This is an optimization exercise on Yosys and OpenROAD, whose aim is small area and a short achievable clock period, not a production implementation.
At most, simulation tests tie the RTL to the original design; equivalence was not proved.
The series may have gaps, and a smaller design here may also do less where the tests do not look.
Only the layout flow was run in runs 3 and 4; the RTL was not checked for function there.

**flow/constraint.sdc**
```tcl
create_clock -name core_clock -period 9.0 [get_ports {clk}]
set_input_delay 1.8000 -clock core_clock [delete_from_list [all_inputs] [get_ports {clk}]]
set_output_delay 1.8000 -clock core_clock [all_outputs]
set_load 0.01 [all_outputs]
```
**flow/run.sh**
```bash
#!/bin/bash
# synth_recipe.tcl (not shown) runs the flow's synth.tcl, then flattens the netlist and writes it again
# the make line also repeats each setting of config.mk as NAME=value (left out here)
make -C /OpenROAD-flow-scripts/flow DESIGN_CONFIG=/design/flow/config.mk WORK_HOME=/design/flow/orfs CLKGATE_MAP_FILE= SYNTH_SCRIPT=/design/flow/synth_recipe.tcl finish
```
**flow/config.mk**
```make
export PLATFORM = sky130hd
export DESIGN_NAME = Execution
export DESIGN_NICKNAME = Execution
export VERILOG_FILES = /design/flow/design.v
export SDC_FILE = /design/flow/constraint.sdc
export NUM_CORES = 4
export LEC_CHECK = 0
export CAP_MARGIN = 20
export CORE_MARGIN = 2
export CORE_UTILIZATION = 40
export SLEW_MARGIN = 20
```
**flow/design.v**
```verilog
module Execution(
    input wire clk,
    input wire rst,  
    input wire [6:0] opcode,
    input wire [4:0] dstin,
    input wire [31:0] src1,
    input wire [31:0] src2,
    input wire [9:0] offsetlo,
    output reg [31:0] result,
    output reg [6:0] memOp,
    output reg [9:0]MemAddr,  
    input wire enable, 
    output wire Nop21     
    );
    reg Nop21_reg;
    reg doneMult;  
    reg multing;
    assign Nop21 = (doneMult==1'b1) ? 1'b0 : (opcode == 7'h02) ? 1'b1: Nop21_reg;
    reg [31:0]reg0;
    reg [31:0]reg1;
    reg [31:0]reg2;
    reg [31:0]reg3;
    reg [2:0]count;
    always @(posedge clk)begin
        if (rst==1'b1) begin  
            doneMult<=1'b0;
            multing<=1'b0;
            count<=3'd0;
            Nop21_reg<=1'b0;
            result<=32'd0;
        end else if(enable==1'b1) begin
            case(opcode)
                7'h00: result<=src1+src2;
                7'h01: result<=src1-src2;
                7'h02: begin  
                    if (multing==1'b0) begin
                        reg0<=src1*src2;
                        multing<=1'b1;
                        Nop21_reg<=1'b1;
                        count<=3'd0;
                    end else if (count==3'd4)begin
                        doneMult<=1'b1;
                        multing<=1'b0;
                        Nop21_reg<=1'b0;
                        count<=3'd0;
                    end else begin
                        count<=count+1;
                        reg1<=reg0;
                        reg2<=reg1;
                        reg3<=reg2;
                        result<=reg3;
                    end
                end
                7'h10: begin  
                    result<=src1;
                    MemAddr<=offsetlo+dstin;
                    memOp<=7'h10;
                end
                7'h11: begin  
                    result<=src1;
                    MemAddr<=offsetlo+dstin;
                    memOp<=7'h11;
                end
                7'h12: begin  
                    result<=src1;
                    MemAddr<=offsetlo+dstin;
                    memOp<=7'h12;
                end
                7'h13: begin  
                    result<=src1;
                    MemAddr<=offsetlo+dstin;
                    memOp<=7'h13;
                end
                7'h3F: ;
                default: result<=32'hFFFFFFFF;
            endcase
        end
    end
endmodule
```
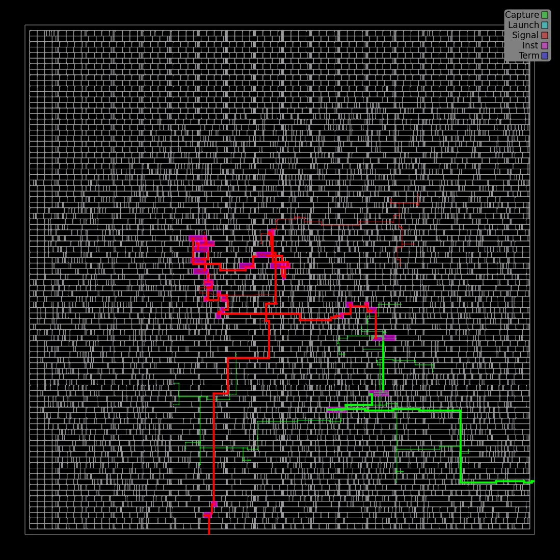
Run 1: the worst timing path
Non-Filler Instances: 3462
PnR worst setup slack: 0.346 ns
Final Critical Period: 8.65 ns

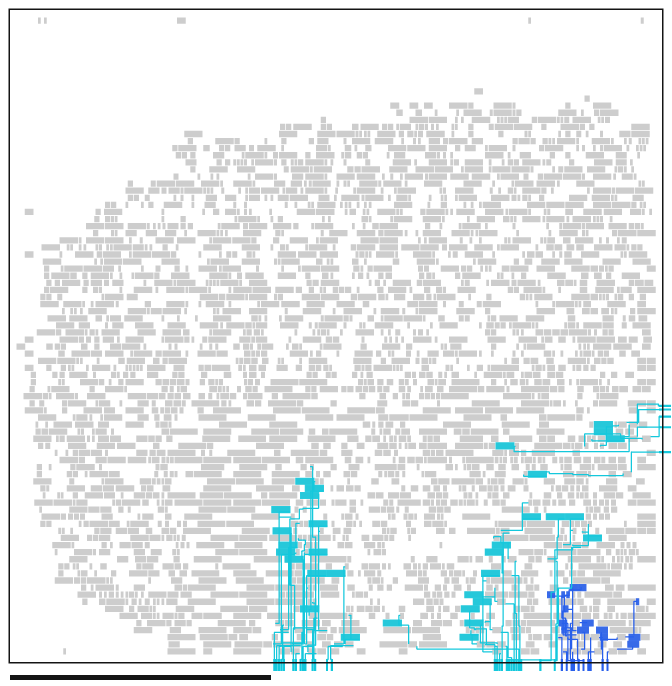
Run 1: port wiring
Scale bar: 100 um.
[blue] offsetlo | direction: input | end cells: 15 | buffers: 10 | wire: 239 um
[cyan] result | direction: output | end cells: 32 | buffers: 32 | wire: 1700 um
Port Buffers: 133
IO Pins: 139

==> impl_results.md, run 1 <==
- Max Slew Vio Count: 0
- Met1 Use GR: about a third
- CP peak stage delay: roughly 0.55 ns
- Worst reg2reg path depth: 7
- Post-synth ARST share: 0%
- GR peak layer: met2
- RSZ-0062 raised after global routing: no
- WS Path Type: in -> reg
- Critical Path Sink: reg0[31]$_DFFE_PP_
- Largest net degree at the start of global routing: between 50 and 60
- Origin of the critical flop-to-flop path: count[0]$_SDFFE_PP0P_
- Post-Place Cells: 3430
- EDFF count, synth: 140
- Max-slew headroom: a little under 50%
- Post-Synth Adder-Cell Area: between 40 and 50%
- Critical path arrival: approximately 8.8 ns
- TritonCTS clock tree: done
- DRC Markers: 0
- Setup bufs post-CTS: 0
- Met3 usage: around 3.3%
- Least-Margin Pin Slew: 0.752 ns
- Layout area overhead: 16.6%
- Leading cell kind: multi-input combinational cells
- ANT cells: 0
- Post-synthesis mux area share: less than 1%
- Commonest non-fill, non-tap cell in the layout: inv_1
- Post-synthesis compound-gate area fraction: under 10%
- Flops & latches, synth: roughly 180
- Xor/xnor cell area share of the yosys netlist: approximately 5.3%
- Vias per cell: 5.22
- # clock sinks: approximately 180
- Yosys top cell by area: fa_1
- Tcrit/Tclk final: a little over nine tenths
- Die area: ~0.063 mm2
- Number of global-route vias before repair: around 19000
- Area share of the largest cell type after synthesis: 33.8%
- GR met2 Demand/Resource: a little over 40%
- Worst hold path type: reg -> reg
- Initial Util: around two fifths
- H-tree Lvls: 4
- Most frequent cells in the layout: inv_1, fa_1, nand2_1, and2_1, ha_1
- # clk buffers: 17
- Post-Synth Simple-Gate Area: 15.5%
- Syn Inst Count: approximately 2500
- ClkCell Share: 2.04%
- Worst Hold Launch: reg2[30]$_DFFE_PP_
- Hold Path Sink: reg3[30]$_DFFE_PP_
- CTS buffer count: 17
- FF+latch count: 178
- Cell Area, Placed: 0.0277 mm2
- Most used cell, CP: fa_1
- DP Wirelength: slightly below 60000 um
- Final Hold Vio Count: 0
- Area occupied by multi-input gates: ~0.017 mm2
- Wire per inst: roughly 21 um
- Detail Route Antenna Nets: 0
- Met1 wire length: around 31000 um
- Worst Hold Path Cells: 0
- Core area: ~0.060 mm2
- Max Cap Violations: 0
- Length of the first detailed-routing pass in iterations: 7
- N_taps: 782
- Storage cell area: roughly 0.0050 mm2
- Buffers, non-clock: slightly above 300
- CTS root buf: clkbuf_16
- Row count: 90
- Slack of the worst reg-to-reg path: approximately 6.3 ns
- Design area: approximately 0.028 mm2
- Setup crit start: src1[15]
- Fillcell total: roughly 5700
- Final RePlAce weighted congestion: about 0.93
- Top Layer Used: met4
- Crit path required time: roughly 9.2 ns
- Final wirelength: around 70000 um
- Max Fanout on Critical Path: 11
- Predominant post-synthesis flop cell: edfxtp_1
- WP depth: 27
- Post-placement worst setup slack: -0.283 ns
- Combinational family with the most area after synthesis: adder cells
- R2r endpoint: reg3[19]$_DFFE_PP_
- Total Nets Final: ~3300
- Met2 routed WL: 35000 um
- Layout cell share with drive strength beyond 1: approximately 8.6%
- Buf/Inv on CP: 8
- Status: finished clean
- CP top delay family: adder cells
- DRT iter0 DRCs: approximately 1300
- Die X: 250 um
- Total GRT Usage: 23.6%
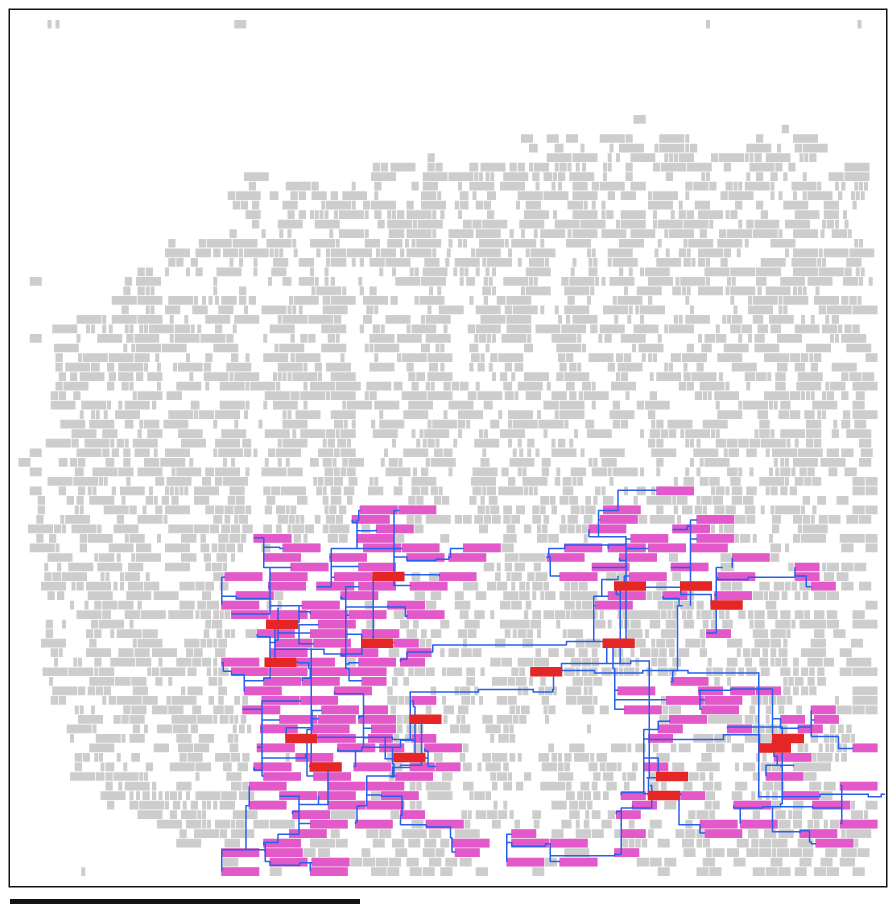
Run 1: routed clock nets over the placement
Scale bar: 100 um.
[magenta] flip-flops | count: 178
[blue] clock wires | length: 2120 um
[red] clock drivers | count: 17
routed clock nets: 18
Final Skew: 0.0109 ns
clock latency on the worst-skew pair: 0.44 ns

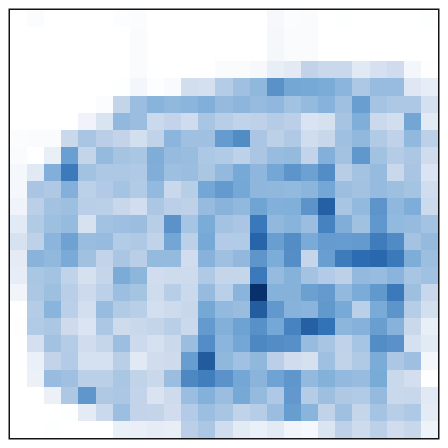
Run 1: wiring heat map
25 x 25 tiles, from white (low) to dark blue (high), scaled to the fullest tile. Values are wire area over tile area, all layers added.
tiles over half the peak: 13%
nearly empty tiles: 18%
emptiest ninth of the die: top left

Run 1, sequential cells grouped by signal name:
Other sequential cells in the stronger gray, the rest of the logic in the fainter gray.
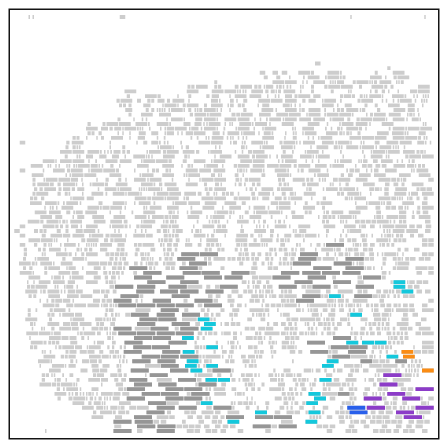

==> inputs of run 2 (changes only) <==
==> flow/design.v (replaced) <==
module Execution(
    input wire clk,
    input wire rst,
    input wire [6:0] opcode,
    input wire [4:0] dstin,
    input wire [31:0] src1,
    input wire [31:0] src2,
    input wire [9:0] offsetlo,
    output reg [31:0] result,
    output wire [6:0] memOp,
    output reg [9:0] MemAddr,
    input wire enable,
    output wire Nop21
    );
    reg doneMult;
    reg [2:0] phase;    
    reg [31:0] ma;      
    reg [31:0] mb;      
    reg [1:0] mop;      
    wire multing = (phase != 3'd0);
    wire isMul = (opcode == 7'h02);
    assign Nop21 = ~doneMult & (isMul | multing);
    assign memOp = {5'b00100, mop};
    wire isLS = (opcode[6:2] == 5'b00100);
    wire [31:0] mac = result + ma * mb[7:0];
    always @(posedge clk) begin
        if (rst) begin
            doneMult <= 1'b0;
            phase <= 3'd0;
            result <= 32'd0;
        end else if (enable) begin
            case (opcode)
                7'h00: result <= src1 + src2;
                7'h01: result <= src1 - src2;
                7'h02: begin
                    if (phase == 3'd0) begin
                        result <= 32'd0;
                        phase <= 3'd1;
                    end else if (phase == 3'd5) begin
                        doneMult <= 1'b1;
                        phase <= 3'd0;
                    end else begin
                        result <= mac;
                        phase <= phase + 3'd1;
                    end
                end
                7'h10, 7'h11, 7'h12, 7'h13: result <= src1;
                7'h3F: ;
                default: result <= 32'hFFFFFFFF;
            endcase
        end
    end
    always @(posedge clk) begin
        if (enable & isMul) begin
            if (phase == 3'd0) begin
                ma <= src1;
                mb <= src2;
            end else begin
                ma <= {ma[23:0], 8'd0};
                mb <= {8'd0, mb[31:8]};
            end
        end
    end
    always @(posedge clk) begin
        if (~rst & enable & isLS) begin
            MemAddr <= offsetlo + {5'd0, dstin};
            mop <= opcode[1:0];
        end
    end
endmodule
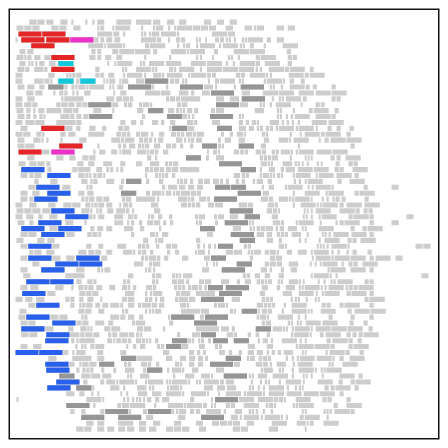
Run 2: sequential cells grouped by signal name
Other sequential cells in the stronger gray, the rest of the logic in the fainter gray.
[magenta] mop | sequential cells: 2
[blue] mb | sequential cells: 32
[red] MemAddr | sequential cells: 10 | where: top left
[cyan] phase | sequential cells: 3
not colored: 65

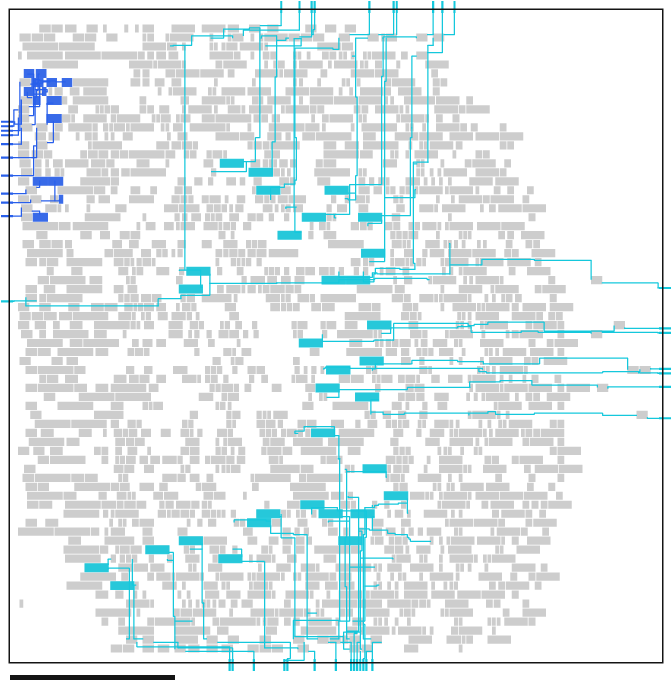
Run 2: port wiring
Scale bar: 50 um.

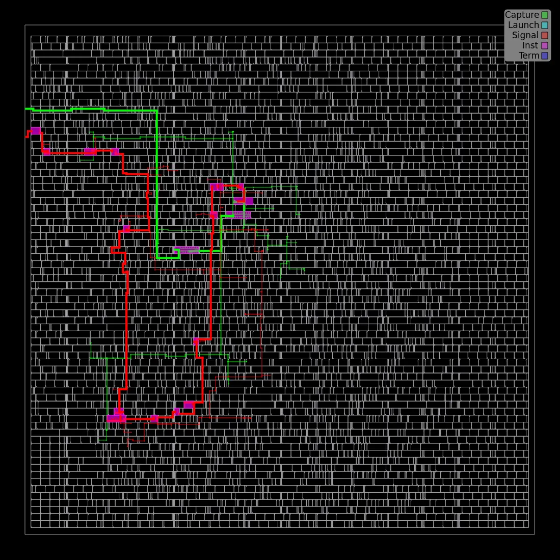
Run 2: the worst timing path
Final Critical Period: 6.25 ns
PnR worst setup slack: 2.75 ns
Setup TNS: 0 ns

==> run 2 against run 1 <==
  * Worst setup slack better by 2.4 ns
  * Still clean
  * Final area down 40%
  * Clock-buffer cell count down 8
  * Synthesized area down 38%
  * Core utilization down 0.53 points
  * Clock skew down 0.0020 ns
  * Critical endpoint is now result[28]$_SDFFE_PP0P_
  * Register-to-register slack worse by 3.3 ns
  * Critical path type unchanged
  * Wire length down 41%
  * Global-route usage down 0.84 points
==> impl_results.md, run 2 <==
- Hold Path Sink: doneMult$_SDFFE_PP0P_ (was reg3[30]$_DFFE_PP_)
- Met1 wire length: 19500 um (was 31300 um)
- Met2 routed WL: 19800 um (was 35000 um)
- EDFF count, synth: 76 (was 140)
- Worst reg2reg path depth: 17 (was 7)
- Worst hold path type: reg -> reg (unchanged)
- Setup crit start: opcode[5] (was src1[15])
- # clk buffers: 9 (was 17)
- Post-Synth Adder-Cell Area: 31.7% (was 42.3%)
- Row count: 70 (was 90)
- Final Hold Vio Count: 0 (unchanged)
- Cell Area, Placed: 0.0168 mm2 (was 0.0277 mm2)
- Post-synthesis compound-gate area fraction: 12.8% (was 7.61%)
- Final wirelength: 42700 um (was 72100 um)
- Storage cell area: 0.00300 mm2 (was 0.00496 mm2)
- Final RePlAce weighted congestion: 0.893 (was 0.927)
- Commonest non-fill, non-tap cell in the layout: inv_1 (unchanged)
- Final Skew: 0.00887 ns (was 0.0109 ns)
- Design area: 0.0171 mm2 (was 0.0283 mm2)
- Total Nets Final: 2104 (was 3330)
- Max Cap Violations: 0 (unchanged)
- Clock latency on the worst-skew pair: 0.37 ns (was 0.44 ns)
- CP top delay family: simple AND/OR/NAND/NOR gates (was adder cells)
- CP peak stage delay: 0.48 ns (was 0.55 ns)
- Worst Hold Path Cells: 2 (was 0)
- ANT cells: 0 (unchanged)
- GR met2 Demand/Resource: 37.3% (was 40.4%)
- DRT iter0 DRCs: 647 (was 1307)
- Slack of the worst reg-to-reg path: 2.98 ns (was 6.29 ns)
- Layout area overhead: 14.1% (was 16.6%)
- GR peak layer: met2 (unchanged)
- Initial Util: 40.8% (was 40.3%)
- Post-placement worst setup slack: 2.40 ns (was -0.283 ns)
- Largest net degree at the start of global routing: 68 (was 55)
- Met3 usage: 2.97% (was 3.28%)
- WS Path Type: in -> reg (unchanged)
- Flops & latches, synth: 112 (was 178)
- Leading cell kind: multi-input combinational cells (unchanged)
- Area occupied by multi-input gates: 0.0107 mm2 (was 0.0172 mm2)
- Top Layer Used: met4 (unchanged)
- Buffers, non-clock: 148 (was 308)
- DRC Markers: 0 (unchanged)
- Detail Route Antenna Nets: 0 (unchanged)
- RSZ-0062 raised after global routing: no (unchanged)
- Die area: 0.0390 mm2 (was 0.0626 mm2)
- Post-Synth Simple-Gate Area: 17.8% (was 15.5%)
- Total GRT Usage: 22.7% (was 23.6%)
- Most frequent cells in the layout: inv_1, fa_1, and2_1, nand2_1, clkdlybuf4s50_1 (was inv_1, fa_1, nand2_1, and2_1, ha_1)
- Status: finished clean (unchanged)
- Die X: 197 um (was 250 um)
- Post-Place Cells: 2206 (was 3430)
- Max Fanout on Critical Path: 32 (was 11)
- Post-synthesis mux area share: 4.15% (was 0.0413%)
- CTS root buf: clkbuf_16 (unchanged)
- Vias per cell: 5.44 (was 5.22)
- Non-Filler Instances: 2222 (was 3462)
- Critical path arrival: 6.50 ns (was 8.84 ns)
- Critical Path Sink: result[28]$_SDFFE_PP0P_ (was reg0[31]$_DFFE_PP_)
- Least-Margin Pin Slew: 0.990 ns (was 0.752 ns)
- Predominant post-synthesis flop cell: edfxtp_1 (unchanged)
- Combinational family with the most area after synthesis: adder cells (unchanged)
- Max-slew headroom: 34.0% (was 49.7%)
- ClkCell Share: 1.69% (was 2.04%)
- # clock sinks: 112 (was 178)
- Setup bufs post-CTS: 0 (unchanged)
- DP Wirelength: 33400 um (was 58700 um)
- FF+latch count: 112 (was 178)
- WP depth: 15 (was 27)
- Tcrit/Tclk final: 69.5% (was 96.2%)
- Wire per inst: 19.2 um (was 20.8 um)
- Yosys top cell by area: fa_1 (unchanged)
- Area share of the largest cell type after synthesis: 25.2% (was 33.8%)
- Buf/Inv on CP: 2 (was 8)
- Syn Inst Count: 1649 (was 2474)
- Number of global-route vias before repair: 12300 (was 19400)
- CTS buffer count: 9 (was 17)
- Xor/xnor cell area share of the yosys netlist: 5.03% (was 5.31%)
Run 2, routed clock nets over the placement:
Scale bar: 50 um.
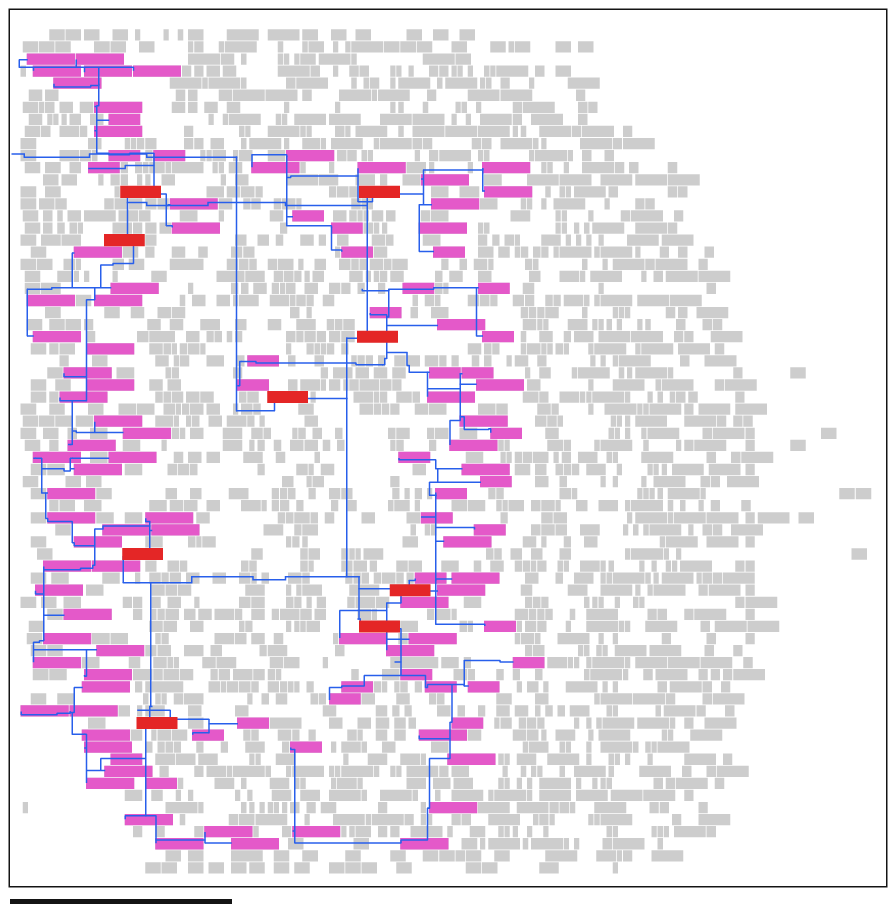

==> run 3: a larger rewrite; changed files in full <==
==> flow/design.v <==
module Execution(
    input wire clk,
    input wire rst,
    input wire [6:0] opcode,
    input wire [4:0] dstin,
    input wire [31:0] src1,
    input wire [31:0] src2,
    input wire [9:0] offsetlo,
    output reg [31:0] result,
    output wire [6:0] memOp,
    output reg [9:0] MemAddr,
    input wire enable,
    output wire Nop21
    );
    reg doneMult;
    reg [2:0] phase;    
    reg [31:0] ma;      
    reg [31:0] mb;      
    reg mbp;            
    reg [1:0] mop;      
    wire multing = (phase != 3'd0);
    wire isMul = (opcode == 7'h02);
    assign Nop21 = ~doneMult & (isMul | multing);
    assign memOp = {5'b00100, mop};
    wire isLS = (opcode[6:2] == 5'b00100);
    wire [8:0] bw = {mb[7:0], mbp};
    wire [3:0] neg;
    wire [31:0] pp0, pp1, pp2, pp3;
    wire [32:0] ma0 = {ma, 1'b0};
    genvar k;
    generate for (k = 0; k < 4; k = k + 1) begin : g_booth
        wire b0 = bw[2*k], b1 = bw[2*k+1], b2 = bw[2*k+2];
        wire one = b1 ^ b0;
        wire two = (b2 & ~b1 & ~b0) | (~b2 & b1 & b0);
        assign neg[k] = b2;
        wire [31:0] row;
        genvar i;
        for (i = 0; i < 32; i = i + 1) begin : g_bit
            if (i < 2*k) begin : g_z
                assign row[i] = 1'b0;
            end else begin : g_s
                assign row[i] = ((one & ma0[i-2*k+1]) | (two & ma0[i-2*k])) ^ b2;
            end
        end
        if (k == 0) begin : g_r0 assign pp0 = row; end
        if (k == 1) begin : g_r1 assign pp1 = row; end
        if (k == 2) begin : g_r2 assign pp2 = row; end
        if (k == 3) begin : g_r3 assign pp3 = row; end
    end endgenerate
    wire t1 = result[4] ^ pp0[4];
    wire t2 = result[4] & pp0[4];
    wire t3 = result[5] ^ pp0[5];
    wire t4 = result[5] & pp0[5];
    wire t5 = result[6] ^ pp0[6] ^ pp1[6];
    wire t6 = (result[6] & pp0[6]) | (result[6] & pp1[6]) | (pp0[6] & pp1[6]);
    wire t7 = pp2[6] ^ pp3[6];
    wire t8 = pp2[6] & pp3[6];
    wire t9 = result[7] ^ pp0[7] ^ pp1[7];
    wire t10 = (result[7] & pp0[7]) | (result[7] & pp1[7]) | (pp0[7] & pp1[7]);
    wire t11 = pp2[7] ^ pp3[7];
    wire t12 = pp2[7] & pp3[7];
    wire t13 = result[8] ^ pp0[8] ^ pp1[8];
    wire t14 = (result[8] & pp0[8]) | (result[8] & pp1[8]) | (pp0[8] & pp1[8]);
    wire t15 = pp2[8] ^ pp3[8];
    wire t16 = pp2[8] & pp3[8];
    wire t17 = result[9] ^ pp0[9] ^ pp1[9];
    wire t18 = (result[9] & pp0[9]) | (result[9] & pp1[9]) | (pp0[9] & pp1[9]);
    wire t19 = pp2[9] ^ pp3[9];
    wire t20 = pp2[9] & pp3[9];
    wire t21 = result[10] ^ pp0[10] ^ pp1[10];
    wire t22 = (result[10] & pp0[10]) | (result[10] & pp1[10]) | (pp0[10] & pp1[10]);
    wire t23 = pp2[10] ^ pp3[10];
    wire t24 = pp2[10] & pp3[10];
    wire t25 = result[11] ^ pp0[11] ^ pp1[11];
    wire t26 = (result[11] & pp0[11]) | (result[11] & pp1[11]) | (pp0[11] & pp1[11]);
    wire t27 = pp2[11] ^ pp3[11];
    wire t28 = pp2[11] & pp3[11];
    wire t29 = result[12] ^ pp0[12] ^ pp1[12];
    wire t30 = (result[12] & pp0[12]) | (result[12] & pp1[12]) | (pp0[12] & pp1[12]);
    wire t31 = pp2[12] ^ pp3[12];
    wire t32 = pp2[12] & pp3[12];
    wire t33 = result[13] ^ pp0[13] ^ pp1[13];
    wire t34 = (result[13] & pp0[13]) | (result[13] & pp1[13]) | (pp0[13] & pp1[13]);
    wire t35 = pp2[13] ^ pp3[13];
    wire t36 = pp2[13] & pp3[13];
    wire t37 = result[14] ^ pp0[14] ^ pp1[14];
    wire t38 = (result[14] & pp0[14]) | (result[14] & pp1[14]) | (pp0[14] & pp1[14]);
    wire t39 = pp2[14] ^ pp3[14];
    wire t40 = pp2[14] & pp3[14];
    wire t41 = result[15] ^ pp0[15] ^ pp1[15];
    wire t42 = (result[15] & pp0[15]) | (result[15] & pp1[15]) | (pp0[15] & pp1[15]);
    wire t43 = pp2[15] ^ pp3[15];
    wire t44 = pp2[15] & pp3[15];
    wire t45 = result[16] ^ pp0[16] ^ pp1[16];
    wire t46 = (result[16] & pp0[16]) | (result[16] & pp1[16]) | (pp0[16] & pp1[16]);
    wire t47 = pp2[16] ^ pp3[16];
    wire t48 = pp2[16] & pp3[16];
    wire t49 = result[17] ^ pp0[17] ^ pp1[17];
    wire t50 = (result[17] & pp0[17]) | (result[17] & pp1[17]) | (pp0[17] & pp1[17]);
    wire t51 = pp2[17] ^ pp3[17];
    wire t52 = pp2[17] & pp3[17];
    wire t53 = result[18] ^ pp0[18] ^ pp1[18];
    wire t54 = (result[18] & pp0[18]) | (result[18] & pp1[18]) | (pp0[18] & pp1[18]);
    wire t55 = pp2[18] ^ pp3[18];
    wire t56 = pp2[18] & pp3[18];
    wire t57 = result[19] ^ pp0[19] ^ pp1[19];
    wire t58 = (result[19] & pp0[19]) | (result[19] & pp1[19]) | (pp0[19] & pp1[19]);
    wire t59 = pp2[19] ^ pp3[19];
    wire t60 = pp2[19] & pp3[19];
    wire t61 = result[20] ^ pp0[20] ^ pp1[20];
    wire t62 = (result[20] & pp0[20]) | (result[20] & pp1[20]) | (pp0[20] & pp1[20]);
    wire t63 = pp2[20] ^ pp3[20];
    wire t64 = pp2[20] & pp3[20];
    wire t65 = result[21] ^ pp0[21] ^ pp1[21];
    wire t66 = (result[21] & pp0[21]) | (result[21] & pp1[21]) | (pp0[21] & pp1[21]);
    wire t67 = pp2[21] ^ pp3[21];
    wire t68 = pp2[21] & pp3[21];
    wire t69 = result[22] ^ pp0[22] ^ pp1[22];
    wire t70 = (result[22] & pp0[22]) | (result[22] & pp1[22]) | (pp0[22] & pp1[22]);
    wire t71 = pp2[22] ^ pp3[22];
    wire t72 = pp2[22] & pp3[22];
    wire t73 = result[23] ^ pp0[23] ^ pp1[23];
    wire t74 = (result[23] & pp0[23]) | (result[23] & pp1[23]) | (pp0[23] & pp1[23]);
    wire t75 = pp2[23] ^ pp3[23];
    wire t76 = pp2[23] & pp3[23];
    wire t77 = result[24] ^ pp0[24] ^ pp1[24];
    wire t78 = (result[24] & pp0[24]) | (result[24] & pp1[24]) | (pp0[24] & pp1[24]);
    wire t79 = pp2[24] ^ pp3[24];
    wire t80 = pp2[24] & pp3[24];
    wire t81 = result[25] ^ pp0[25] ^ pp1[25];
    wire t82 = (result[25] & pp0[25]) | (result[25] & pp1[25]) | (pp0[25] & pp1[25]);
    wire t83 = pp2[25] ^ pp3[25];
    wire t84 = pp2[25] & pp3[25];
    wire t85 = result[26] ^ pp0[26] ^ pp1[26];
    wire t86 = (result[26] & pp0[26]) | (result[26] & pp1[26]) | (pp0[26] & pp1[26]);
    wire t87 = pp2[26] ^ pp3[26];
    wire t88 = pp2[26] & pp3[26];
    wire t89 = result[27] ^ pp0[27] ^ pp1[27];
    wire t90 = (result[27] & pp0[27]) | (result[27] & pp1[27]) | (pp0[27] & pp1[27]);
    wire t91 = pp2[27] ^ pp3[27];
    wire t92 = pp2[27] & pp3[27];
    wire t93 = result[28] ^ pp0[28] ^ pp1[28];
    wire t94 = (result[28] & pp0[28]) | (result[28] & pp1[28]) | (pp0[28] & pp1[28]);
    wire t95 = pp2[28] ^ pp3[28];
    wire t96 = pp2[28] & pp3[28];
    wire t97 = result[29] ^ pp0[29] ^ pp1[29];
    wire t98 = (result[29] & pp0[29]) | (result[29] & pp1[29]) | (pp0[29] & pp1[29]);
    wire t99 = pp2[29] ^ pp3[29];
    wire t100 = pp2[29] & pp3[29];
    wire t101 = result[30] ^ pp0[30] ^ pp1[30];
    wire t102 = (result[30] & pp0[30]) | (result[30] & pp1[30]) | (pp0[30] & pp1[30]);
    wire t103 = pp2[30] ^ pp3[30];
    wire t104 = pp2[30] & pp3[30];
    wire t105 = result[31] ^ pp0[31] ^ pp1[31];
    wire t106 = (result[31] & pp0[31]) | (result[31] & pp1[31]) | (pp0[31] & pp1[31]);
    wire t107 = pp2[31] ^ pp3[31];
    wire t108 = pp2[31] & pp3[31];
    wire t109 = result[2] ^ pp0[2];
    wire t110 = result[2] & pp0[2];
    wire t111 = result[3] ^ pp0[3];
    wire t112 = result[3] & pp0[3];
    wire t113 = t1 ^ pp1[4] ^ pp2[4];
    wire t114 = (t1 & pp1[4]) | (t1 & pp2[4]) | (pp1[4] & pp2[4]);
    wire t115 = t2 ^ t3 ^ pp1[5];
    wire t116 = (t2 & t3) | (t2 & pp1[5]) | (t3 & pp1[5]);
    wire t117 = t4 ^ t5 ^ t7;
    wire t118 = (t4 & t5) | (t4 & t7) | (t5 & t7);
    wire t119 = t6 ^ t8 ^ t9;
    wire t120 = (t6 & t8) | (t6 & t9) | (t8 & t9);
    wire t121 = t10 ^ t12 ^ t13;
    wire t122 = (t10 & t12) | (t10 & t13) | (t12 & t13);
    wire t123 = t14 ^ t16 ^ t17;
    wire t124 = (t14 & t16) | (t14 & t17) | (t16 & t17);
    wire t125 = t18 ^ t20 ^ t21;
    wire t126 = (t18 & t20) | (t18 & t21) | (t20 & t21);
    wire t127 = t22 ^ t24 ^ t25;
    wire t128 = (t22 & t24) | (t22 & t25) | (t24 & t25);
    wire t129 = t26 ^ t28 ^ t29;
    wire t130 = (t26 & t28) | (t26 & t29) | (t28 & t29);
    wire t131 = t30 ^ t32 ^ t33;
    wire t132 = (t30 & t32) | (t30 & t33) | (t32 & t33);
    wire t133 = t34 ^ t36 ^ t37;
    wire t134 = (t34 & t36) | (t34 & t37) | (t36 & t37);
    wire t135 = t38 ^ t40 ^ t41;
    wire t136 = (t38 & t40) | (t38 & t41) | (t40 & t41);
    wire t137 = t42 ^ t44 ^ t45;
    wire t138 = (t42 & t44) | (t42 & t45) | (t44 & t45);
    wire t139 = t46 ^ t48 ^ t49;
    wire t140 = (t46 & t48) | (t46 & t49) | (t48 & t49);
    wire t141 = t50 ^ t52 ^ t53;
    wire t142 = (t50 & t52) | (t50 & t53) | (t52 & t53);
    wire t143 = t54 ^ t56 ^ t57;
    wire t144 = (t54 & t56) | (t54 & t57) | (t56 & t57);
    wire t145 = t58 ^ t60 ^ t61;
    wire t146 = (t58 & t60) | (t58 & t61) | (t60 & t61);
    wire t147 = t62 ^ t64 ^ t65;
    wire t148 = (t62 & t64) | (t62 & t65) | (t64 & t65);
    wire t149 = t66 ^ t68 ^ t69;
    wire t150 = (t66 & t68) | (t66 & t69) | (t68 & t69);
    wire t151 = t70 ^ t72 ^ t73;
    wire t152 = (t70 & t72) | (t70 & t73) | (t72 & t73);
    wire t153 = t74 ^ t76 ^ t77;
    wire t154 = (t74 & t76) | (t74 & t77) | (t76 & t77);
    wire t155 = t78 ^ t80 ^ t81;
    wire t156 = (t78 & t80) | (t78 & t81) | (t80 & t81);
    wire t157 = t82 ^ t84 ^ t85;
    wire t158 = (t82 & t84) | (t82 & t85) | (t84 & t85);
    wire t159 = t86 ^ t88 ^ t89;
    wire t160 = (t86 & t88) | (t86 & t89) | (t88 & t89);
    wire t161 = t90 ^ t92 ^ t93;
    wire t162 = (t90 & t92) | (t90 & t93) | (t92 & t93);
    wire t163 = t94 ^ t96 ^ t97;
    wire t164 = (t94 & t96) | (t94 & t97) | (t96 & t97);
    wire t165 = t98 ^ t100 ^ t101;
    wire t166 = (t98 & t100) | (t98 & t101) | (t100 & t101);
    wire t167 = t102 ^ t104 ^ t105;
    wire t168 = (t102 & t104) | (t102 & t105) | (t104 & t105);
    wire t169 = result[0] ^ pp0[0];
    wire t170 = result[0] & pp0[0];
    wire t171 = result[1] ^ pp0[1];
    wire t172 = result[1] & pp0[1];
    wire t173 = t109 ^ pp1[2] ^ neg[1];
    wire t174 = (t109 & pp1[2]) | (t109 & neg[1]) | (pp1[2] & neg[1]);
    wire t175 = t110 ^ t111 ^ pp1[3];
    wire t176 = (t110 & t111) | (t110 & pp1[3]) | (t111 & pp1[3]);
    wire t177 = t112 ^ t113 ^ neg[2];
    wire t178 = (t112 & t113) | (t112 & neg[2]) | (t113 & neg[2]);
    wire t179 = t114 ^ t115 ^ pp2[5];
    wire t180 = (t114 & t115) | (t114 & pp2[5]) | (t115 & pp2[5]);
    wire t181 = t116 ^ t117 ^ neg[3];
    wire t182 = (t116 & t117) | (t116 & neg[3]) | (t117 & neg[3]);
    wire t183 = t118 ^ t119 ^ t11;
    wire t184 = (t118 & t119) | (t118 & t11) | (t119 & t11);
    wire t185 = t120 ^ t121 ^ t15;
    wire t186 = (t120 & t121) | (t120 & t15) | (t121 & t15);
    wire t187 = t122 ^ t123 ^ t19;
    wire t188 = (t122 & t123) | (t122 & t19) | (t123 & t19);
    wire t189 = t124 ^ t125 ^ t23;
    wire t190 = (t124 & t125) | (t124 & t23) | (t125 & t23);
    wire t191 = t126 ^ t127 ^ t27;
    wire t192 = (t126 & t127) | (t126 & t27) | (t127 & t27);
    wire t193 = t128 ^ t129 ^ t31;
    wire t194 = (t128 & t129) | (t128 & t31) | (t129 & t31);
    wire t195 = t130 ^ t131 ^ t35;
    wire t196 = (t130 & t131) | (t130 & t35) | (t131 & t35);
    wire t197 = t132 ^ t133 ^ t39;
    wire t198 = (t132 & t133) | (t132 & t39) | (t133 & t39);
    wire t199 = t134 ^ t135 ^ t43;
    wire t200 = (t134 & t135) | (t134 & t43) | (t135 & t43);
    wire t201 = t136 ^ t137 ^ t47;
    wire t202 = (t136 & t137) | (t136 & t47) | (t137 & t47);
    wire t203 = t138 ^ t139 ^ t51;
    wire t204 = (t138 & t139) | (t138 & t51) | (t139 & t51);
    wire t205 = t140 ^ t141 ^ t55;
    wire t206 = (t140 & t141) | (t140 & t55) | (t141 & t55);
    wire t207 = t142 ^ t143 ^ t59;
    wire t208 = (t142 & t143) | (t142 & t59) | (t143 & t59);
    wire t209 = t144 ^ t145 ^ t63;
    wire t210 = (t144 & t145) | (t144 & t63) | (t145 & t63);
    wire t211 = t146 ^ t147 ^ t67;
    wire t212 = (t146 & t147) | (t146 & t67) | (t147 & t67);
    wire t213 = t148 ^ t149 ^ t71;
    wire t214 = (t148 & t149) | (t148 & t71) | (t149 & t71);
    wire t215 = t150 ^ t151 ^ t75;
    wire t216 = (t150 & t151) | (t150 & t75) | (t151 & t75);
    wire t217 = t152 ^ t153 ^ t79;
    wire t218 = (t152 & t153) | (t152 & t79) | (t153 & t79);
    wire t219 = t154 ^ t155 ^ t83;
    wire t220 = (t154 & t155) | (t154 & t83) | (t155 & t83);
    wire t221 = t156 ^ t157 ^ t87;
    wire t222 = (t156 & t157) | (t156 & t87) | (t157 & t87);
    wire t223 = t158 ^ t159 ^ t91;
    wire t224 = (t158 & t159) | (t158 & t91) | (t159 & t91);
    wire t225 = t160 ^ t161 ^ t95;
    wire t226 = (t160 & t161) | (t160 & t95) | (t161 & t95);
    wire t227 = t162 ^ t163 ^ t99;
    wire t228 = (t162 & t163) | (t162 & t99) | (t163 & t99);
    wire t229 = t164 ^ t165 ^ t103;
    wire t230 = (t164 & t165) | (t164 & t103) | (t165 & t103);
    wire t231 = t166 ^ t167 ^ t107;
    wire t232 = (t166 & t167) | (t166 & t107) | (t167 & t107);
    wire [31:0] csa = {t230, t228, t226, t224, t222, t220, t218, t216, t214, t212, t210, t208, t206, t204, t202, t200, t198, t196, t194, t192, t190, t188, t186, t184, t182, t180, t178, t176, t174, t172, t170, t169};
    wire [31:0] csb = {t231, t229, t227, t225, t223, t221, t219, t217, t215, t213, t211, t209, t207, t205, t203, t201, t199, t197, t195, t193, t191, t189, t187, t185, t183, t181, t179, t177, t175, t173, t171, neg[0]};
    wire [31:0] mac = csa + csb;
    wire sub = opcode[0];
    wire [32:0] alu33 = {src1, 1'b1} + {src2 ^ {32{sub}}, sub};
    wire [31:0] alu = alu33[32:1];
    always @(posedge clk) begin
        if (rst) begin
            doneMult <= 1'b0;
            phase <= 3'd0;
            result <= 32'd0;
        end else if (enable) begin
            case (opcode)
                7'h00, 7'h01: result <= alu;
                7'h02: begin
                    if (phase == 3'd0) begin
                        result <= 32'd0;
                        phase <= 3'd1;
                    end else if (phase == 3'd5) begin
                        doneMult <= 1'b1;
                        phase <= 3'd0;
                    end else begin
                        result <= mac;
                        phase <= phase + 3'd1;
                    end
                end
                7'h10, 7'h11, 7'h12, 7'h13: result <= src1;
                7'h3F: ;
                default: result <= 32'hFFFFFFFF;
            endcase
        end
    end
    always @(posedge clk) begin
        if (enable & isMul) begin
            if (phase == 3'd0) begin
                ma <= src1;
                mb <= src2;
                mbp <= 1'b0;
            end else begin
                ma <= {ma[23:0], 8'd0};
                mb <= {8'd0, mb[31:8]};
                mbp <= mb[7];
            end
        end
    end
    always @(posedge clk) begin
        if (~rst & enable & isLS) begin
            MemAddr <= offsetlo + {5'd0, dstin};
            mop <= opcode[1:0];
        end
    end
endmodule
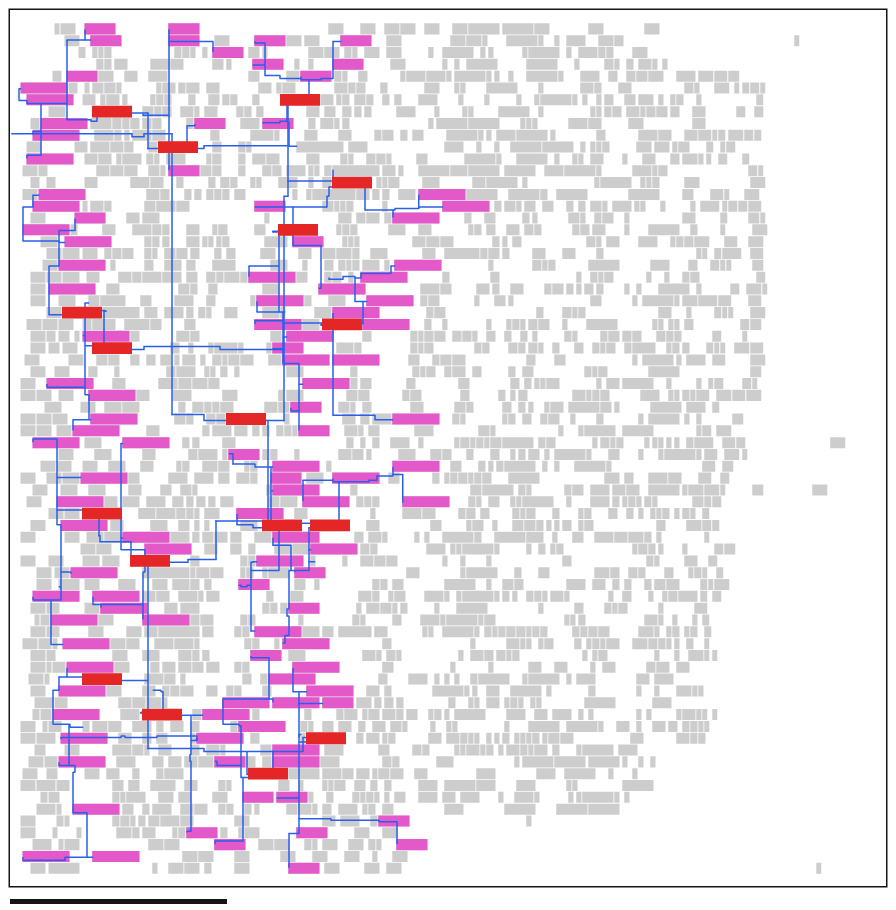
Run 3: routed clock nets over the placement
Scale bar: 50 um.
[magenta] flip-flops | count: 113
[red] clock drivers | count: 17
[blue] clock wires | length: 1830 um
routed clock nets: 18
Final Skew: 0.00684 ns

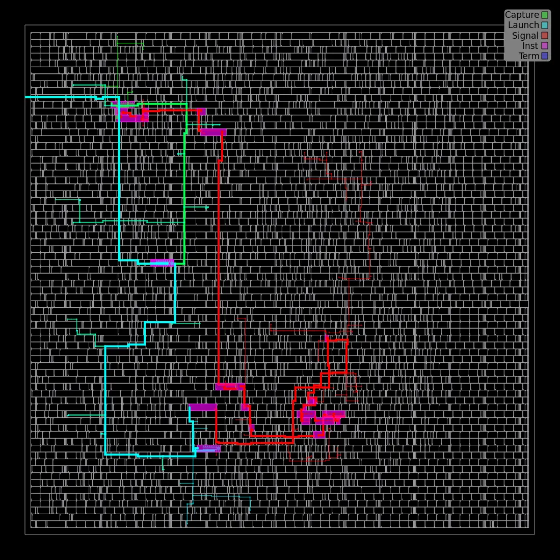
Run 3: the worst timing path
Non-Filler Instances: 2485
utilization after layout: 45.8%
Final Critical Period: 7.05 ns
PnR worst setup slack: 1.95 ns

==> run 3 against run 2 <==
  * Critical path depth up 6
  * Still clean
  * Clock skew is 0.0020 ns lower
  * Non-clock buffer count rose by 8
  * Worst hold slack better by 0.0078 ns
  * Die area up 4.3%
  * Core utilization down 0.65 points
  * Maximum frequency decreased by 11%
==> impl_results.md, run 3 <==
- Storage cell area: 0.00303 mm2 (was 0.00300 mm2)
- TritonCTS clock tree: done (unchanged)
- Design area: 0.0177 mm2 (was 0.0171 mm2)
- Cell Area, Placed: 0.0171 mm2 (was 0.0168 mm2)
- Most used cell, CP: fa_1
- ANT cells: 0 (unchanged)
- Area occupied by multi-input gates: 0.0112 mm2 (was 0.0107 mm2)
- Predominant post-synthesis flop cell: edfxtp_1 (unchanged)
- # clock sinks: 113 (was 112)
- Flops & latches, synth: 113 (was 112)
- DRC Markers: 0 (unchanged)
- Length of the first detailed-routing pass in iterations: 7 (was 5)
- Worst hold path type: reg -> reg (unchanged)
- Max Slew Vio Count: 0 (unchanged)
- Origin of the critical flop-to-flop path: mb[1]$_DFFE_PP_ (was mb[7]$_DFFE_PP_)
- Met3 usage: 3.11% (was 2.97%)
- WP depth: 21 (was 15)
- Post-synth ARST share: 0% (unchanged)
- Post-Synth Adder-Cell Area: 19.8% (was 31.7%)
- Layout cell share with drive strength beyond 1: 7.12% (was 5.47%)
- Initial Util: 40.5% (was 40.8%)
- Row count: 72 (was 70)
- Met1 Use GR: 36.5% (was 31.9%)
- Worst reg2reg path depth: 21 (was 17)
- ClkCell Share: 3.43% (was 1.69%)
- Setup TNS: 0 ns (unchanged)
- Met2 routed WL: 24700 um (was 19800 um)
- Number of global-route vias before repair: 14200 (was 12300)
- DRT iter0 DRCs: 1282 (was 647)
- Combinational family with the most area after synthesis: compound AO/OA/AOI/OAI gates (was adder cells)
- Met1 wire length: 24000 um (was 19500 um)
- Crit path required time: 9.28 ns (was 9.25 ns)
- Total GRT Usage: 25.7% (was 22.7%)
- Buf/Inv on CP: 2 (unchanged)
- Slack of the worst reg-to-reg path: 1.95 ns (was 2.98 ns)
- Final Hold Vio Count: 0 (unchanged)
- CTS buffer count: 17 (was 9)
- EDFF count, synth: 77 (was 76)
- DP Wirelength: 39900 um (was 33400 um)
- Final RePlAce weighted congestion: 1.01 (was 0.893)
- Critical path arrival: 7.33 ns (was 6.50 ns)
- Post-Synth Simple-Gate Area: 14.0% (was 17.8%)
- Total Nets Final: 2223 (was 2104)
- Detail Route Antenna Nets: 0 (unchanged)
- Worst Hold Launch: doneMult$_SDFFE_PP0P_ (unchanged)
- CP peak stage delay: 0.97 ns (was 0.48 ns)
- Die X: 202 um (was 197 um)
- Worst Hold Path Cells: 2 (unchanged)
- Final wirelength: 53000 um (was 42700 um)
- Syn Inst Count: 1963 (was 1649)
- R2r endpoint: result[31]$_SDFFE_PP0P_ (was result[28]$_SDFFE_PP0P_)
- Layout area overhead: 13.2% (was 14.1%)
- # clk buffers: 22 (was 9)
- H-tree Lvls: 4 (was 3)
- Max-slew headroom: 22.4% (was 34.0%)
- Fillcell total: 3873 (was 3487)
- Post-synthesis compound-gate area fraction: 27.5% (was 12.8%)
- Die area: 0.0406 mm2 (was 0.0390 mm2)
- Status: finished clean (unchanged)
- Critical Path Sink: result[31]$_SDFFE_PP0P_ (was result[28]$_SDFFE_PP0P_)
- Wire per inst: 21.3 um (was 19.2 um)
- FF+latch count: 113 (was 112)
- Commonest non-fill, non-tap cell in the layout: a21oi_1 (was inv_1)
- Area share of the largest cell type after synthesis: 14.8% (was 25.2%)
- Max Fanout on Critical Path: 28 (was 32)
- Least-Margin Pin Slew: 1.16 ns (was 0.990 ns)
- Max Cap Violations: 0 (unchanged)
- Port Buffers: 133 (unchanged)
- Clock latency on the worst-skew pair: 0.44 ns (was 0.37 ns)
- Leading cell kind: multi-input combinational cells (unchanged)
- CP top delay family: compound AO/OA/AOI/OAI gates (was simple AND/OR/NAND/NOR gates)
- Vias per cell: 5.96 (was 5.44)
- Setup crit start: mb[1]$_DFFE_PP_ (was opcode[5])
- Yosys top cell by area: edfxtp_1 (was fa_1)
- Xor/xnor cell area share of the yosys netlist: 6.15% (was 5.03%)
- Post-synthesis mux area share: 3.66% (was 4.15%)
- Post-placement worst setup slack: 2.01 ns (was 2.40 ns)
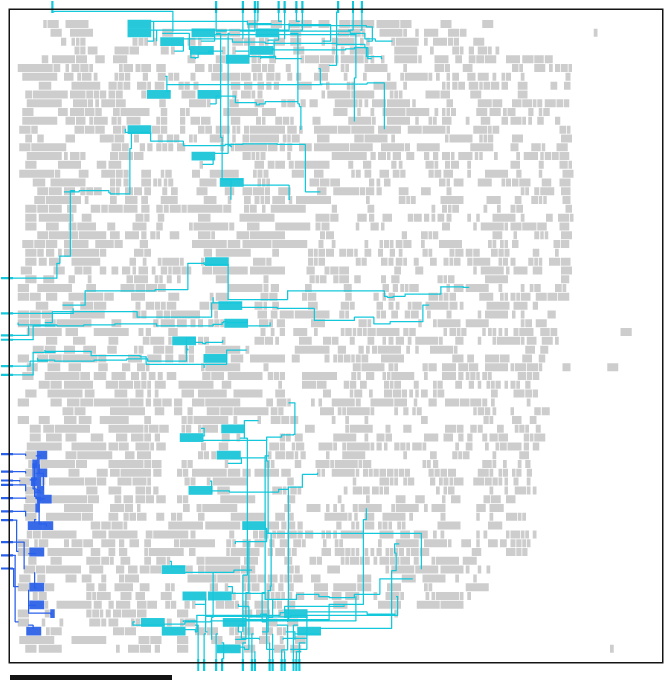
Run 3: port wiring
Scale bar: 50 um.

Run 3, wiring heat map:
20 x 20 tiles, from white (low) to dark blue (high), scaled to the fullest tile. Values are wire area over tile area, all layers added.
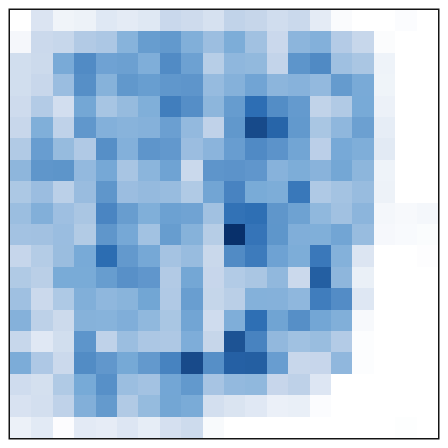

==> inputs of run 4 (changes only) <==
--- a/flow/config.mk
+++ b/flow/config.mk
@@ -8,4 +8,5 @@
 export CAP_MARGIN = 20
 export CORE_MARGIN = 2
 export CORE_UTILIZATION = 40
+export SETUP_SLACK_MARGIN = 4.5
 export SLEW_MARGIN = 20
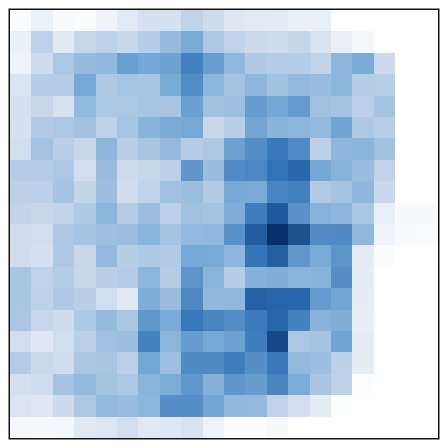
Run 4: wiring heat map
20 x 20 tiles, from white (low) to dark blue (high), scaled to the fullest tile. Values are wire area over tile area, all layers added.
nearly empty tiles: 14%
emptiest ninth of the die: bottom right
fullest tile: 0.76
mean over tiles: 0.24
tiles over half the peak: 19%

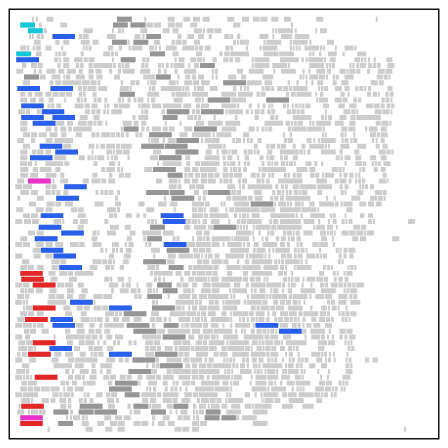
Run 4: sequential cells grouped by signal name
Other sequential cells in the stronger gray, the rest of the logic in the fainter gray.
[red] MemAddr | sequential cells: 10 | where: bottom left
[blue] mb | sequential cells: 32
[magenta] mop | sequential cells: 2
[cyan] phase | sequential cells: 3
not colored: 66
Storage cell area: 0.00303 mm2
sequential cell area share: 15.1%

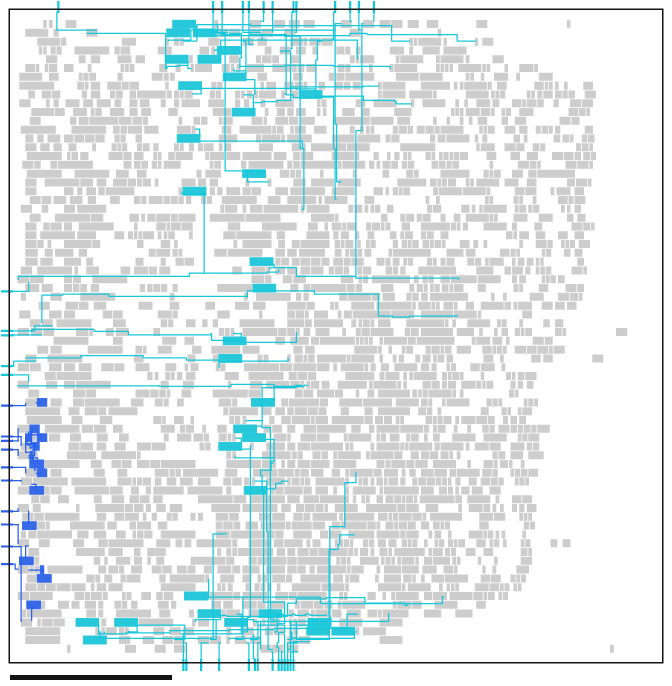
Run 4: port wiring
Scale bar: 50 um.
[cyan] result | direction: output | end cells: 32 | buffers: 32 | wire: 2810 um
[blue] offsetlo | direction: input | end cells: 15 | buffers: 10 | wire: 141 um

==> run 4 against run 3 <==
  * Clock-buffer cell count down 4
  * Synthesized area is the same
  * Die area unchanged
  * Non-clock buffer count is 120 higher
  * Synthesized cell count did not move
  * Core utilization is 6.3 points higher
  * Global-route usage up 3.2 points
==> impl_results.md, run 4 <==
- Post-synthesis mux area share: 3.66% (unchanged)
- H-tree Lvls: 4 (unchanged)
- Die X: 202 um (unchanged)
- CP peak stage delay: 0.56 ns (was 0.97 ns)
- Most frequent cells in the layout: inv_1, nor2_1, a21oi_1, clkdlybuf4s50_1, nand2_1 (was a21oi_1, inv_1, nor2_1, clkdlybuf4s50_1, nand2_1)
- Met1 Use GR: 39.8% (was 36.5%)
- Detail Route Antenna Nets: 0 (unchanged)
- GR peak layer: met2 (unchanged)
- Worst hold path type: reg -> reg (unchanged)
- Total GRT Usage: 28.9% (was 25.7%)
- Clock latency on the worst-skew pair: 0.44 ns (about the same)
- Die area: 0.0406 mm2 (unchanged)
- Xor/xnor cell area share of the yosys netlist: 6.15% (unchanged)
- Critical path arrival: 5.91 ns (was 7.33 ns)
- DP Wirelength: 40100 um (was 39900 um)
- Layout cell share with drive strength beyond 1: 19.3% (was 7.12%)
- IO Pins: 139 (unchanged)
- Total Nets Final: 2345 (was 2223)
- Max Slew Vio Count: 0 (unchanged)
- Slack of the worst reg-to-reg path: 3.39 ns (was 1.95 ns)
- Post-Synth Simple-Gate Area: 14.0% (unchanged)
- Length of the first detailed-routing pass in iterations: 5 (was 7)
- Flops & latches, synth: 113 (unchanged)
- Top Layer Used: met4 (unchanged)
- Non-Filler Instances: 2607 (was 2485)
- R2r endpoint: result[29]$_SDFFE_PP0P_ (was result[31]$_SDFFE_PP0P_)
- Initial Util: 40.5% (unchanged)
- Largest net degree at the start of global routing: 69 (was 71)
- Leading cell kind: multi-input combinational cells (unchanged)
- Met3 usage: 4.21% (was 3.11%)
- EDFF count, synth: 77 (unchanged)
- Post-Synth Adder-Cell Area: 19.8% (unchanged)
- PnR worst setup slack: 3.39 ns (was 1.95 ns)
- Area occupied by multi-input gates: 0.0122 mm2 (was 0.0112 mm2)
- WS Path Type: reg -> reg (unchanged)
- DRT iter0 DRCs: 1298 (was 1282)
- Final wirelength: 60600 um (was 53000 um)
- Predominant post-synthesis flop cell: edfxtp_1 (unchanged)
- Worst Hold Path Cells: 2 (unchanged)
- Status: finished clean (unchanged)
- Utilization after layout: 52.1% (was 45.8%)
- TritonCTS clock tree: done (unchanged)
- Final Skew: 0.0117 ns (was 0.00684 ns)
- Design area: 0.0201 mm2 (was 0.0177 mm2)
- Critical Path Sink: result[29]$_SDFFE_PP0P_ (was result[31]$_SDFFE_PP0P_)
- Final RePlAce weighted congestion: 0.907 (was 1.01)
Run 4, routed clock nets over the placement:
Scale bar: 50 um.
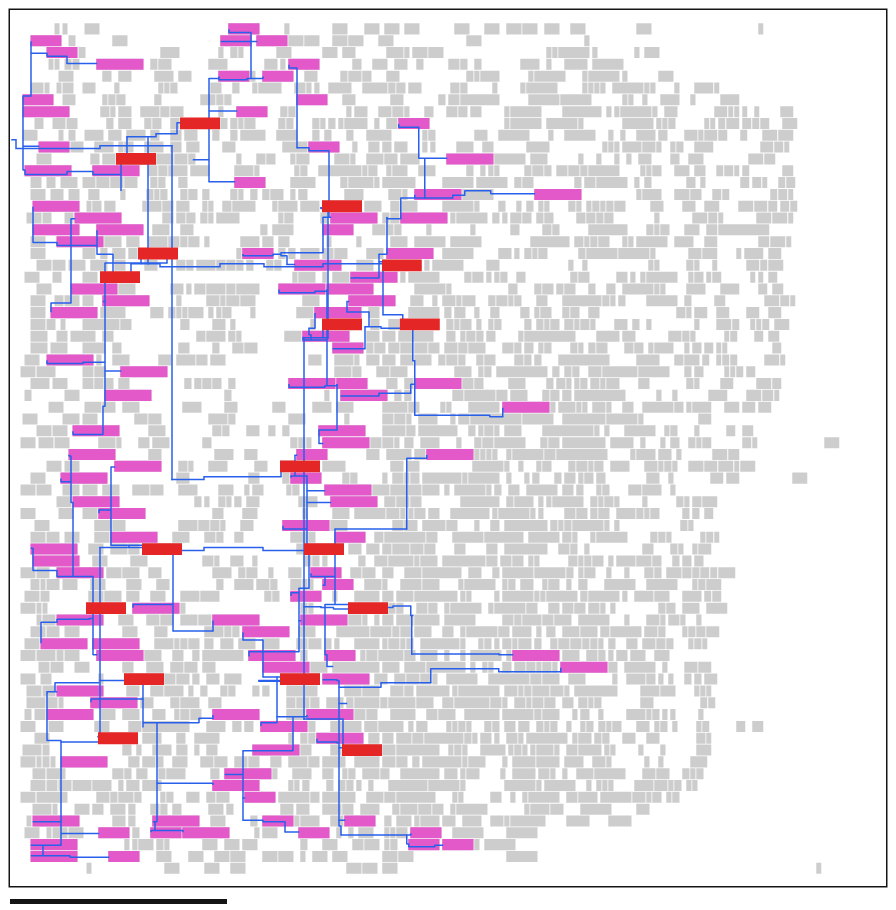

## Run 5: files that changed since run 4, shown whole
==> flow/design.v <==
module Execution(
    input wire clk,
    input wire rst,
    input wire [6:0] opcode,
    input wire [4:0] dstin,
    input wire [31:0] src1,
    input wire [31:0] src2,
    input wire [9:0] offsetlo,
    output reg [31:0] result,
    output wire [6:0] memOp,
    output reg [9:0] MemAddr,
    input wire enable,
    output wire Nop21
    );
    reg doneMult;
    reg [2:0] phase;    
    reg [31:0] ma;      
    reg [23:0] mb;      
    reg [8:0] bq;       
    reg [23:0] cs;      
    reg cy;             
    reg [1:0] mop;      
    wire multing = (phase != 3'd0);
    wire isMul = (opcode == 7'h02);
    assign Nop21 = ~doneMult & (isMul | multing);
    assign memOp = {5'b00100, mop};
    wire isLS = (opcode[6:2] == 5'b00100);
    wire [3:0] neg;
    wire [31:0] pp0, pp1, pp2, pp3;
    wire [32:0] ma0 = {ma, 1'b0};
    genvar k, i;
    generate for (k = 0; k < 4; k = k + 1) begin : g_booth
        wire b0 = bq[2*k], b1 = bq[2*k+1], b2 = bq[2*k+2];
        wire one = b1 ^ b0;
        wire two = (b2 & ~b1 & ~b0) | (~b2 & b1 & b0);
        assign neg[k] = b2;
        wire [31:0] row;
        for (i = 0; i < 32; i = i + 1) begin : g_bit
            if (i < 2*k) begin : g_z
                assign row[i] = 1'b0;
            end else begin : g_s
                assign row[i] = ((one & ma0[i-2*k+1]) | (two & ma0[i-2*k])) ^ b2;
            end
        end
        if (k == 0) begin : g_r0 assign pp0 = row; end
        if (k == 1) begin : g_r1 assign pp1 = row; end
        if (k == 2) begin : g_r2 assign pp2 = row; end
        if (k == 3) begin : g_r3 assign pp3 = row; end
    end endgenerate
    wire t1 = result[6] ^ cs[6];
    wire t2 = result[6] & cs[6];
    wire t3 = result[7] ^ cs[7];
    wire t4 = result[7] & cs[7];
    wire t5 = result[8] ^ cs[8];
    wire t6 = result[8] & cs[8];
    wire t7 = result[9] ^ cs[9];
    wire t8 = result[9] & cs[9];
    wire t9 = result[10] ^ cs[10];
    wire t10 = result[10] & cs[10];
    wire t11 = result[11] ^ cs[11];
    wire t12 = result[11] & cs[11];
    wire t13 = result[12] ^ cs[12];
    wire t14 = result[12] & cs[12];
    wire t15 = result[13] ^ cs[13];
    wire t16 = result[13] & cs[13];
    wire t17 = result[14] ^ cs[14];
    wire t18 = result[14] & cs[14];
    wire t19 = result[15] ^ cs[15];
    wire t20 = result[15] & cs[15];
    wire t21 = result[16] ^ cs[16];
    wire t22 = result[16] & cs[16];
    wire t23 = result[17] ^ cs[17];
    wire t24 = result[17] & cs[17];
    wire t25 = result[18] ^ cs[18];
    wire t26 = result[18] & cs[18];
    wire t27 = result[19] ^ cs[19];
    wire t28 = result[19] & cs[19];
    wire t29 = result[20] ^ cs[20];
    wire t30 = result[20] & cs[20];
    wire t31 = result[21] ^ cs[21];
    wire t32 = result[21] & cs[21];
    wire t33 = result[22] ^ cs[22];
    wire t34 = result[22] & cs[22];
    wire t35 = result[23] ^ cs[23];
    wire t36 = result[23] & cs[23];
    wire t37 = result[2] ^ cs[2];
    wire t38 = result[2] & cs[2];
    wire t39 = result[3] ^ cs[3];
    wire t40 = result[3] & cs[3];
    wire t41 = result[4] ^ cs[4] ^ pp0[4];
    wire t42 = (result[4] & cs[4]) | (result[4] & pp0[4]) | (cs[4] & pp0[4]);
    wire t43 = pp1[4] ^ pp2[4];
    wire t44 = pp1[4] & pp2[4];
    wire t45 = result[5] ^ cs[5] ^ pp0[5];
    wire t46 = (result[5] & cs[5]) | (result[5] & pp0[5]) | (cs[5] & pp0[5]);
    wire t47 = pp1[5] ^ pp2[5];
    wire t48 = pp1[5] & pp2[5];
    wire t49 = t1 ^ pp0[6] ^ pp1[6];
    wire t50 = (t1 & pp0[6]) | (t1 & pp1[6]) | (pp0[6] & pp1[6]);
    wire t51 = pp2[6] ^ pp3[6] ^ neg[3];
    wire t52 = (pp2[6] & pp3[6]) | (pp2[6] & neg[3]) | (pp3[6] & neg[3]);
    wire t53 = t2 ^ t3 ^ pp0[7];
    wire t54 = (t2 & t3) | (t2 & pp0[7]) | (t3 & pp0[7]);
    wire t55 = pp1[7] ^ pp2[7] ^ pp3[7];
    wire t56 = (pp1[7] & pp2[7]) | (pp1[7] & pp3[7]) | (pp2[7] & pp3[7]);
    wire t57 = t4 ^ t5 ^ pp0[8];
    wire t58 = (t4 & t5) | (t4 & pp0[8]) | (t5 & pp0[8]);
    wire t59 = pp1[8] ^ pp2[8] ^ pp3[8];
    wire t60 = (pp1[8] & pp2[8]) | (pp1[8] & pp3[8]) | (pp2[8] & pp3[8]);
    wire t61 = t6 ^ t7 ^ pp0[9];
    wire t62 = (t6 & t7) | (t6 & pp0[9]) | (t7 & pp0[9]);
    wire t63 = pp1[9] ^ pp2[9] ^ pp3[9];
    wire t64 = (pp1[9] & pp2[9]) | (pp1[9] & pp3[9]) | (pp2[9] & pp3[9]);
    wire t65 = t8 ^ t9 ^ pp0[10];
    wire t66 = (t8 & t9) | (t8 & pp0[10]) | (t9 & pp0[10]);
    wire t67 = pp1[10] ^ pp2[10] ^ pp3[10];
    wire t68 = (pp1[10] & pp2[10]) | (pp1[10] & pp3[10]) | (pp2[10] & pp3[10]);
    wire t69 = t10 ^ t11 ^ pp0[11];
    wire t70 = (t10 & t11) | (t10 & pp0[11]) | (t11 & pp0[11]);
    wire t71 = pp1[11] ^ pp2[11] ^ pp3[11];
    wire t72 = (pp1[11] & pp2[11]) | (pp1[11] & pp3[11]) | (pp2[11] & pp3[11]);
    wire t73 = t12 ^ t13 ^ pp0[12];
    wire t74 = (t12 & t13) | (t12 & pp0[12]) | (t13 & pp0[12]);
    wire t75 = pp1[12] ^ pp2[12] ^ pp3[12];
    wire t76 = (pp1[12] & pp2[12]) | (pp1[12] & pp3[12]) | (pp2[12] & pp3[12]);
    wire t77 = t14 ^ t15 ^ pp0[13];
    wire t78 = (t14 & t15) | (t14 & pp0[13]) | (t15 & pp0[13]);
    wire t79 = pp1[13] ^ pp2[13] ^ pp3[13];
    wire t80 = (pp1[13] & pp2[13]) | (pp1[13] & pp3[13]) | (pp2[13] & pp3[13]);
    wire t81 = t16 ^ t17 ^ pp0[14];
    wire t82 = (t16 & t17) | (t16 & pp0[14]) | (t17 & pp0[14]);
    wire t83 = pp1[14] ^ pp2[14] ^ pp3[14];
    wire t84 = (pp1[14] & pp2[14]) | (pp1[14] & pp3[14]) | (pp2[14] & pp3[14]);
    wire t85 = t18 ^ t19 ^ pp0[15];
    wire t86 = (t18 & t19) | (t18 & pp0[15]) | (t19 & pp0[15]);
    wire t87 = pp1[15] ^ pp2[15] ^ pp3[15];
    wire t88 = (pp1[15] & pp2[15]) | (pp1[15] & pp3[15]) | (pp2[15] & pp3[15]);
    wire t89 = t20 ^ t21 ^ pp0[16];
    wire t90 = (t20 & t21) | (t20 & pp0[16]) | (t21 & pp0[16]);
    wire t91 = pp1[16] ^ pp2[16] ^ pp3[16];
    wire t92 = (pp1[16] & pp2[16]) | (pp1[16] & pp3[16]) | (pp2[16] & pp3[16]);
    wire t93 = t22 ^ t23 ^ pp0[17];
    wire t94 = (t22 & t23) | (t22 & pp0[17]) | (t23 & pp0[17]);
    wire t95 = pp1[17] ^ pp2[17] ^ pp3[17];
    wire t96 = (pp1[17] & pp2[17]) | (pp1[17] & pp3[17]) | (pp2[17] & pp3[17]);
    wire t97 = t24 ^ t25 ^ pp0[18];
    wire t98 = (t24 & t25) | (t24 & pp0[18]) | (t25 & pp0[18]);
    wire t99 = pp1[18] ^ pp2[18] ^ pp3[18];
    wire t100 = (pp1[18] & pp2[18]) | (pp1[18] & pp3[18]) | (pp2[18] & pp3[18]);
    wire t101 = t26 ^ t27 ^ pp0[19];
    wire t102 = (t26 & t27) | (t26 & pp0[19]) | (t27 & pp0[19]);
    wire t103 = pp1[19] ^ pp2[19] ^ pp3[19];
    wire t104 = (pp1[19] & pp2[19]) | (pp1[19] & pp3[19]) | (pp2[19] & pp3[19]);
    wire t105 = t28 ^ t29 ^ pp0[20];
    wire t106 = (t28 & t29) | (t28 & pp0[20]) | (t29 & pp0[20]);
    wire t107 = pp1[20] ^ pp2[20] ^ pp3[20];
    wire t108 = (pp1[20] & pp2[20]) | (pp1[20] & pp3[20]) | (pp2[20] & pp3[20]);
    wire t109 = t30 ^ t31 ^ pp0[21];
    wire t110 = (t30 & t31) | (t30 & pp0[21]) | (t31 & pp0[21]);
    wire t111 = pp1[21] ^ pp2[21] ^ pp3[21];
    wire t112 = (pp1[21] & pp2[21]) | (pp1[21] & pp3[21]) | (pp2[21] & pp3[21]);
    wire t113 = t32 ^ t33 ^ pp0[22];
    wire t114 = (t32 & t33) | (t32 & pp0[22]) | (t33 & pp0[22]);
    wire t115 = pp1[22] ^ pp2[22] ^ pp3[22];
    wire t116 = (pp1[22] & pp2[22]) | (pp1[22] & pp3[22]) | (pp2[22] & pp3[22]);
    wire t117 = t34 ^ t35 ^ pp0[23];
    wire t118 = (t34 & t35) | (t34 & pp0[23]) | (t35 & pp0[23]);
    wire t119 = pp1[23] ^ pp2[23] ^ pp3[23];
    wire t120 = (pp1[23] & pp2[23]) | (pp1[23] & pp3[23]) | (pp2[23] & pp3[23]);
    wire t121 = t36 ^ result[24] ^ pp0[24];
    wire t122 = (t36 & result[24]) | (t36 & pp0[24]) | (result[24] & pp0[24]);
    wire t123 = pp1[24] ^ pp2[24] ^ pp3[24];
    wire t124 = (pp1[24] & pp2[24]) | (pp1[24] & pp3[24]) | (pp2[24] & pp3[24]);
    wire t125 = result[25] ^ pp0[25] ^ pp1[25];
    wire t126 = (result[25] & pp0[25]) | (result[25] & pp1[25]) | (pp0[25] & pp1[25]);
    wire t127 = pp2[25] ^ pp3[25];
    wire t128 = pp2[25] & pp3[25];
    wire t129 = result[26] ^ pp0[26] ^ pp1[26];
    wire t130 = (result[26] & pp0[26]) | (result[26] & pp1[26]) | (pp0[26] & pp1[26]);
    wire t131 = pp2[26] ^ pp3[26];
    wire t132 = pp2[26] & pp3[26];
    wire t133 = result[27] ^ pp0[27] ^ pp1[27];
    wire t134 = (result[27] & pp0[27]) | (result[27] & pp1[27]) | (pp0[27] & pp1[27]);
    wire t135 = pp2[27] ^ pp3[27];
    wire t136 = pp2[27] & pp3[27];
    wire t137 = result[28] ^ pp0[28] ^ pp1[28];
    wire t138 = (result[28] & pp0[28]) | (result[28] & pp1[28]) | (pp0[28] & pp1[28]);
    wire t139 = pp2[28] ^ pp3[28];
    wire t140 = pp2[28] & pp3[28];
    wire t141 = result[29] ^ pp0[29] ^ pp1[29];
    wire t142 = (result[29] & pp0[29]) | (result[29] & pp1[29]) | (pp0[29] & pp1[29]);
    wire t143 = pp2[29] ^ pp3[29];
    wire t144 = pp2[29] & pp3[29];
    wire t145 = result[30] ^ pp0[30] ^ pp1[30];
    wire t146 = (result[30] & pp0[30]) | (result[30] & pp1[30]) | (pp0[30] & pp1[30]);
    wire t147 = pp2[30] ^ pp3[30];
    wire t148 = pp2[30] & pp3[30];
    wire t149 = result[31] ^ pp0[31] ^ pp1[31];
    wire t150 = (result[31] & pp0[31]) | (result[31] & pp1[31]) | (pp0[31] & pp1[31]);
    wire t151 = pp2[31] ^ pp3[31];
    wire t152 = pp2[31] & pp3[31];
    wire t153 = result[0] ^ cs[0];
    wire t154 = result[0] & cs[0];
    wire t155 = result[1] ^ cs[1];
    wire t156 = result[1] & cs[1];
    wire t157 = t37 ^ pp0[2] ^ pp1[2];
    wire t158 = (t37 & pp0[2]) | (t37 & pp1[2]) | (pp0[2] & pp1[2]);
    wire t159 = t38 ^ t39 ^ pp0[3];
    wire t160 = (t38 & t39) | (t38 & pp0[3]) | (t39 & pp0[3]);
    wire t161 = t40 ^ t41 ^ t43;
    wire t162 = (t40 & t41) | (t40 & t43) | (t41 & t43);
    wire t163 = t42 ^ t44 ^ t45;
    wire t164 = (t42 & t44) | (t42 & t45) | (t44 & t45);
    wire t165 = t46 ^ t48 ^ t49;
    wire t166 = (t46 & t48) | (t46 & t49) | (t48 & t49);
    wire t167 = t50 ^ t52 ^ t53;
    wire t168 = (t50 & t52) | (t50 & t53) | (t52 & t53);
    wire t169 = t54 ^ t56 ^ t57;
    wire t170 = (t54 & t56) | (t54 & t57) | (t56 & t57);
    wire t171 = t58 ^ t60 ^ t61;
    wire t172 = (t58 & t60) | (t58 & t61) | (t60 & t61);
    wire t173 = t62 ^ t64 ^ t65;
    wire t174 = (t62 & t64) | (t62 & t65) | (t64 & t65);
    wire t175 = t66 ^ t68 ^ t69;
    wire t176 = (t66 & t68) | (t66 & t69) | (t68 & t69);
    wire t177 = t70 ^ t72 ^ t73;
    wire t178 = (t70 & t72) | (t70 & t73) | (t72 & t73);
    wire t179 = t74 ^ t76 ^ t77;
    wire t180 = (t74 & t76) | (t74 & t77) | (t76 & t77);
    wire t181 = t78 ^ t80 ^ t81;
    wire t182 = (t78 & t80) | (t78 & t81) | (t80 & t81);
    wire t183 = t82 ^ t84 ^ t85;
    wire t184 = (t82 & t84) | (t82 & t85) | (t84 & t85);
    wire t185 = t86 ^ t88 ^ t89;
    wire t186 = (t86 & t88) | (t86 & t89) | (t88 & t89);
    wire t187 = t90 ^ t92 ^ t93;
    wire t188 = (t90 & t92) | (t90 & t93) | (t92 & t93);
    wire t189 = t94 ^ t96 ^ t97;
    wire t190 = (t94 & t96) | (t94 & t97) | (t96 & t97);
    wire t191 = t98 ^ t100 ^ t101;
    wire t192 = (t98 & t100) | (t98 & t101) | (t100 & t101);
    wire t193 = t102 ^ t104 ^ t105;
    wire t194 = (t102 & t104) | (t102 & t105) | (t104 & t105);
    wire t195 = t106 ^ t108 ^ t109;
    wire t196 = (t106 & t108) | (t106 & t109) | (t108 & t109);
    wire t197 = t110 ^ t112 ^ t113;
    wire t198 = (t110 & t112) | (t110 & t113) | (t112 & t113);
    wire t199 = t114 ^ t116 ^ t117;
    wire t200 = (t114 & t116) | (t114 & t117) | (t116 & t117);
    wire t201 = t118 ^ t120 ^ t121;
    wire t202 = (t118 & t120) | (t118 & t121) | (t120 & t121);
    wire t203 = t122 ^ t124 ^ t125;
    wire t204 = (t122 & t124) | (t122 & t125) | (t124 & t125);
    wire t205 = t126 ^ t128 ^ t129;
    wire t206 = (t126 & t128) | (t126 & t129) | (t128 & t129);
    wire t207 = t130 ^ t132 ^ t133;
    wire t208 = (t130 & t132) | (t130 & t133) | (t132 & t133);
    wire t209 = t134 ^ t136 ^ t137;
    wire t210 = (t134 & t136) | (t134 & t137) | (t136 & t137);
    wire t211 = t138 ^ t140 ^ t141;
    wire t212 = (t138 & t140) | (t138 & t141) | (t140 & t141);
    wire t213 = t142 ^ t144 ^ t145;
    wire t214 = (t142 & t144) | (t142 & t145) | (t144 & t145);
    wire t215 = t146 ^ t148 ^ t149;
    wire t216 = (t146 & t148) | (t146 & t149) | (t148 & t149);
    wire t217 = t153 ^ pp0[0];
    wire t218 = t153 & pp0[0];
    wire t219 = t154 ^ t155 ^ pp0[1];
    wire t220 = (t154 & t155) | (t154 & pp0[1]) | (t155 & pp0[1]);
    wire t221 = t156 ^ t157 ^ neg[1];
    wire t222 = (t156 & t157) | (t156 & neg[1]) | (t157 & neg[1]);
    wire t223 = t158 ^ t159 ^ pp1[3];
    wire t224 = (t158 & t159) | (t158 & pp1[3]) | (t159 & pp1[3]);
    wire t225 = t160 ^ t161 ^ neg[2];
    wire t226 = (t160 & t161) | (t160 & neg[2]) | (t161 & neg[2]);
    wire t227 = t162 ^ t163 ^ t47;
    wire t228 = (t162 & t163) | (t162 & t47) | (t163 & t47);
    wire t229 = t164 ^ t165 ^ t51;
    wire t230 = (t164 & t165) | (t164 & t51) | (t165 & t51);
    wire t231 = t166 ^ t167 ^ t55;
    wire t232 = (t166 & t167) | (t166 & t55) | (t167 & t55);
    wire t233 = t168 ^ t169 ^ t59;
    wire t234 = (t168 & t169) | (t168 & t59) | (t169 & t59);
    wire t235 = t170 ^ t171 ^ t63;
    wire t236 = (t170 & t171) | (t170 & t63) | (t171 & t63);
    wire t237 = t172 ^ t173 ^ t67;
    wire t238 = (t172 & t173) | (t172 & t67) | (t173 & t67);
    wire t239 = t174 ^ t175 ^ t71;
    wire t240 = (t174 & t175) | (t174 & t71) | (t175 & t71);
    wire t241 = t176 ^ t177 ^ t75;
    wire t242 = (t176 & t177) | (t176 & t75) | (t177 & t75);
    wire t243 = t178 ^ t179 ^ t79;
    wire t244 = (t178 & t179) | (t178 & t79) | (t179 & t79);
    wire t245 = t180 ^ t181 ^ t83;
    wire t246 = (t180 & t181) | (t180 & t83) | (t181 & t83);
    wire t247 = t182 ^ t183 ^ t87;
    wire t248 = (t182 & t183) | (t182 & t87) | (t183 & t87);
    wire t249 = t184 ^ t185 ^ t91;
    wire t250 = (t184 & t185) | (t184 & t91) | (t185 & t91);
    wire t251 = t186 ^ t187 ^ t95;
    wire t252 = (t186 & t187) | (t186 & t95) | (t187 & t95);
    wire t253 = t188 ^ t189 ^ t99;
    wire t254 = (t188 & t189) | (t188 & t99) | (t189 & t99);
    wire t255 = t190 ^ t191 ^ t103;
    wire t256 = (t190 & t191) | (t190 & t103) | (t191 & t103);
    wire t257 = t192 ^ t193 ^ t107;
    wire t258 = (t192 & t193) | (t192 & t107) | (t193 & t107);
    wire t259 = t194 ^ t195 ^ t111;
    wire t260 = (t194 & t195) | (t194 & t111) | (t195 & t111);
    wire t261 = t196 ^ t197 ^ t115;
    wire t262 = (t196 & t197) | (t196 & t115) | (t197 & t115);
    wire t263 = t198 ^ t199 ^ t119;
    wire t264 = (t198 & t199) | (t198 & t119) | (t199 & t119);
    wire t265 = t200 ^ t201 ^ t123;
    wire t266 = (t200 & t201) | (t200 & t123) | (t201 & t123);
    wire t267 = t202 ^ t203 ^ t127;
    wire t268 = (t202 & t203) | (t202 & t127) | (t203 & t127);
    wire t269 = t204 ^ t205 ^ t131;
    wire t270 = (t204 & t205) | (t204 & t131) | (t205 & t131);
    wire t271 = t206 ^ t207 ^ t135;
    wire t272 = (t206 & t207) | (t206 & t135) | (t207 & t135);
    wire t273 = t208 ^ t209 ^ t139;
    wire t274 = (t208 & t209) | (t208 & t139) | (t209 & t139);
    wire t275 = t210 ^ t211 ^ t143;
    wire t276 = (t210 & t211) | (t210 & t143) | (t211 & t143);
    wire t277 = t212 ^ t213 ^ t147;
    wire t278 = (t212 & t213) | (t212 & t147) | (t213 & t147);
    wire t279 = t214 ^ t215 ^ t151;
    wire t280 = (t214 & t215) | (t214 & t151) | (t215 & t151);
    wire [31:0] sa = {t278, t276, t274, t272, t270, t268, t266, t264, t262, t260, t258, t256, t254, t252, t250, t248, t246, t244, t242, t240, t238, t236, t234, t232, t230, t228, t226, t224, t222, t220, t218, t217};
    wire [31:0] sb = {t279, t277, t275, t273, t271, t269, t267, t265, t263, t261, t259, t257, t255, t253, t251, t249, t247, t245, t243, t241, t239, t237, t235, t233, t231, t229, t227, t225, t223, t221, t219, neg[0]};
    wire [8:0] fin = sa[7:0] + sb[7:0] + {7'd0, cy};
    wire [31:0] keep = (phase == 3'd2) ? 32'hFF000000 :
                       (phase == 3'd3) ? 32'hFFFF0000 :
                       (phase == 3'd4) ? 32'hFFFFFF00 : 32'h00000000;
    wire [31:0] acc = {(keep[31:8] & result[31:8]) | (~keep[31:8] & sa[31:8]), fin[7:0]};
    wire [31:0] accr = {acc[7:0], acc[31:8]};
    wire [7:0] nb = (phase == 3'd1) ? mb[7:0] : (phase == 3'd2) ? mb[15:8] : mb[23:16];
    wire sub = opcode[0];
    wire [32:0] alu33 = {src1, 1'b1} + {src2 ^ {32{sub}}, sub};
    wire [31:0] alu = alu33[32:1];
    always @(posedge clk) begin
        if (rst) begin
            doneMult <= 1'b0;
            phase <= 3'd0;
            result <= 32'd0;
        end else if (enable) begin
            case (opcode)
                7'h00, 7'h01: result <= alu;
                7'h02: begin
                    if (phase == 3'd0) begin
                        result <= 32'd0;
                        phase <= 3'd1;
                    end else if (phase == 3'd5) begin
                        doneMult <= 1'b1;
                        phase <= 3'd0;
                    end else begin
                        result <= accr;
                        phase <= phase + 3'd1;
                    end
                end
                7'h10, 7'h11, 7'h12, 7'h13: result <= src1;
                7'h3F: ;
                default: result <= 32'hFFFFFFFF;
            endcase
        end
    end
    always @(posedge clk) begin
        if (enable & isMul) begin
            if (phase == 3'd0) begin
                ma <= src1;
                mb <= src2[31:8];
                bq <= {src2[7:0], 1'b0};
                cs <= 24'd0;
                cy <= 1'b0;
            end else begin
                bq <= {nb, bq[8]};
                cs <= sb[31:8];
                cy <= fin[8];
            end
        end
    end
    always @(posedge clk) begin
        if (~rst & enable & isLS) begin
            MemAddr <= offsetlo + {5'd0, dstin};
            mop <= opcode[1:0];
        end
    end
endmodule
==> flow/config.mk <==
export PLATFORM = sky130hd
export DESIGN_NAME = Execution
export DESIGN_NICKNAME = Execution
export VERILOG_FILES = /design/flow/design.v
export SDC_FILE = /design/flow/constraint.sdc
export NUM_CORES = 4
export LEC_CHECK = 0
export CAP_MARGIN = 20
export CORE_MARGIN = 2
export CORE_UTILIZATION = 40
export SLEW_MARGIN = 20
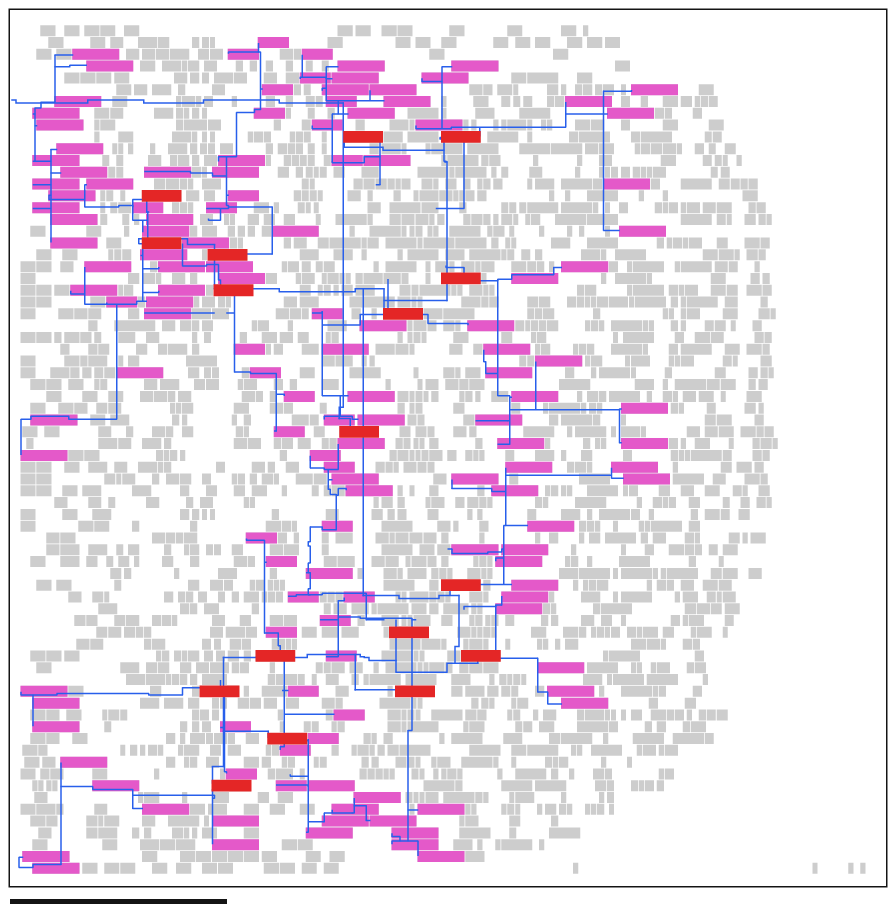
Run 5: routed clock nets over the placement
Scale bar: 50 um.
clock latency on the worst-skew pair: 0.45 ns
Final Skew: 0.0129 ns

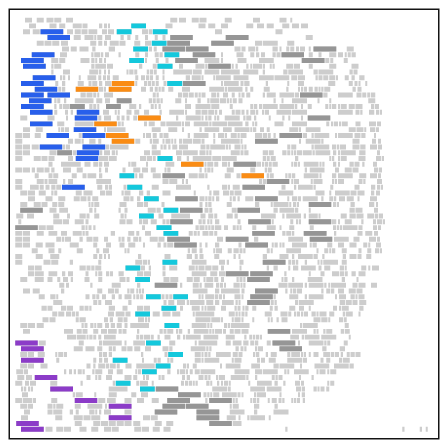
Run 5: sequential cells grouped by signal name
Other sequential cells in the stronger gray, the rest of the logic in the fainter gray.
[purple] MemAddr | sequential cells: 10 | where: bottom left
[blue] mb | sequential cells: 24 | where: top left
[orange] bq | sequential cells: 9 | where: top left
[cyan] result | sequential cells: 32
not colored: 63
Storage cell area: 0.00378 mm2

==> run 5 against run 4 <==
  * Worst hold slack got worse by 0.031 ns
  * Critical path depth fell by 21
  * Cell count fell by 6.9%
  * Worst setup slack got worse by 0.50 ns
  * Synthesized cell count fell by 3.2%
  * Wire length fell by 9.6%
==> impl_results.md, run 5 <==
- Post-synth ARST share: 0% (unchanged)
- Largest net degree at the start of global routing: 81 (was 69)
- Initial Util: 40.6% (was 40.5%)
- N_taps: 518 (unchanged)
- Row count: 72 (unchanged)
- Crit path required time: 7.20 ns (was 9.30 ns)
- Most used cell, CP: clkdlybuf4s50_1 (was buf_6)
- Predominant post-synthesis flop cell: edfxtp_1 (unchanged)
- GR peak layer: met2 (unchanged)
- Combinational family with the most area after synthesis: compound AO/OA/AOI/OAI gates (unchanged)
- Post-Synth Adder-Cell Area: 22.4% (was 19.8%)
- Worst reg2reg path depth: 16 (was 26)
- Setup crit start: opcode[3] (was mb[2]$_DFFE_PP_)
- Setup bufs post-CTS: 0 (was 78)
- H-tree Lvls: 4 (unchanged)
- Port Buffers: 133 (unchanged)
- # clk buffers: 17 (was 18)
- Flops & latches, synth: 138 (was 113)
- Tcrit/Tclk final: 68.0% (was 62.4%)
- Design area: 0.0178 mm2 (was 0.0201 mm2)
- Most frequent cells in the layout: a21oi_1, nand2_1, inv_1, clkdlybuf4s50_1, nor2_1 (was inv_1, nor2_1, a21oi_1, clkdlybuf4s50_1, nand2_1)
- Slack of the worst reg-to-reg path: 3.25 ns (was 3.39 ns)
- ClkCell Share: 3.35% (was 2.74%)
- Core area: 0.0386 mm2 (about the same)
- Max Slew Vio Count: 0 (unchanged)
- Detail Route Antenna Nets: 0 (unchanged)
- FF+latch count: 138 (was 113)
- Layout cell share with drive strength beyond 1: 4.72% (was 19.3%)
- Die area: 0.0408 mm2 (was 0.0406 mm2)
- Critical path arrival: 4.32 ns (was 5.91 ns)
- Area share of the largest cell type after synthesis: 19.5% (was 14.8%)
- Syn Inst Count: 1901 (was 1963)
- # clock sinks: 138 (was 113)
- ANT cells: 0 (unchanged)
- CTS buffer count: 17 (unchanged)
- Worst Hold Launch: doneMult$_SDFFE_PP0P_ (unchanged)
- Final RePlAce weighted congestion: 0.940 (was 0.907)
- Top Layer Used: met4 (unchanged)
- Post-Synth Simple-Gate Area: 13.6% (was 14.0%)
- Post-Place Cells: 2394 (was 2454)
- Sequential cell area share: 21.3% (was 15.1%)
- Length of the first detailed-routing pass in iterations: 6 (was 5)
- Met3 usage: 3.61% (was 4.21%)
- Post-synthesis compound-gate area fraction: 25.1% (was 27.5%)
- Status: finished clean (unchanged)
- DP Wirelength: 40800 um (was 40100 um)
- Buffers, non-clock: 164 (was 276)
- Layout area overhead: 13.6% (was 28.8%)
- Number of global-route vias before repair: 13700 (was 15000)
- Total GRT Usage: 26.6% (was 28.9%)
- Area occupied by multi-input gates: 0.0106 mm2 (was 0.0122 mm2)
- Worst Hold Path Cells: 2 (unchanged)
- WS Path Type: in -> out (was reg -> reg)
- GR met2 Demand/Resource: 44.9% (was 46.6%)
- Setup TNS: 0 ns (unchanged)
- Origin of the critical flop-to-flop path: bq[1]$_DFFE_PP_ (was mb[2]$_DFFE_PP_)
- Final Hold Vio Count: 0 (unchanged)
- Xor/xnor cell area share of the yosys netlist: 4.53% (was 6.15%)
- TritonCTS clock tree: done (unchanged)
- Post-placement worst setup slack: 2.91 ns (was 2.34 ns)
- Total Nets Final: 2165 (was 2345)
- Cell Area, Placed: 0.0172 mm2 (about the same)
- Max Cap Violations: 0 (unchanged)
- DRT iter0 DRCs: 1547 (was 1298)
- Hold Path Sink: doneMult$_SDFFE_PP0P_ (unchanged)
- Vias per cell: 6.03 (was 6.04)
- Wire per inst: 22.6 um (was 23.2 um)
- Fillcell total: 3701 (was 3658)
- CP top delay family: simple AND/OR/NAND/NOR gates (was adder cells)
- IO Pins: 139 (unchanged)
- Max Fanout on Critical Path: 11 (was 4)
- Least-Margin Pin Slew: 1.07 ns (was 1.00 ns)
- Leading cell kind: multi-input combinational cells (unchanged)
- Worst hold path type: reg -> reg (unchanged)
- RSZ-0062 raised after global routing: no (was yes)
- Post-synthesis mux area share: 1.48% (was 3.66%)
- Commonest non-fill, non-tap cell in the layout: a21oi_1 (was inv_1)
- WP depth: 5 (was 26)
- Met2 routed WL: 26300 um (was 27500 um)
- Die X: 202 um (about the same)
- Critical Path Sink: Nop21 (was result[29]$_SDFFE_PP0P_)
- Buf/Inv on CP: 2 (was 8)
- CP peak stage delay: 0.76 ns (was 0.56 ns)
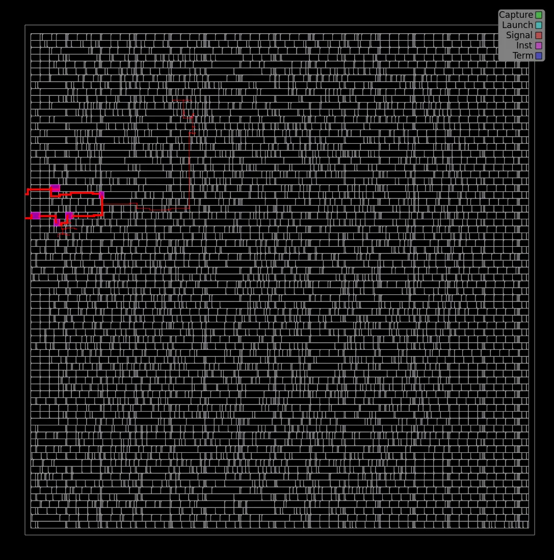
Run 5: the worst timing path
Non-Filler Instances: 2426
Final Critical Period: 6.12 ns
PnR worst setup slack: 2.88 ns
utilization after layout: 46.1%

Run 5, port wiring:
Scale bar: 50 um.
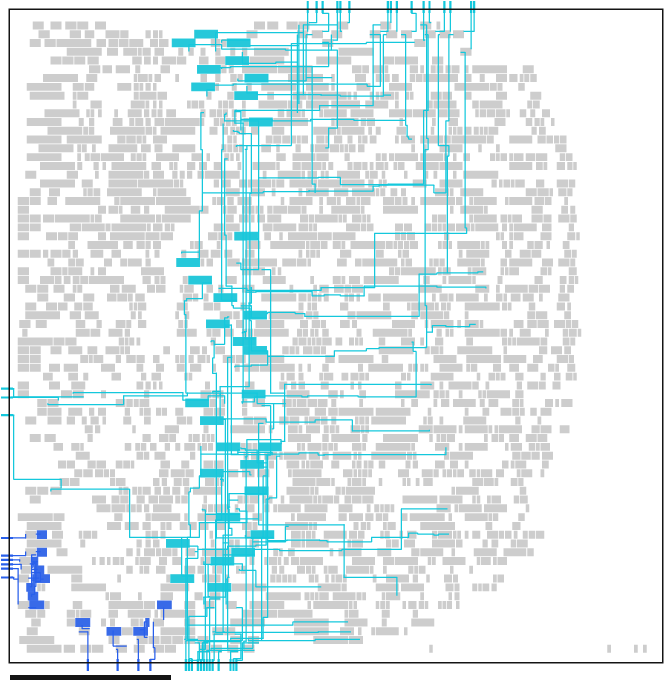

==> inputs of run 6 (changes only) <==
--- a/flow/config.mk
+++ b/flow/config.mk
@@ -8,4 +8,5 @@
 export CAP_MARGIN = 20
 export CORE_MARGIN = 2
 export CORE_UTILIZATION = 40
+export SETUP_SLACK_MARGIN = 4.5
 export SLEW_MARGIN = 20
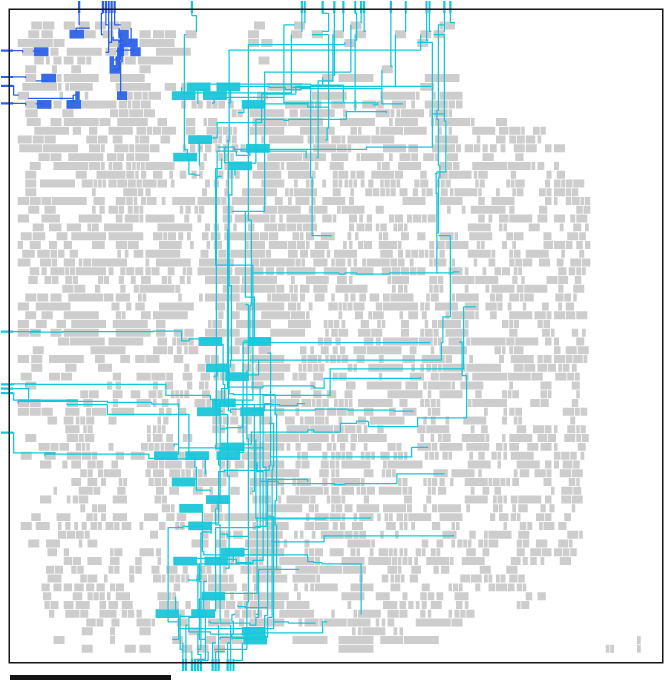
Run 6: port wiring
Scale bar: 50 um.
[blue] offsetlo | direction: input | end cells: 15 | buffers: 10 | wire: 159 um
[cyan] result | direction: output | end cells: 32 | buffers: 32 | wire: 4640 um

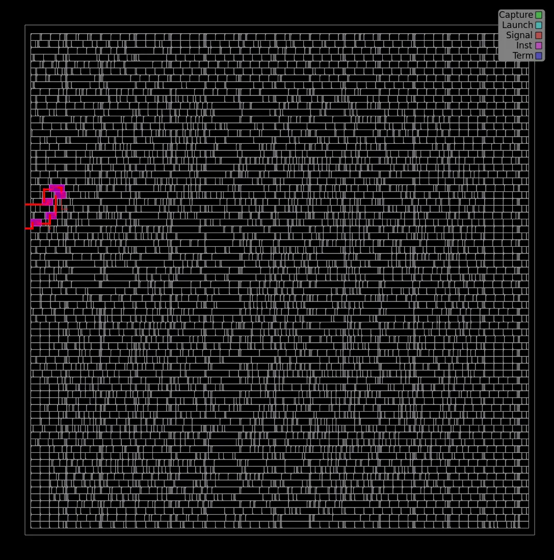
Run 6: the worst timing path
Final Critical Period: 4.76 ns
utilization after layout: 47.4%
Non-Filler Instances: 2456
PnR worst setup slack: 4.24 ns

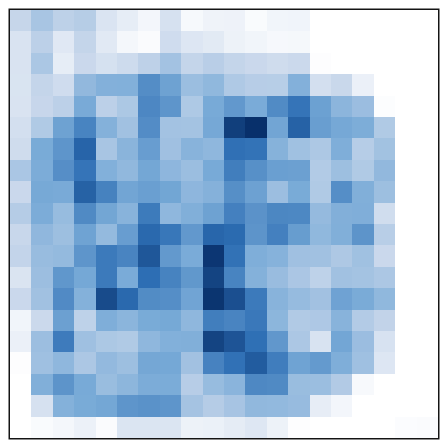
Run 6: wiring heat map
20 x 20 tiles, from white (low) to dark blue (high), scaled to the fullest tile. Values are wire area over tile area, all layers added.
final wirelength: 55900 um
total number of vias: 14700
wire per inst: 22.8 um
Total GRT Usage: 26.8%

==> run 6 against run 5 <==
  * Via count grew 0.74%
  * Synthesized cell count is the same
  * Clock-buffer cell count is the same
  * Worst hold slack gained 0.067 ns
  * Sequential cell count is the same
  * Worst setup slack gained 1.4 ns
  * Clock skew shrank 0.0033 ns
  * Final area grew 2.9%
==> impl_results.md, run 6 <==
- Status: finished clean (unchanged)
- Post-synth ARST share: 0% (unchanged)
- Length of the first detailed-routing pass in iterations: 9 (was 6)
- Area occupied by multi-input gates: 0.0107 mm2 (was 0.0106 mm2)
- Xor/xnor cell area share of the yosys netlist: 4.53% (unchanged)
- Max Slew Vio Count: 0 (unchanged)
- Total Nets Final: 2194 (was 2165)
- GR peak layer: met2 (unchanged)
- Final Skew: 0.00965 ns (was 0.0129 ns)
- Combinational family with the most area after synthesis: compound AO/OA/AOI/OAI gates (unchanged)
- Worst Hold Launch: mb[22]$_DFFE_PP_ (was doneMult$_SDFFE_PP0P_)
- Slack of the worst reg-to-reg path: 4.53 ns (was 3.25 ns)
- Post-Synth Adder-Cell Area: 22.4% (unchanged)
- WP depth: 5 (unchanged)
- Leading cell kind: multi-input combinational cells (unchanged)
- Least-Margin Pin Slew: 0.920 ns (was 1.07 ns)
- Vias per cell: 6.00 (was 6.03)
- Design area: 0.0183 mm2 (was 0.0178 mm2)
- # clk buffers: 17 (unchanged)
- CP top delay family: simple AND/OR/NAND/NOR gates (unchanged)
- Worst hold path type: reg -> reg (unchanged)
- WS Path Type: in -> out (unchanged)
- Max-slew headroom: 38.6% (was 28.6%)
- Critical path arrival: 2.96 ns (was 4.32 ns)
- Worst reg2reg path depth: 18 (was 16)
- Post-Place Cells: 2392 (was 2394)
- EDFF count, synth: 102 (unchanged)
- CP peak stage delay: 0.44 ns (was 0.76 ns)
- Final Hold Vio Count: 0 (unchanged)
- IO Pins: 139 (unchanged)
- Die area: 0.0408 mm2 (unchanged)
- Met2 routed WL: 26500 um (was 26300 um)
- DRC Markers: 0 (unchanged)
- Met1 Use GR: 36.4% (was 35.2%)
- Buf/Inv on CP: 2 (unchanged)
- ANT cells: 1 (was 0)
- ClkCell Share: 3.46% (was 3.35%)
- Hold Path Sink: bq[7]$_DFFE_PP_ (was doneMult$_SDFFE_PP0P_)
- Post-synthesis mux area share: 1.48% (unchanged)
- Setup TNS: 0 ns (unchanged)
- Worst Hold Path Cells: 2 (unchanged)
- Port Buffers: 133 (unchanged)
- N_taps: 518 (unchanged)
- DRT iter0 DRCs: 1341 (was 1547)
- Top Layer Used: met4 (unchanged)
- RSZ-0062 raised after global routing: yes (was no)
- Final RePlAce weighted congestion: 0.925 (was 0.940)
- Flops & latches, synth: 138 (unchanged)
- Fillcell total: 3743 (was 3701)
- Post-Synth Simple-Gate Area: 13.6% (unchanged)
- Number of global-route vias before repair: 13800 (was 13700)
- Largest net degree at the start of global routing: 89 (was 81)
- Post-synthesis compound-gate area fraction: 25.1% (unchanged)
- TritonCTS clock tree: done (unchanged)
- Setup crit start: opcode[5] (was opcode[3])
- Met3 usage: 3.93% (was 3.61%)
- # clock sinks: 138 (unchanged)
- Tcrit/Tclk final: 52.9% (was 68.0%)
- Max Fanout on Critical Path: 2 (was 11)
- Met1 wire length: 23400 um (was 22400 um)
- Predominant post-synthesis flop cell: edfxtp_1 (unchanged)
- FF+latch count: 138 (unchanged)
- CTS buffer count: 17 (unchanged)
- GR met2 Demand/Resource: 44.1% (was 44.9%)
- Post-placement worst setup slack: 3.12 ns (was 2.91 ns)
- DP Wirelength: 40900 um (was 40800 um)
- Row count: 72 (unchanged)
- Origin of the critical flop-to-flop path: bq[1]$_DFFE_PP_ (unchanged)
- Buffers, non-clock: 192 (was 164)
Run 6, routed clock nets over the placement:
Scale bar: 50 um.
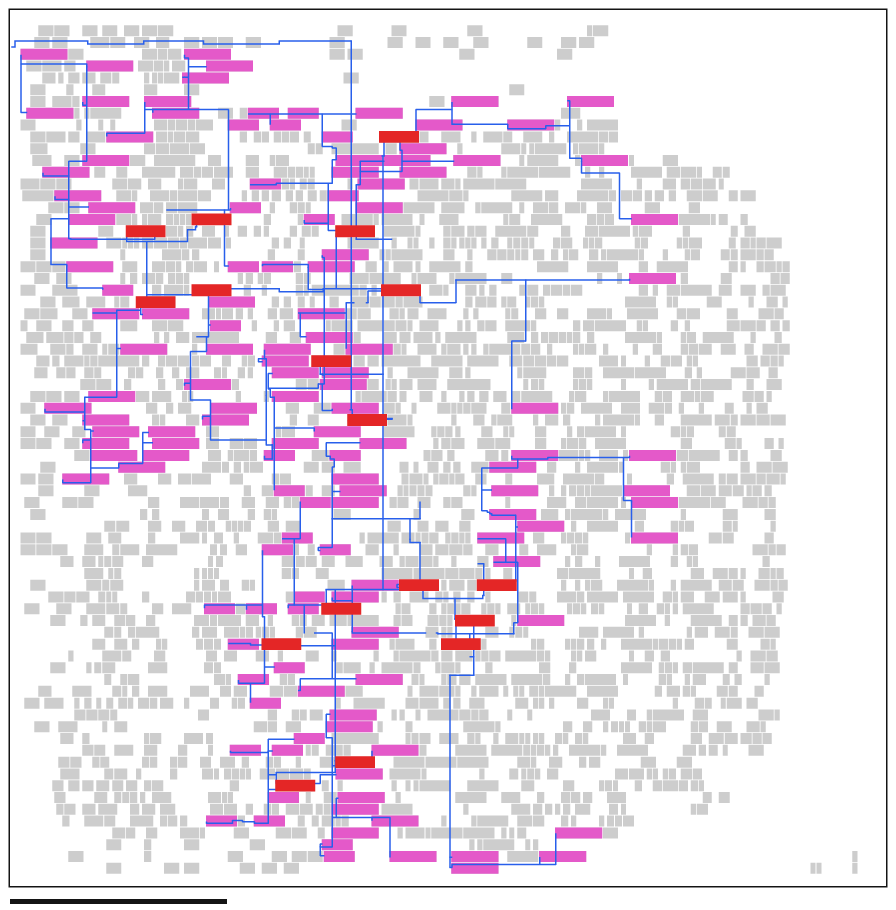

==> run 7: too many edits to list; what changed since run 6 <==
flow/design.v: 389 -> 352 lines; modules unchanged: 0
  Execution: edited, 389 -> 352 lines
==> flow/flow/run.sh (new file) <==
#!/bin/bash
# The standard layout, with plain buffers (buf_1) on the ports instead of
# the delay cells buffer_ports picks by default. Timing repair resizes them.
set -euo pipefail
export BUFFER_PORTS_ARGS="-buffer_cell sky130_fd_sc_hd__buf_1"
bash standard.sh > standard_flow.log 2>&1
==> flow/standard.sh (new file) <==
#!/bin/bash
# synth_recipe.tcl (not shown) runs the flow's synth.tcl, then flattens the netlist and writes it again
# the make line also repeats each setting of config.mk as NAME=value (left out here)
make -C /OpenROAD-flow-scripts/flow DESIGN_CONFIG=/design/flow/config.mk WORK_HOME=/design/flow/orfs CLKGATE_MAP_FILE= SYNTH_SCRIPT=/design/flow/synth_recipe.tcl "${@:-finish}"
removed: flow/run.sh
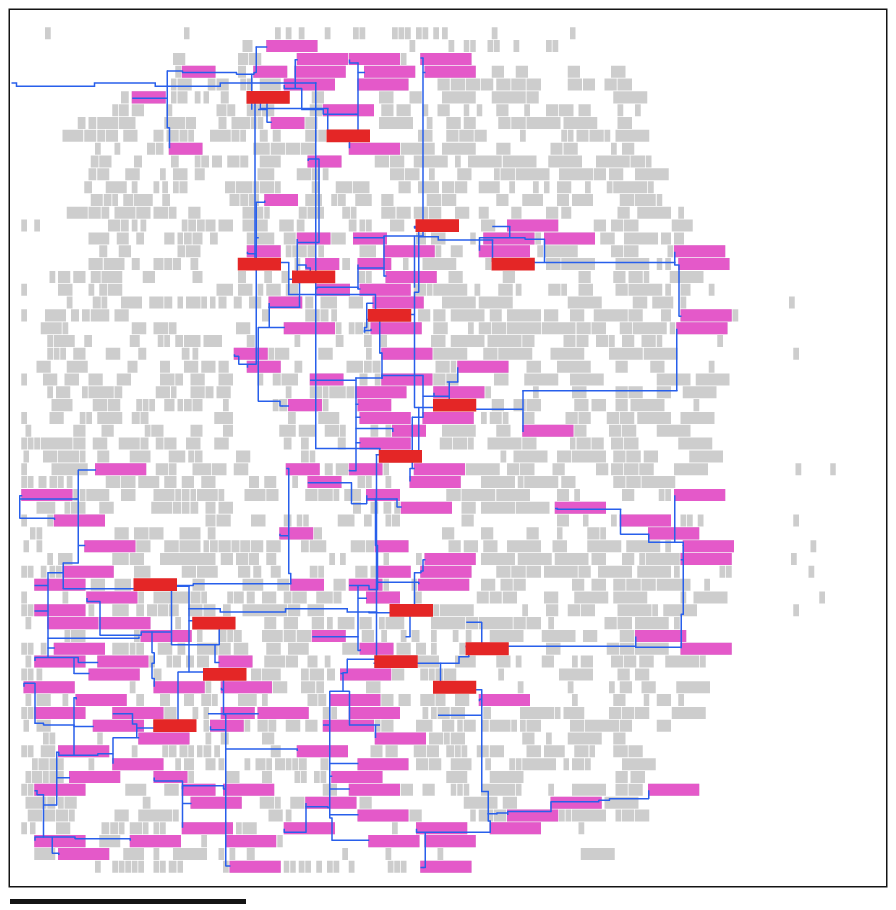
Run 7: routed clock nets over the placement
Scale bar: 50 um.
[magenta] flip-flops | count: 142
[red] clock drivers | count: 17
[blue] clock wires | length: 2120 um
routed clock nets: 18
Final Skew: 0.00845 ns
clock latency on the worst-skew pair: 0.43 ns

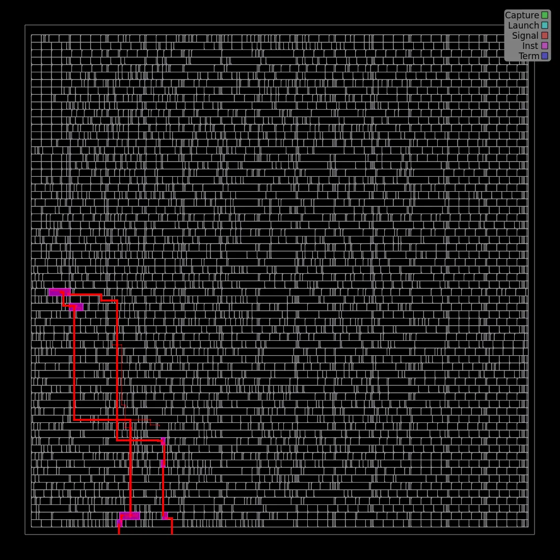
Run 7: the worst timing path
utilization after layout: 45.1%
Final Critical Period: 4.73 ns

==> run 7 against run 6 <==
  * Sequential cell count rose by 4
  * Die area fell by 15%
  * Non-clock buffer count fell by 34
  * Final area fell by 20%
  * Synthesized cell count fell by 29%
==> impl_results.md, run 7 <==
- DRT iter0 DRCs: 1073 (was 1341)
- Final Hold Vio Count: 0 (unchanged)
- DRC Markers: 0 (unchanged)
- TritonCTS clock tree: done (unchanged)
- N_taps: 442 (was 518)
- Commonest non-fill, non-tap cell in the layout: xor2_1 (was a21oi_1)
- FF+latch count: 142 (was 138)
- CP peak stage delay: 0.35 ns (was 0.44 ns)
- Fmax: 0.212 GHz (was 0.210 GHz)
- WP depth: 7 (was 5)
- Worst Hold Launch: doneMult$_SDFFE_PP0P_ (was mb[22]$_DFFE_PP_)
- Area share of the largest cell type after synthesis: 23.8% (was 19.5%)
- Syn Inst Count: 1358 (was 1901)
- Cell Area, Placed: 0.0140 mm2 (was 0.0172 mm2)
- Wire per inst: 22.8 um (about the same)
- PnR worst setup slack: 4.27 ns (was 4.24 ns)
- Storage cell area: 0.00389 mm2 (was 0.00378 mm2)
- Most used cell, CP: nor2_1 (was buf_6)
- Chip height: 186 um (was 202 um)
- Post-synthesis compound-gate area fraction: 19.0% (was 25.1%)
- Status: finished clean (unchanged)
- Initial Util: 40.6% (about the same)
- Resized cells post-CTS: 6 (was 49)
- R2r endpoint: result[29]$_SDFFE_PP0P_ (was result[30]$_SDFFE_PP0P_)
- Slack of the worst reg-to-reg path: 4.87 ns (was 4.53 ns)
- Detail Route Antenna Nets: 0 (unchanged)
- Max-slew headroom: 24.7% (was 38.6%)
- Fillcell total: 3199 (was 3743)
- Length of the first detailed-routing pass in iterations: 6 (was 9)
- Yosys top cell by area: edfxtp_1 (unchanged)
- Setup TNS: 0 ns (unchanged)
- Critical path arrival: 2.93 ns (was 2.96 ns)
- Origin of the critical flop-to-flop path: neg[2]$_DFFE_PP_ (was bq[1]$_DFFE_PP_)
- CTS buffer count: 17 (unchanged)
- Least-Margin Pin Slew: 1.12 ns (was 0.920 ns)
- Area occupied by multi-input gates: 0.00854 mm2 (was 0.0107 mm2)
- Post-placement worst setup slack: 3.82 ns (was 3.12 ns)
- Most frequent cells after synthesis: xor2_1, inv_1, a22oi_1 (was a21oi_1, nand2_1, inv_1)
- ANT cells: 0 (was 1)
- Leading cell kind: multi-input combinational cells (unchanged)
- Buf/Inv on CP: 3 (was 2)
- Total GRT Usage: 25.4% (was 26.8%)
- Design area: 0.0147 mm2 (was 0.0183 mm2)
- Post-Synth Adder-Cell Area: 21.2% (was 22.4%)
- CTS root buf: clkbuf_16 (unchanged)
- Final wirelength: 43000 um (was 55900 um)
- Final RePlAce weighted congestion: 0.903 (was 0.925)
- Max Fanout on Critical Path: 2 (unchanged)
- Met1 wire length: 18300 um (was 23400 um)
- Port Buffers: 133 (unchanged)
- CP top delay family: simple AND/OR/NAND/NOR gates (unchanged)
- Non-Filler Instances: 1885 (was 2456)
- Number of global-route vias before repair: 10600 (was 13800)
- Predominant post-synthesis flop cell: edfxtp_1 (unchanged)
- IO Pins: 139 (unchanged)
- Post-Synth Simple-Gate Area: 9.06% (was 13.6%)
- GR peak layer: met2 (unchanged)
- Worst hold path type: reg -> reg (unchanged)
- Worst Hold Path Cells: 2 (unchanged)
- Total number of vias: 10800 (was 14700)
- RSZ-0062 raised after global routing: yes (unchanged)
- Worst reg2reg path depth: 12 (was 18)
- Critical Path Sink: Nop21 (unchanged)
- Total Nets Final: 1678 (was 2194)
- DP Wirelength: 32200 um (was 40900 um)
- Setup crit start: opcode[0] (was opcode[5])
- Post-synth ARST share: 0% (unchanged)
- Die area: 0.0345 mm2 (was 0.0408 mm2)
- Hold Path Sink: doneMult$_SDFFE_PP0P_ (was bq[7]$_DFFE_PP_)
- GR met2 Demand/Resource: 37.7% (was 44.1%)
- Post-synthesis mux area share: 1.38% (was 1.48%)
- Max Slew Vio Count: 0 (unchanged)
- Vias per cell: 5.72 (was 6.00)
- Die X: 186 um (was 202 um)
- EDFF count, synth: 105 (was 102)
- Core area: 0.0325 mm2 (was 0.0386 mm2)
- Sequential cell area share: 26.5% (was 20.7%)
- Top Layer Used: met4 (unchanged)
- Layout area overhead: 11.0% (was 16.9%)
- Xor/xnor cell area share of the yosys netlist: 13.0% (was 4.53%)
- Most frequent cells in the layout: xor2_1, buf_1, inv_1, a22oi_1, fa_1 (was a21oi_1, nand2_1, inv_1, clkdlybuf4s50_1, nor2_1)
- Met2 routed WL: 19000 um (was 26500 um)
- Combinational family with the most area after synthesis: adder cells (was compound AO/OA/AOI/OAI gates)
- Tcrit/Tclk final: 52.5% (was 52.9%)
- H-tree Lvls: 4 (unchanged)
- Post-Place Cells: 1848 (was 2392)
- Setup bufs post-CTS: 3 (was 12)
- # clock sinks: 142 (was 138)
- WS Path Type: in -> out (unchanged)
- Max Cap Violations: 0 (unchanged)
- Layout cell share with drive strength beyond 1: 6.03% (was 7.54%)
- Crit path required time: 7.20 ns (about the same)
- Synthesis Warnings: 1 (unchanged)
- Buffers, non-clock: 158 (was 192)
- Met3 usage: 5.65% (was 3.93%)
- # clk buffers: 21 (was 17)
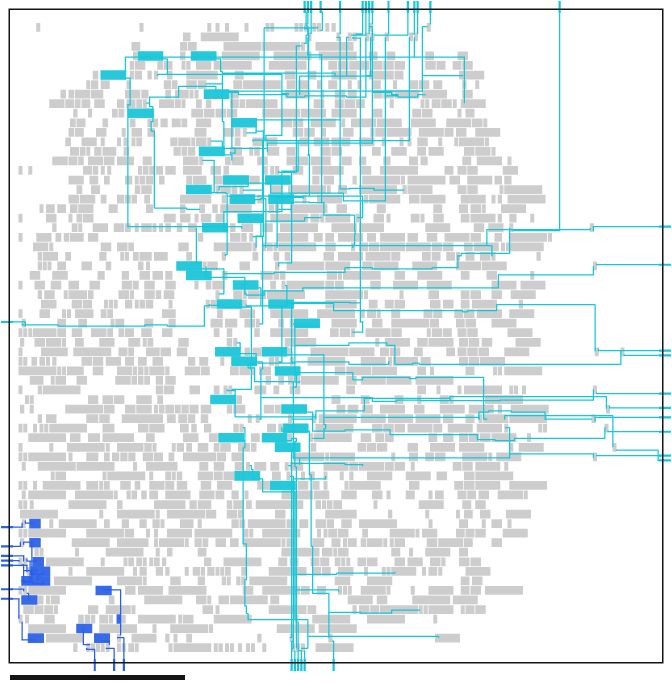
Run 7: port wiring
Scale bar: 50 um.
[blue] offsetlo | direction: input | end cells: 15 | buffers: 10 | wire: 147 um
[cyan] result | direction: output | end cells: 32 | buffers: 32 | wire: 4080 um

Run 7, sequential cells grouped by signal name:
Other sequential cells in the stronger gray, the rest of the logic in the fainter gray.
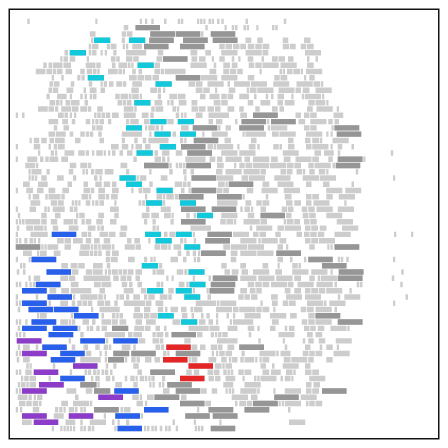

==> inputs of run 8 (changes only) <==
==> flow/run.sh (new file) <==
#!/bin/bash
# synth_recipe.tcl (not shown) runs the flow's synth.tcl, then flattens the netlist and writes it again
# the make line also repeats each setting of config.mk as NAME=value (left out here)
make -C /OpenROAD-flow-scripts/flow DESIGN_CONFIG=/design/flow/config.mk WORK_HOME=/design/flow/orfs CLKGATE_MAP_FILE= SYNTH_SCRIPT=/design/flow/synth_recipe.tcl finish
removed: flow/flow/run.sh
removed: flow/standard.sh
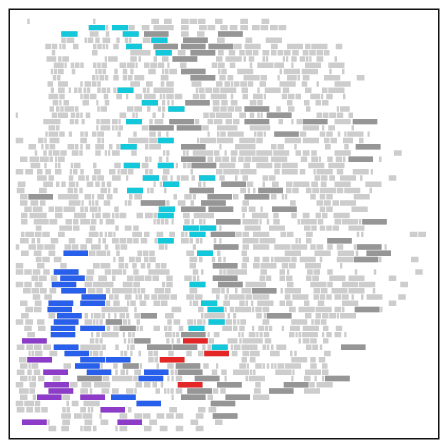
Run 8: sequential cells grouped by signal name
Other sequential cells in the stronger gray, the rest of the logic in the fainter gray.
[purple] MemAddr | sequential cells: 10 | where: bottom left
[blue] mb | sequential cells: 24 | where: bottom left
[cyan] result | sequential cells: 32
[red] btwo | sequential cells: 4 | where: bottom middle

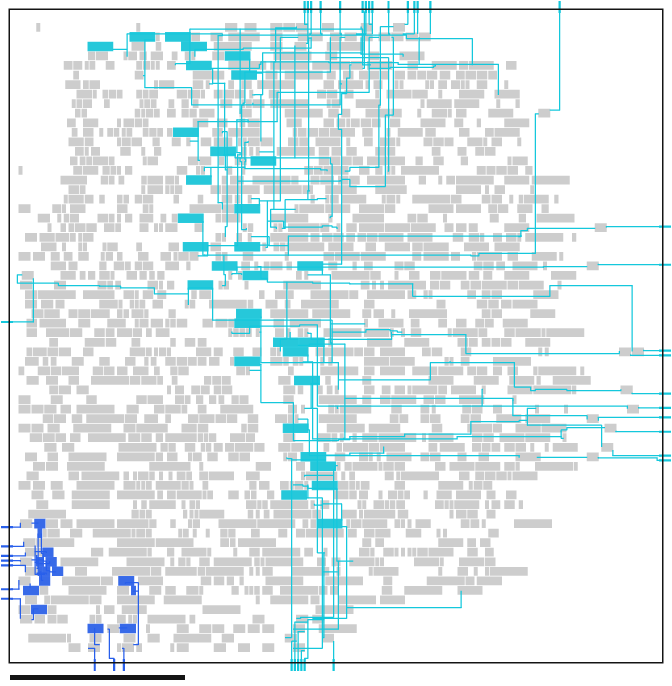
Run 8: port wiring
Scale bar: 50 um.
[cyan] result | direction: output | end cells: 32 | buffers: 32 | wire: 3900 um
[blue] offsetlo | direction: input | end cells: 15 | buffers: 10 | wire: 154 um

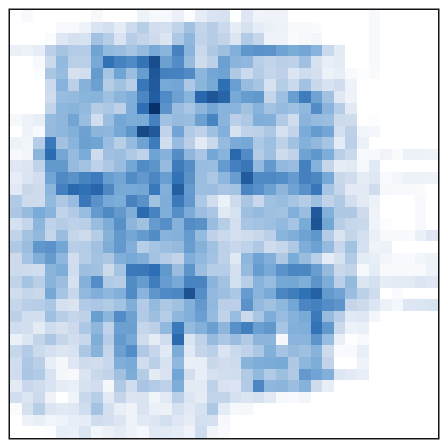
Run 8: wiring heat map
37 x 37 tiles, from white (low) to dark blue (high), scaled to the fullest tile. Values are wire area over tile area, all layers added.
mean over tiles: 0.21
nearly empty tiles: 19%
fullest tile: 0.75
emptiest ninth of the die: top right
tiles over half the peak: 17%
Total GRT Usage: 25.6%
wire per inst: 22.7 um
total number of vias: 10700
final wirelength: 42800 um

==> run 8 against run 7 <==
  * Final area up 5.8%
  * Worst setup slack better by 0.010 ns
  * Non-clock buffer count grew 2
  * Maximum frequency increased by 0.22%
  * Register-to-register slack lost 0.04 ns
  * Sequential share of layout area decreased by 1.5 points
  * Critical path type unchanged
  * Highest routed layer unchanged
==> impl_results.md, run 8 <==
- Buffers, non-clock: 160 (was 158)
- Buf/Inv on CP: 3 (unchanged)
- Met3 usage: 6.18% (was 5.65%)
- Most used cell, CP: nor2_1 (unchanged)
- Max Slew Vio Count: 0 (unchanged)
- Met1 wire length: 18200 um (was 18300 um)
- Layout area overhead: 17.4% (was 11.0%)
- Worst Hold Path Cells: 2 (unchanged)
- Sequential cell area share: 25.1% (was 26.5%)
- Combinational family with the most area after synthesis: adder cells (unchanged)
- Chip height: 186 um (unchanged)
- Yosys top cell by area: edfxtp_1 (unchanged)
- Design area: 0.0155 mm2 (was 0.0147 mm2)
- Crit path required time: 7.20 ns (about the same)
- PnR worst setup slack: 4.28 ns (was 4.27 ns)
- Initial Util: 40.6% (unchanged)
- Slack of the worst reg-to-reg path: 4.83 ns (was 4.87 ns)
- WS Path Type: in -> out (unchanged)
- Critical path arrival: 2.92 ns (was 2.93 ns)
- Layout cell share with drive strength beyond 1: 6.65% (was 6.03%)
- Length of the first detailed-routing pass in iterations: 6 (unchanged)
- Storage cell area: 0.00389 mm2 (unchanged)
- Worst reg2reg path depth: 12 (unchanged)
- Hold Path Sink: doneMult$_SDFFE_PP0P_ (unchanged)
- Area occupied by multi-input gates: 0.00855 mm2 (was 0.00854 mm2)
- CP top delay family: simple AND/OR/NAND/NOR gates (unchanged)
- CTS buffer count: 17 (unchanged)
- Status: finished clean (unchanged)
- Number of global-route vias before repair: 10800 (was 10600)
- EDFF count, synth: 105 (unchanged)
- Final Skew: 0.0169 ns (was 0.00845 ns)
- Final Critical Period: 4.72 ns (was 4.73 ns)
- DRC Markers: 0 (unchanged)
- Setup crit start: opcode[5] (was opcode[0])
- Total Nets Final: 1679 (was 1678)
- Worst hold path type: reg -> reg (unchanged)
- Most frequent cells in the layout: xor2_1, clkdlybuf4s50_1, inv_1, a22oi_1, fa_1 (was xor2_1, buf_1, inv_1, a22oi_1, fa_1)
- # clock sinks: 142 (unchanged)
- Post-Synth Simple-Gate Area: 9.06% (unchanged)
- Commonest non-fill, non-tap cell in the layout: xor2_1 (unchanged)
- GR peak layer: met2 (unchanged)
- Fillcell total: 3085 (was 3199)
- Port Buffers: 133 (unchanged)
- Tcrit/Tclk final: 52.4% (was 52.5%)
- WP depth: 7 (unchanged)
- Final Hold Vio Count: 0 (unchanged)
- Post-synthesis mux area share: 1.38% (unchanged)
- Max-slew headroom: 31.8% (was 24.7%)
- Flops & latches, synth: 142 (unchanged)
- Fmax: 0.212 GHz (about the same)
- Post-synthesis compound-gate area fraction: 19.0% (unchanged)
- Post-placement worst setup slack: 3.10 ns (was 3.82 ns)
- Setup bufs post-CTS: 4 (was 3)

==> screenshots <==
Wiring heat map.
picture 1
20 x 20 tiles, from white (low) to dark blue (high), scaled to the fullest tile. Values are wire area over tile area, all layers added.
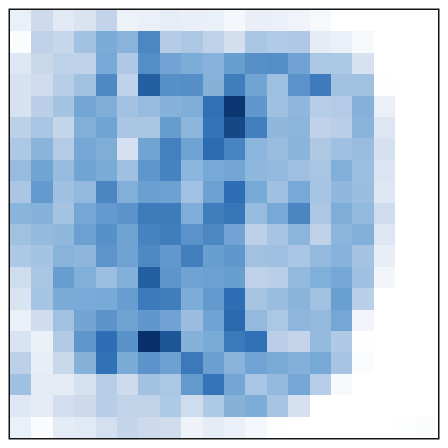
picture 2
37 x 37 tiles, from white (low) to dark blue (high), scaled to the fullest tile. Values are wire area over tile area, all layers added.
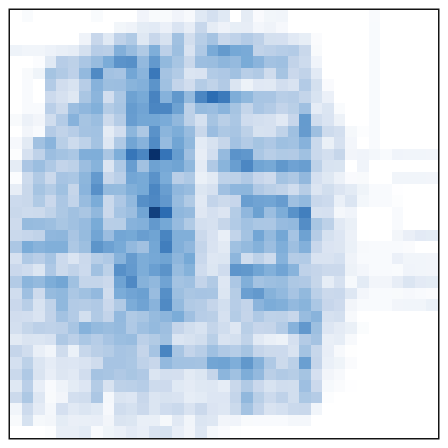
picture 3
39 x 39 tiles, from white (low) to dark blue (high), scaled to the fullest tile. Values are wire area over tile area, all layers added.
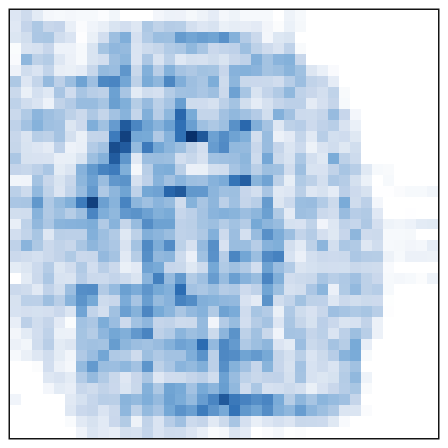
run 7: picture 2
run 2: picture 3
run 5: picture 1

[static timing again, ports no longer ideal]
How much do the figures lean on ideal ports? The routed layouts below were timed once more, with nothing changed but the port constraints.
Step 1 assumes that a clkbuf_16 drives the clock port and a buf_2 every other input.
Step 2, shift: input delay + t, output delay - t, t = (earliest + latest rising clock arrival at the registers) / 2. This alone moves slack from input paths to output paths.
a / b / c = no drivers / after step 1 / after step 2; a / b = the first two.
run | t, ns | setup WS [ns] | pins driven straight from the clock port
run 1 | 0.479 | 0.346 / 0.371 / -0.109 | 1
run 2 | 0.409 | 2.746 / 2.771 / 2.362 | 1
run 3 | 0.479 | 1.953 / 1.953 / 1.953 | 1
run 4 | 0.482 | 3.387 / 3.387 / 3.387 | 1
run 5 | 0.495 | 2.882 / 2.862 / 2.862 | 1
run 6 | 0.487 | 4.240 / 4.209 / 4.143 | 1
run 7 | 0.475 | 4.273 / 4.253 / 4.154 | 1
run 8 | 0.484 | 4.283 / 4.251 / 4.113 | 1
With both steps, setup timing fails in run 1, where it was met with ideal ports. For run 1, which loses most, drivers alone change the setup slack by +0.025 ns; drivers and shift together by -0.455 ns.
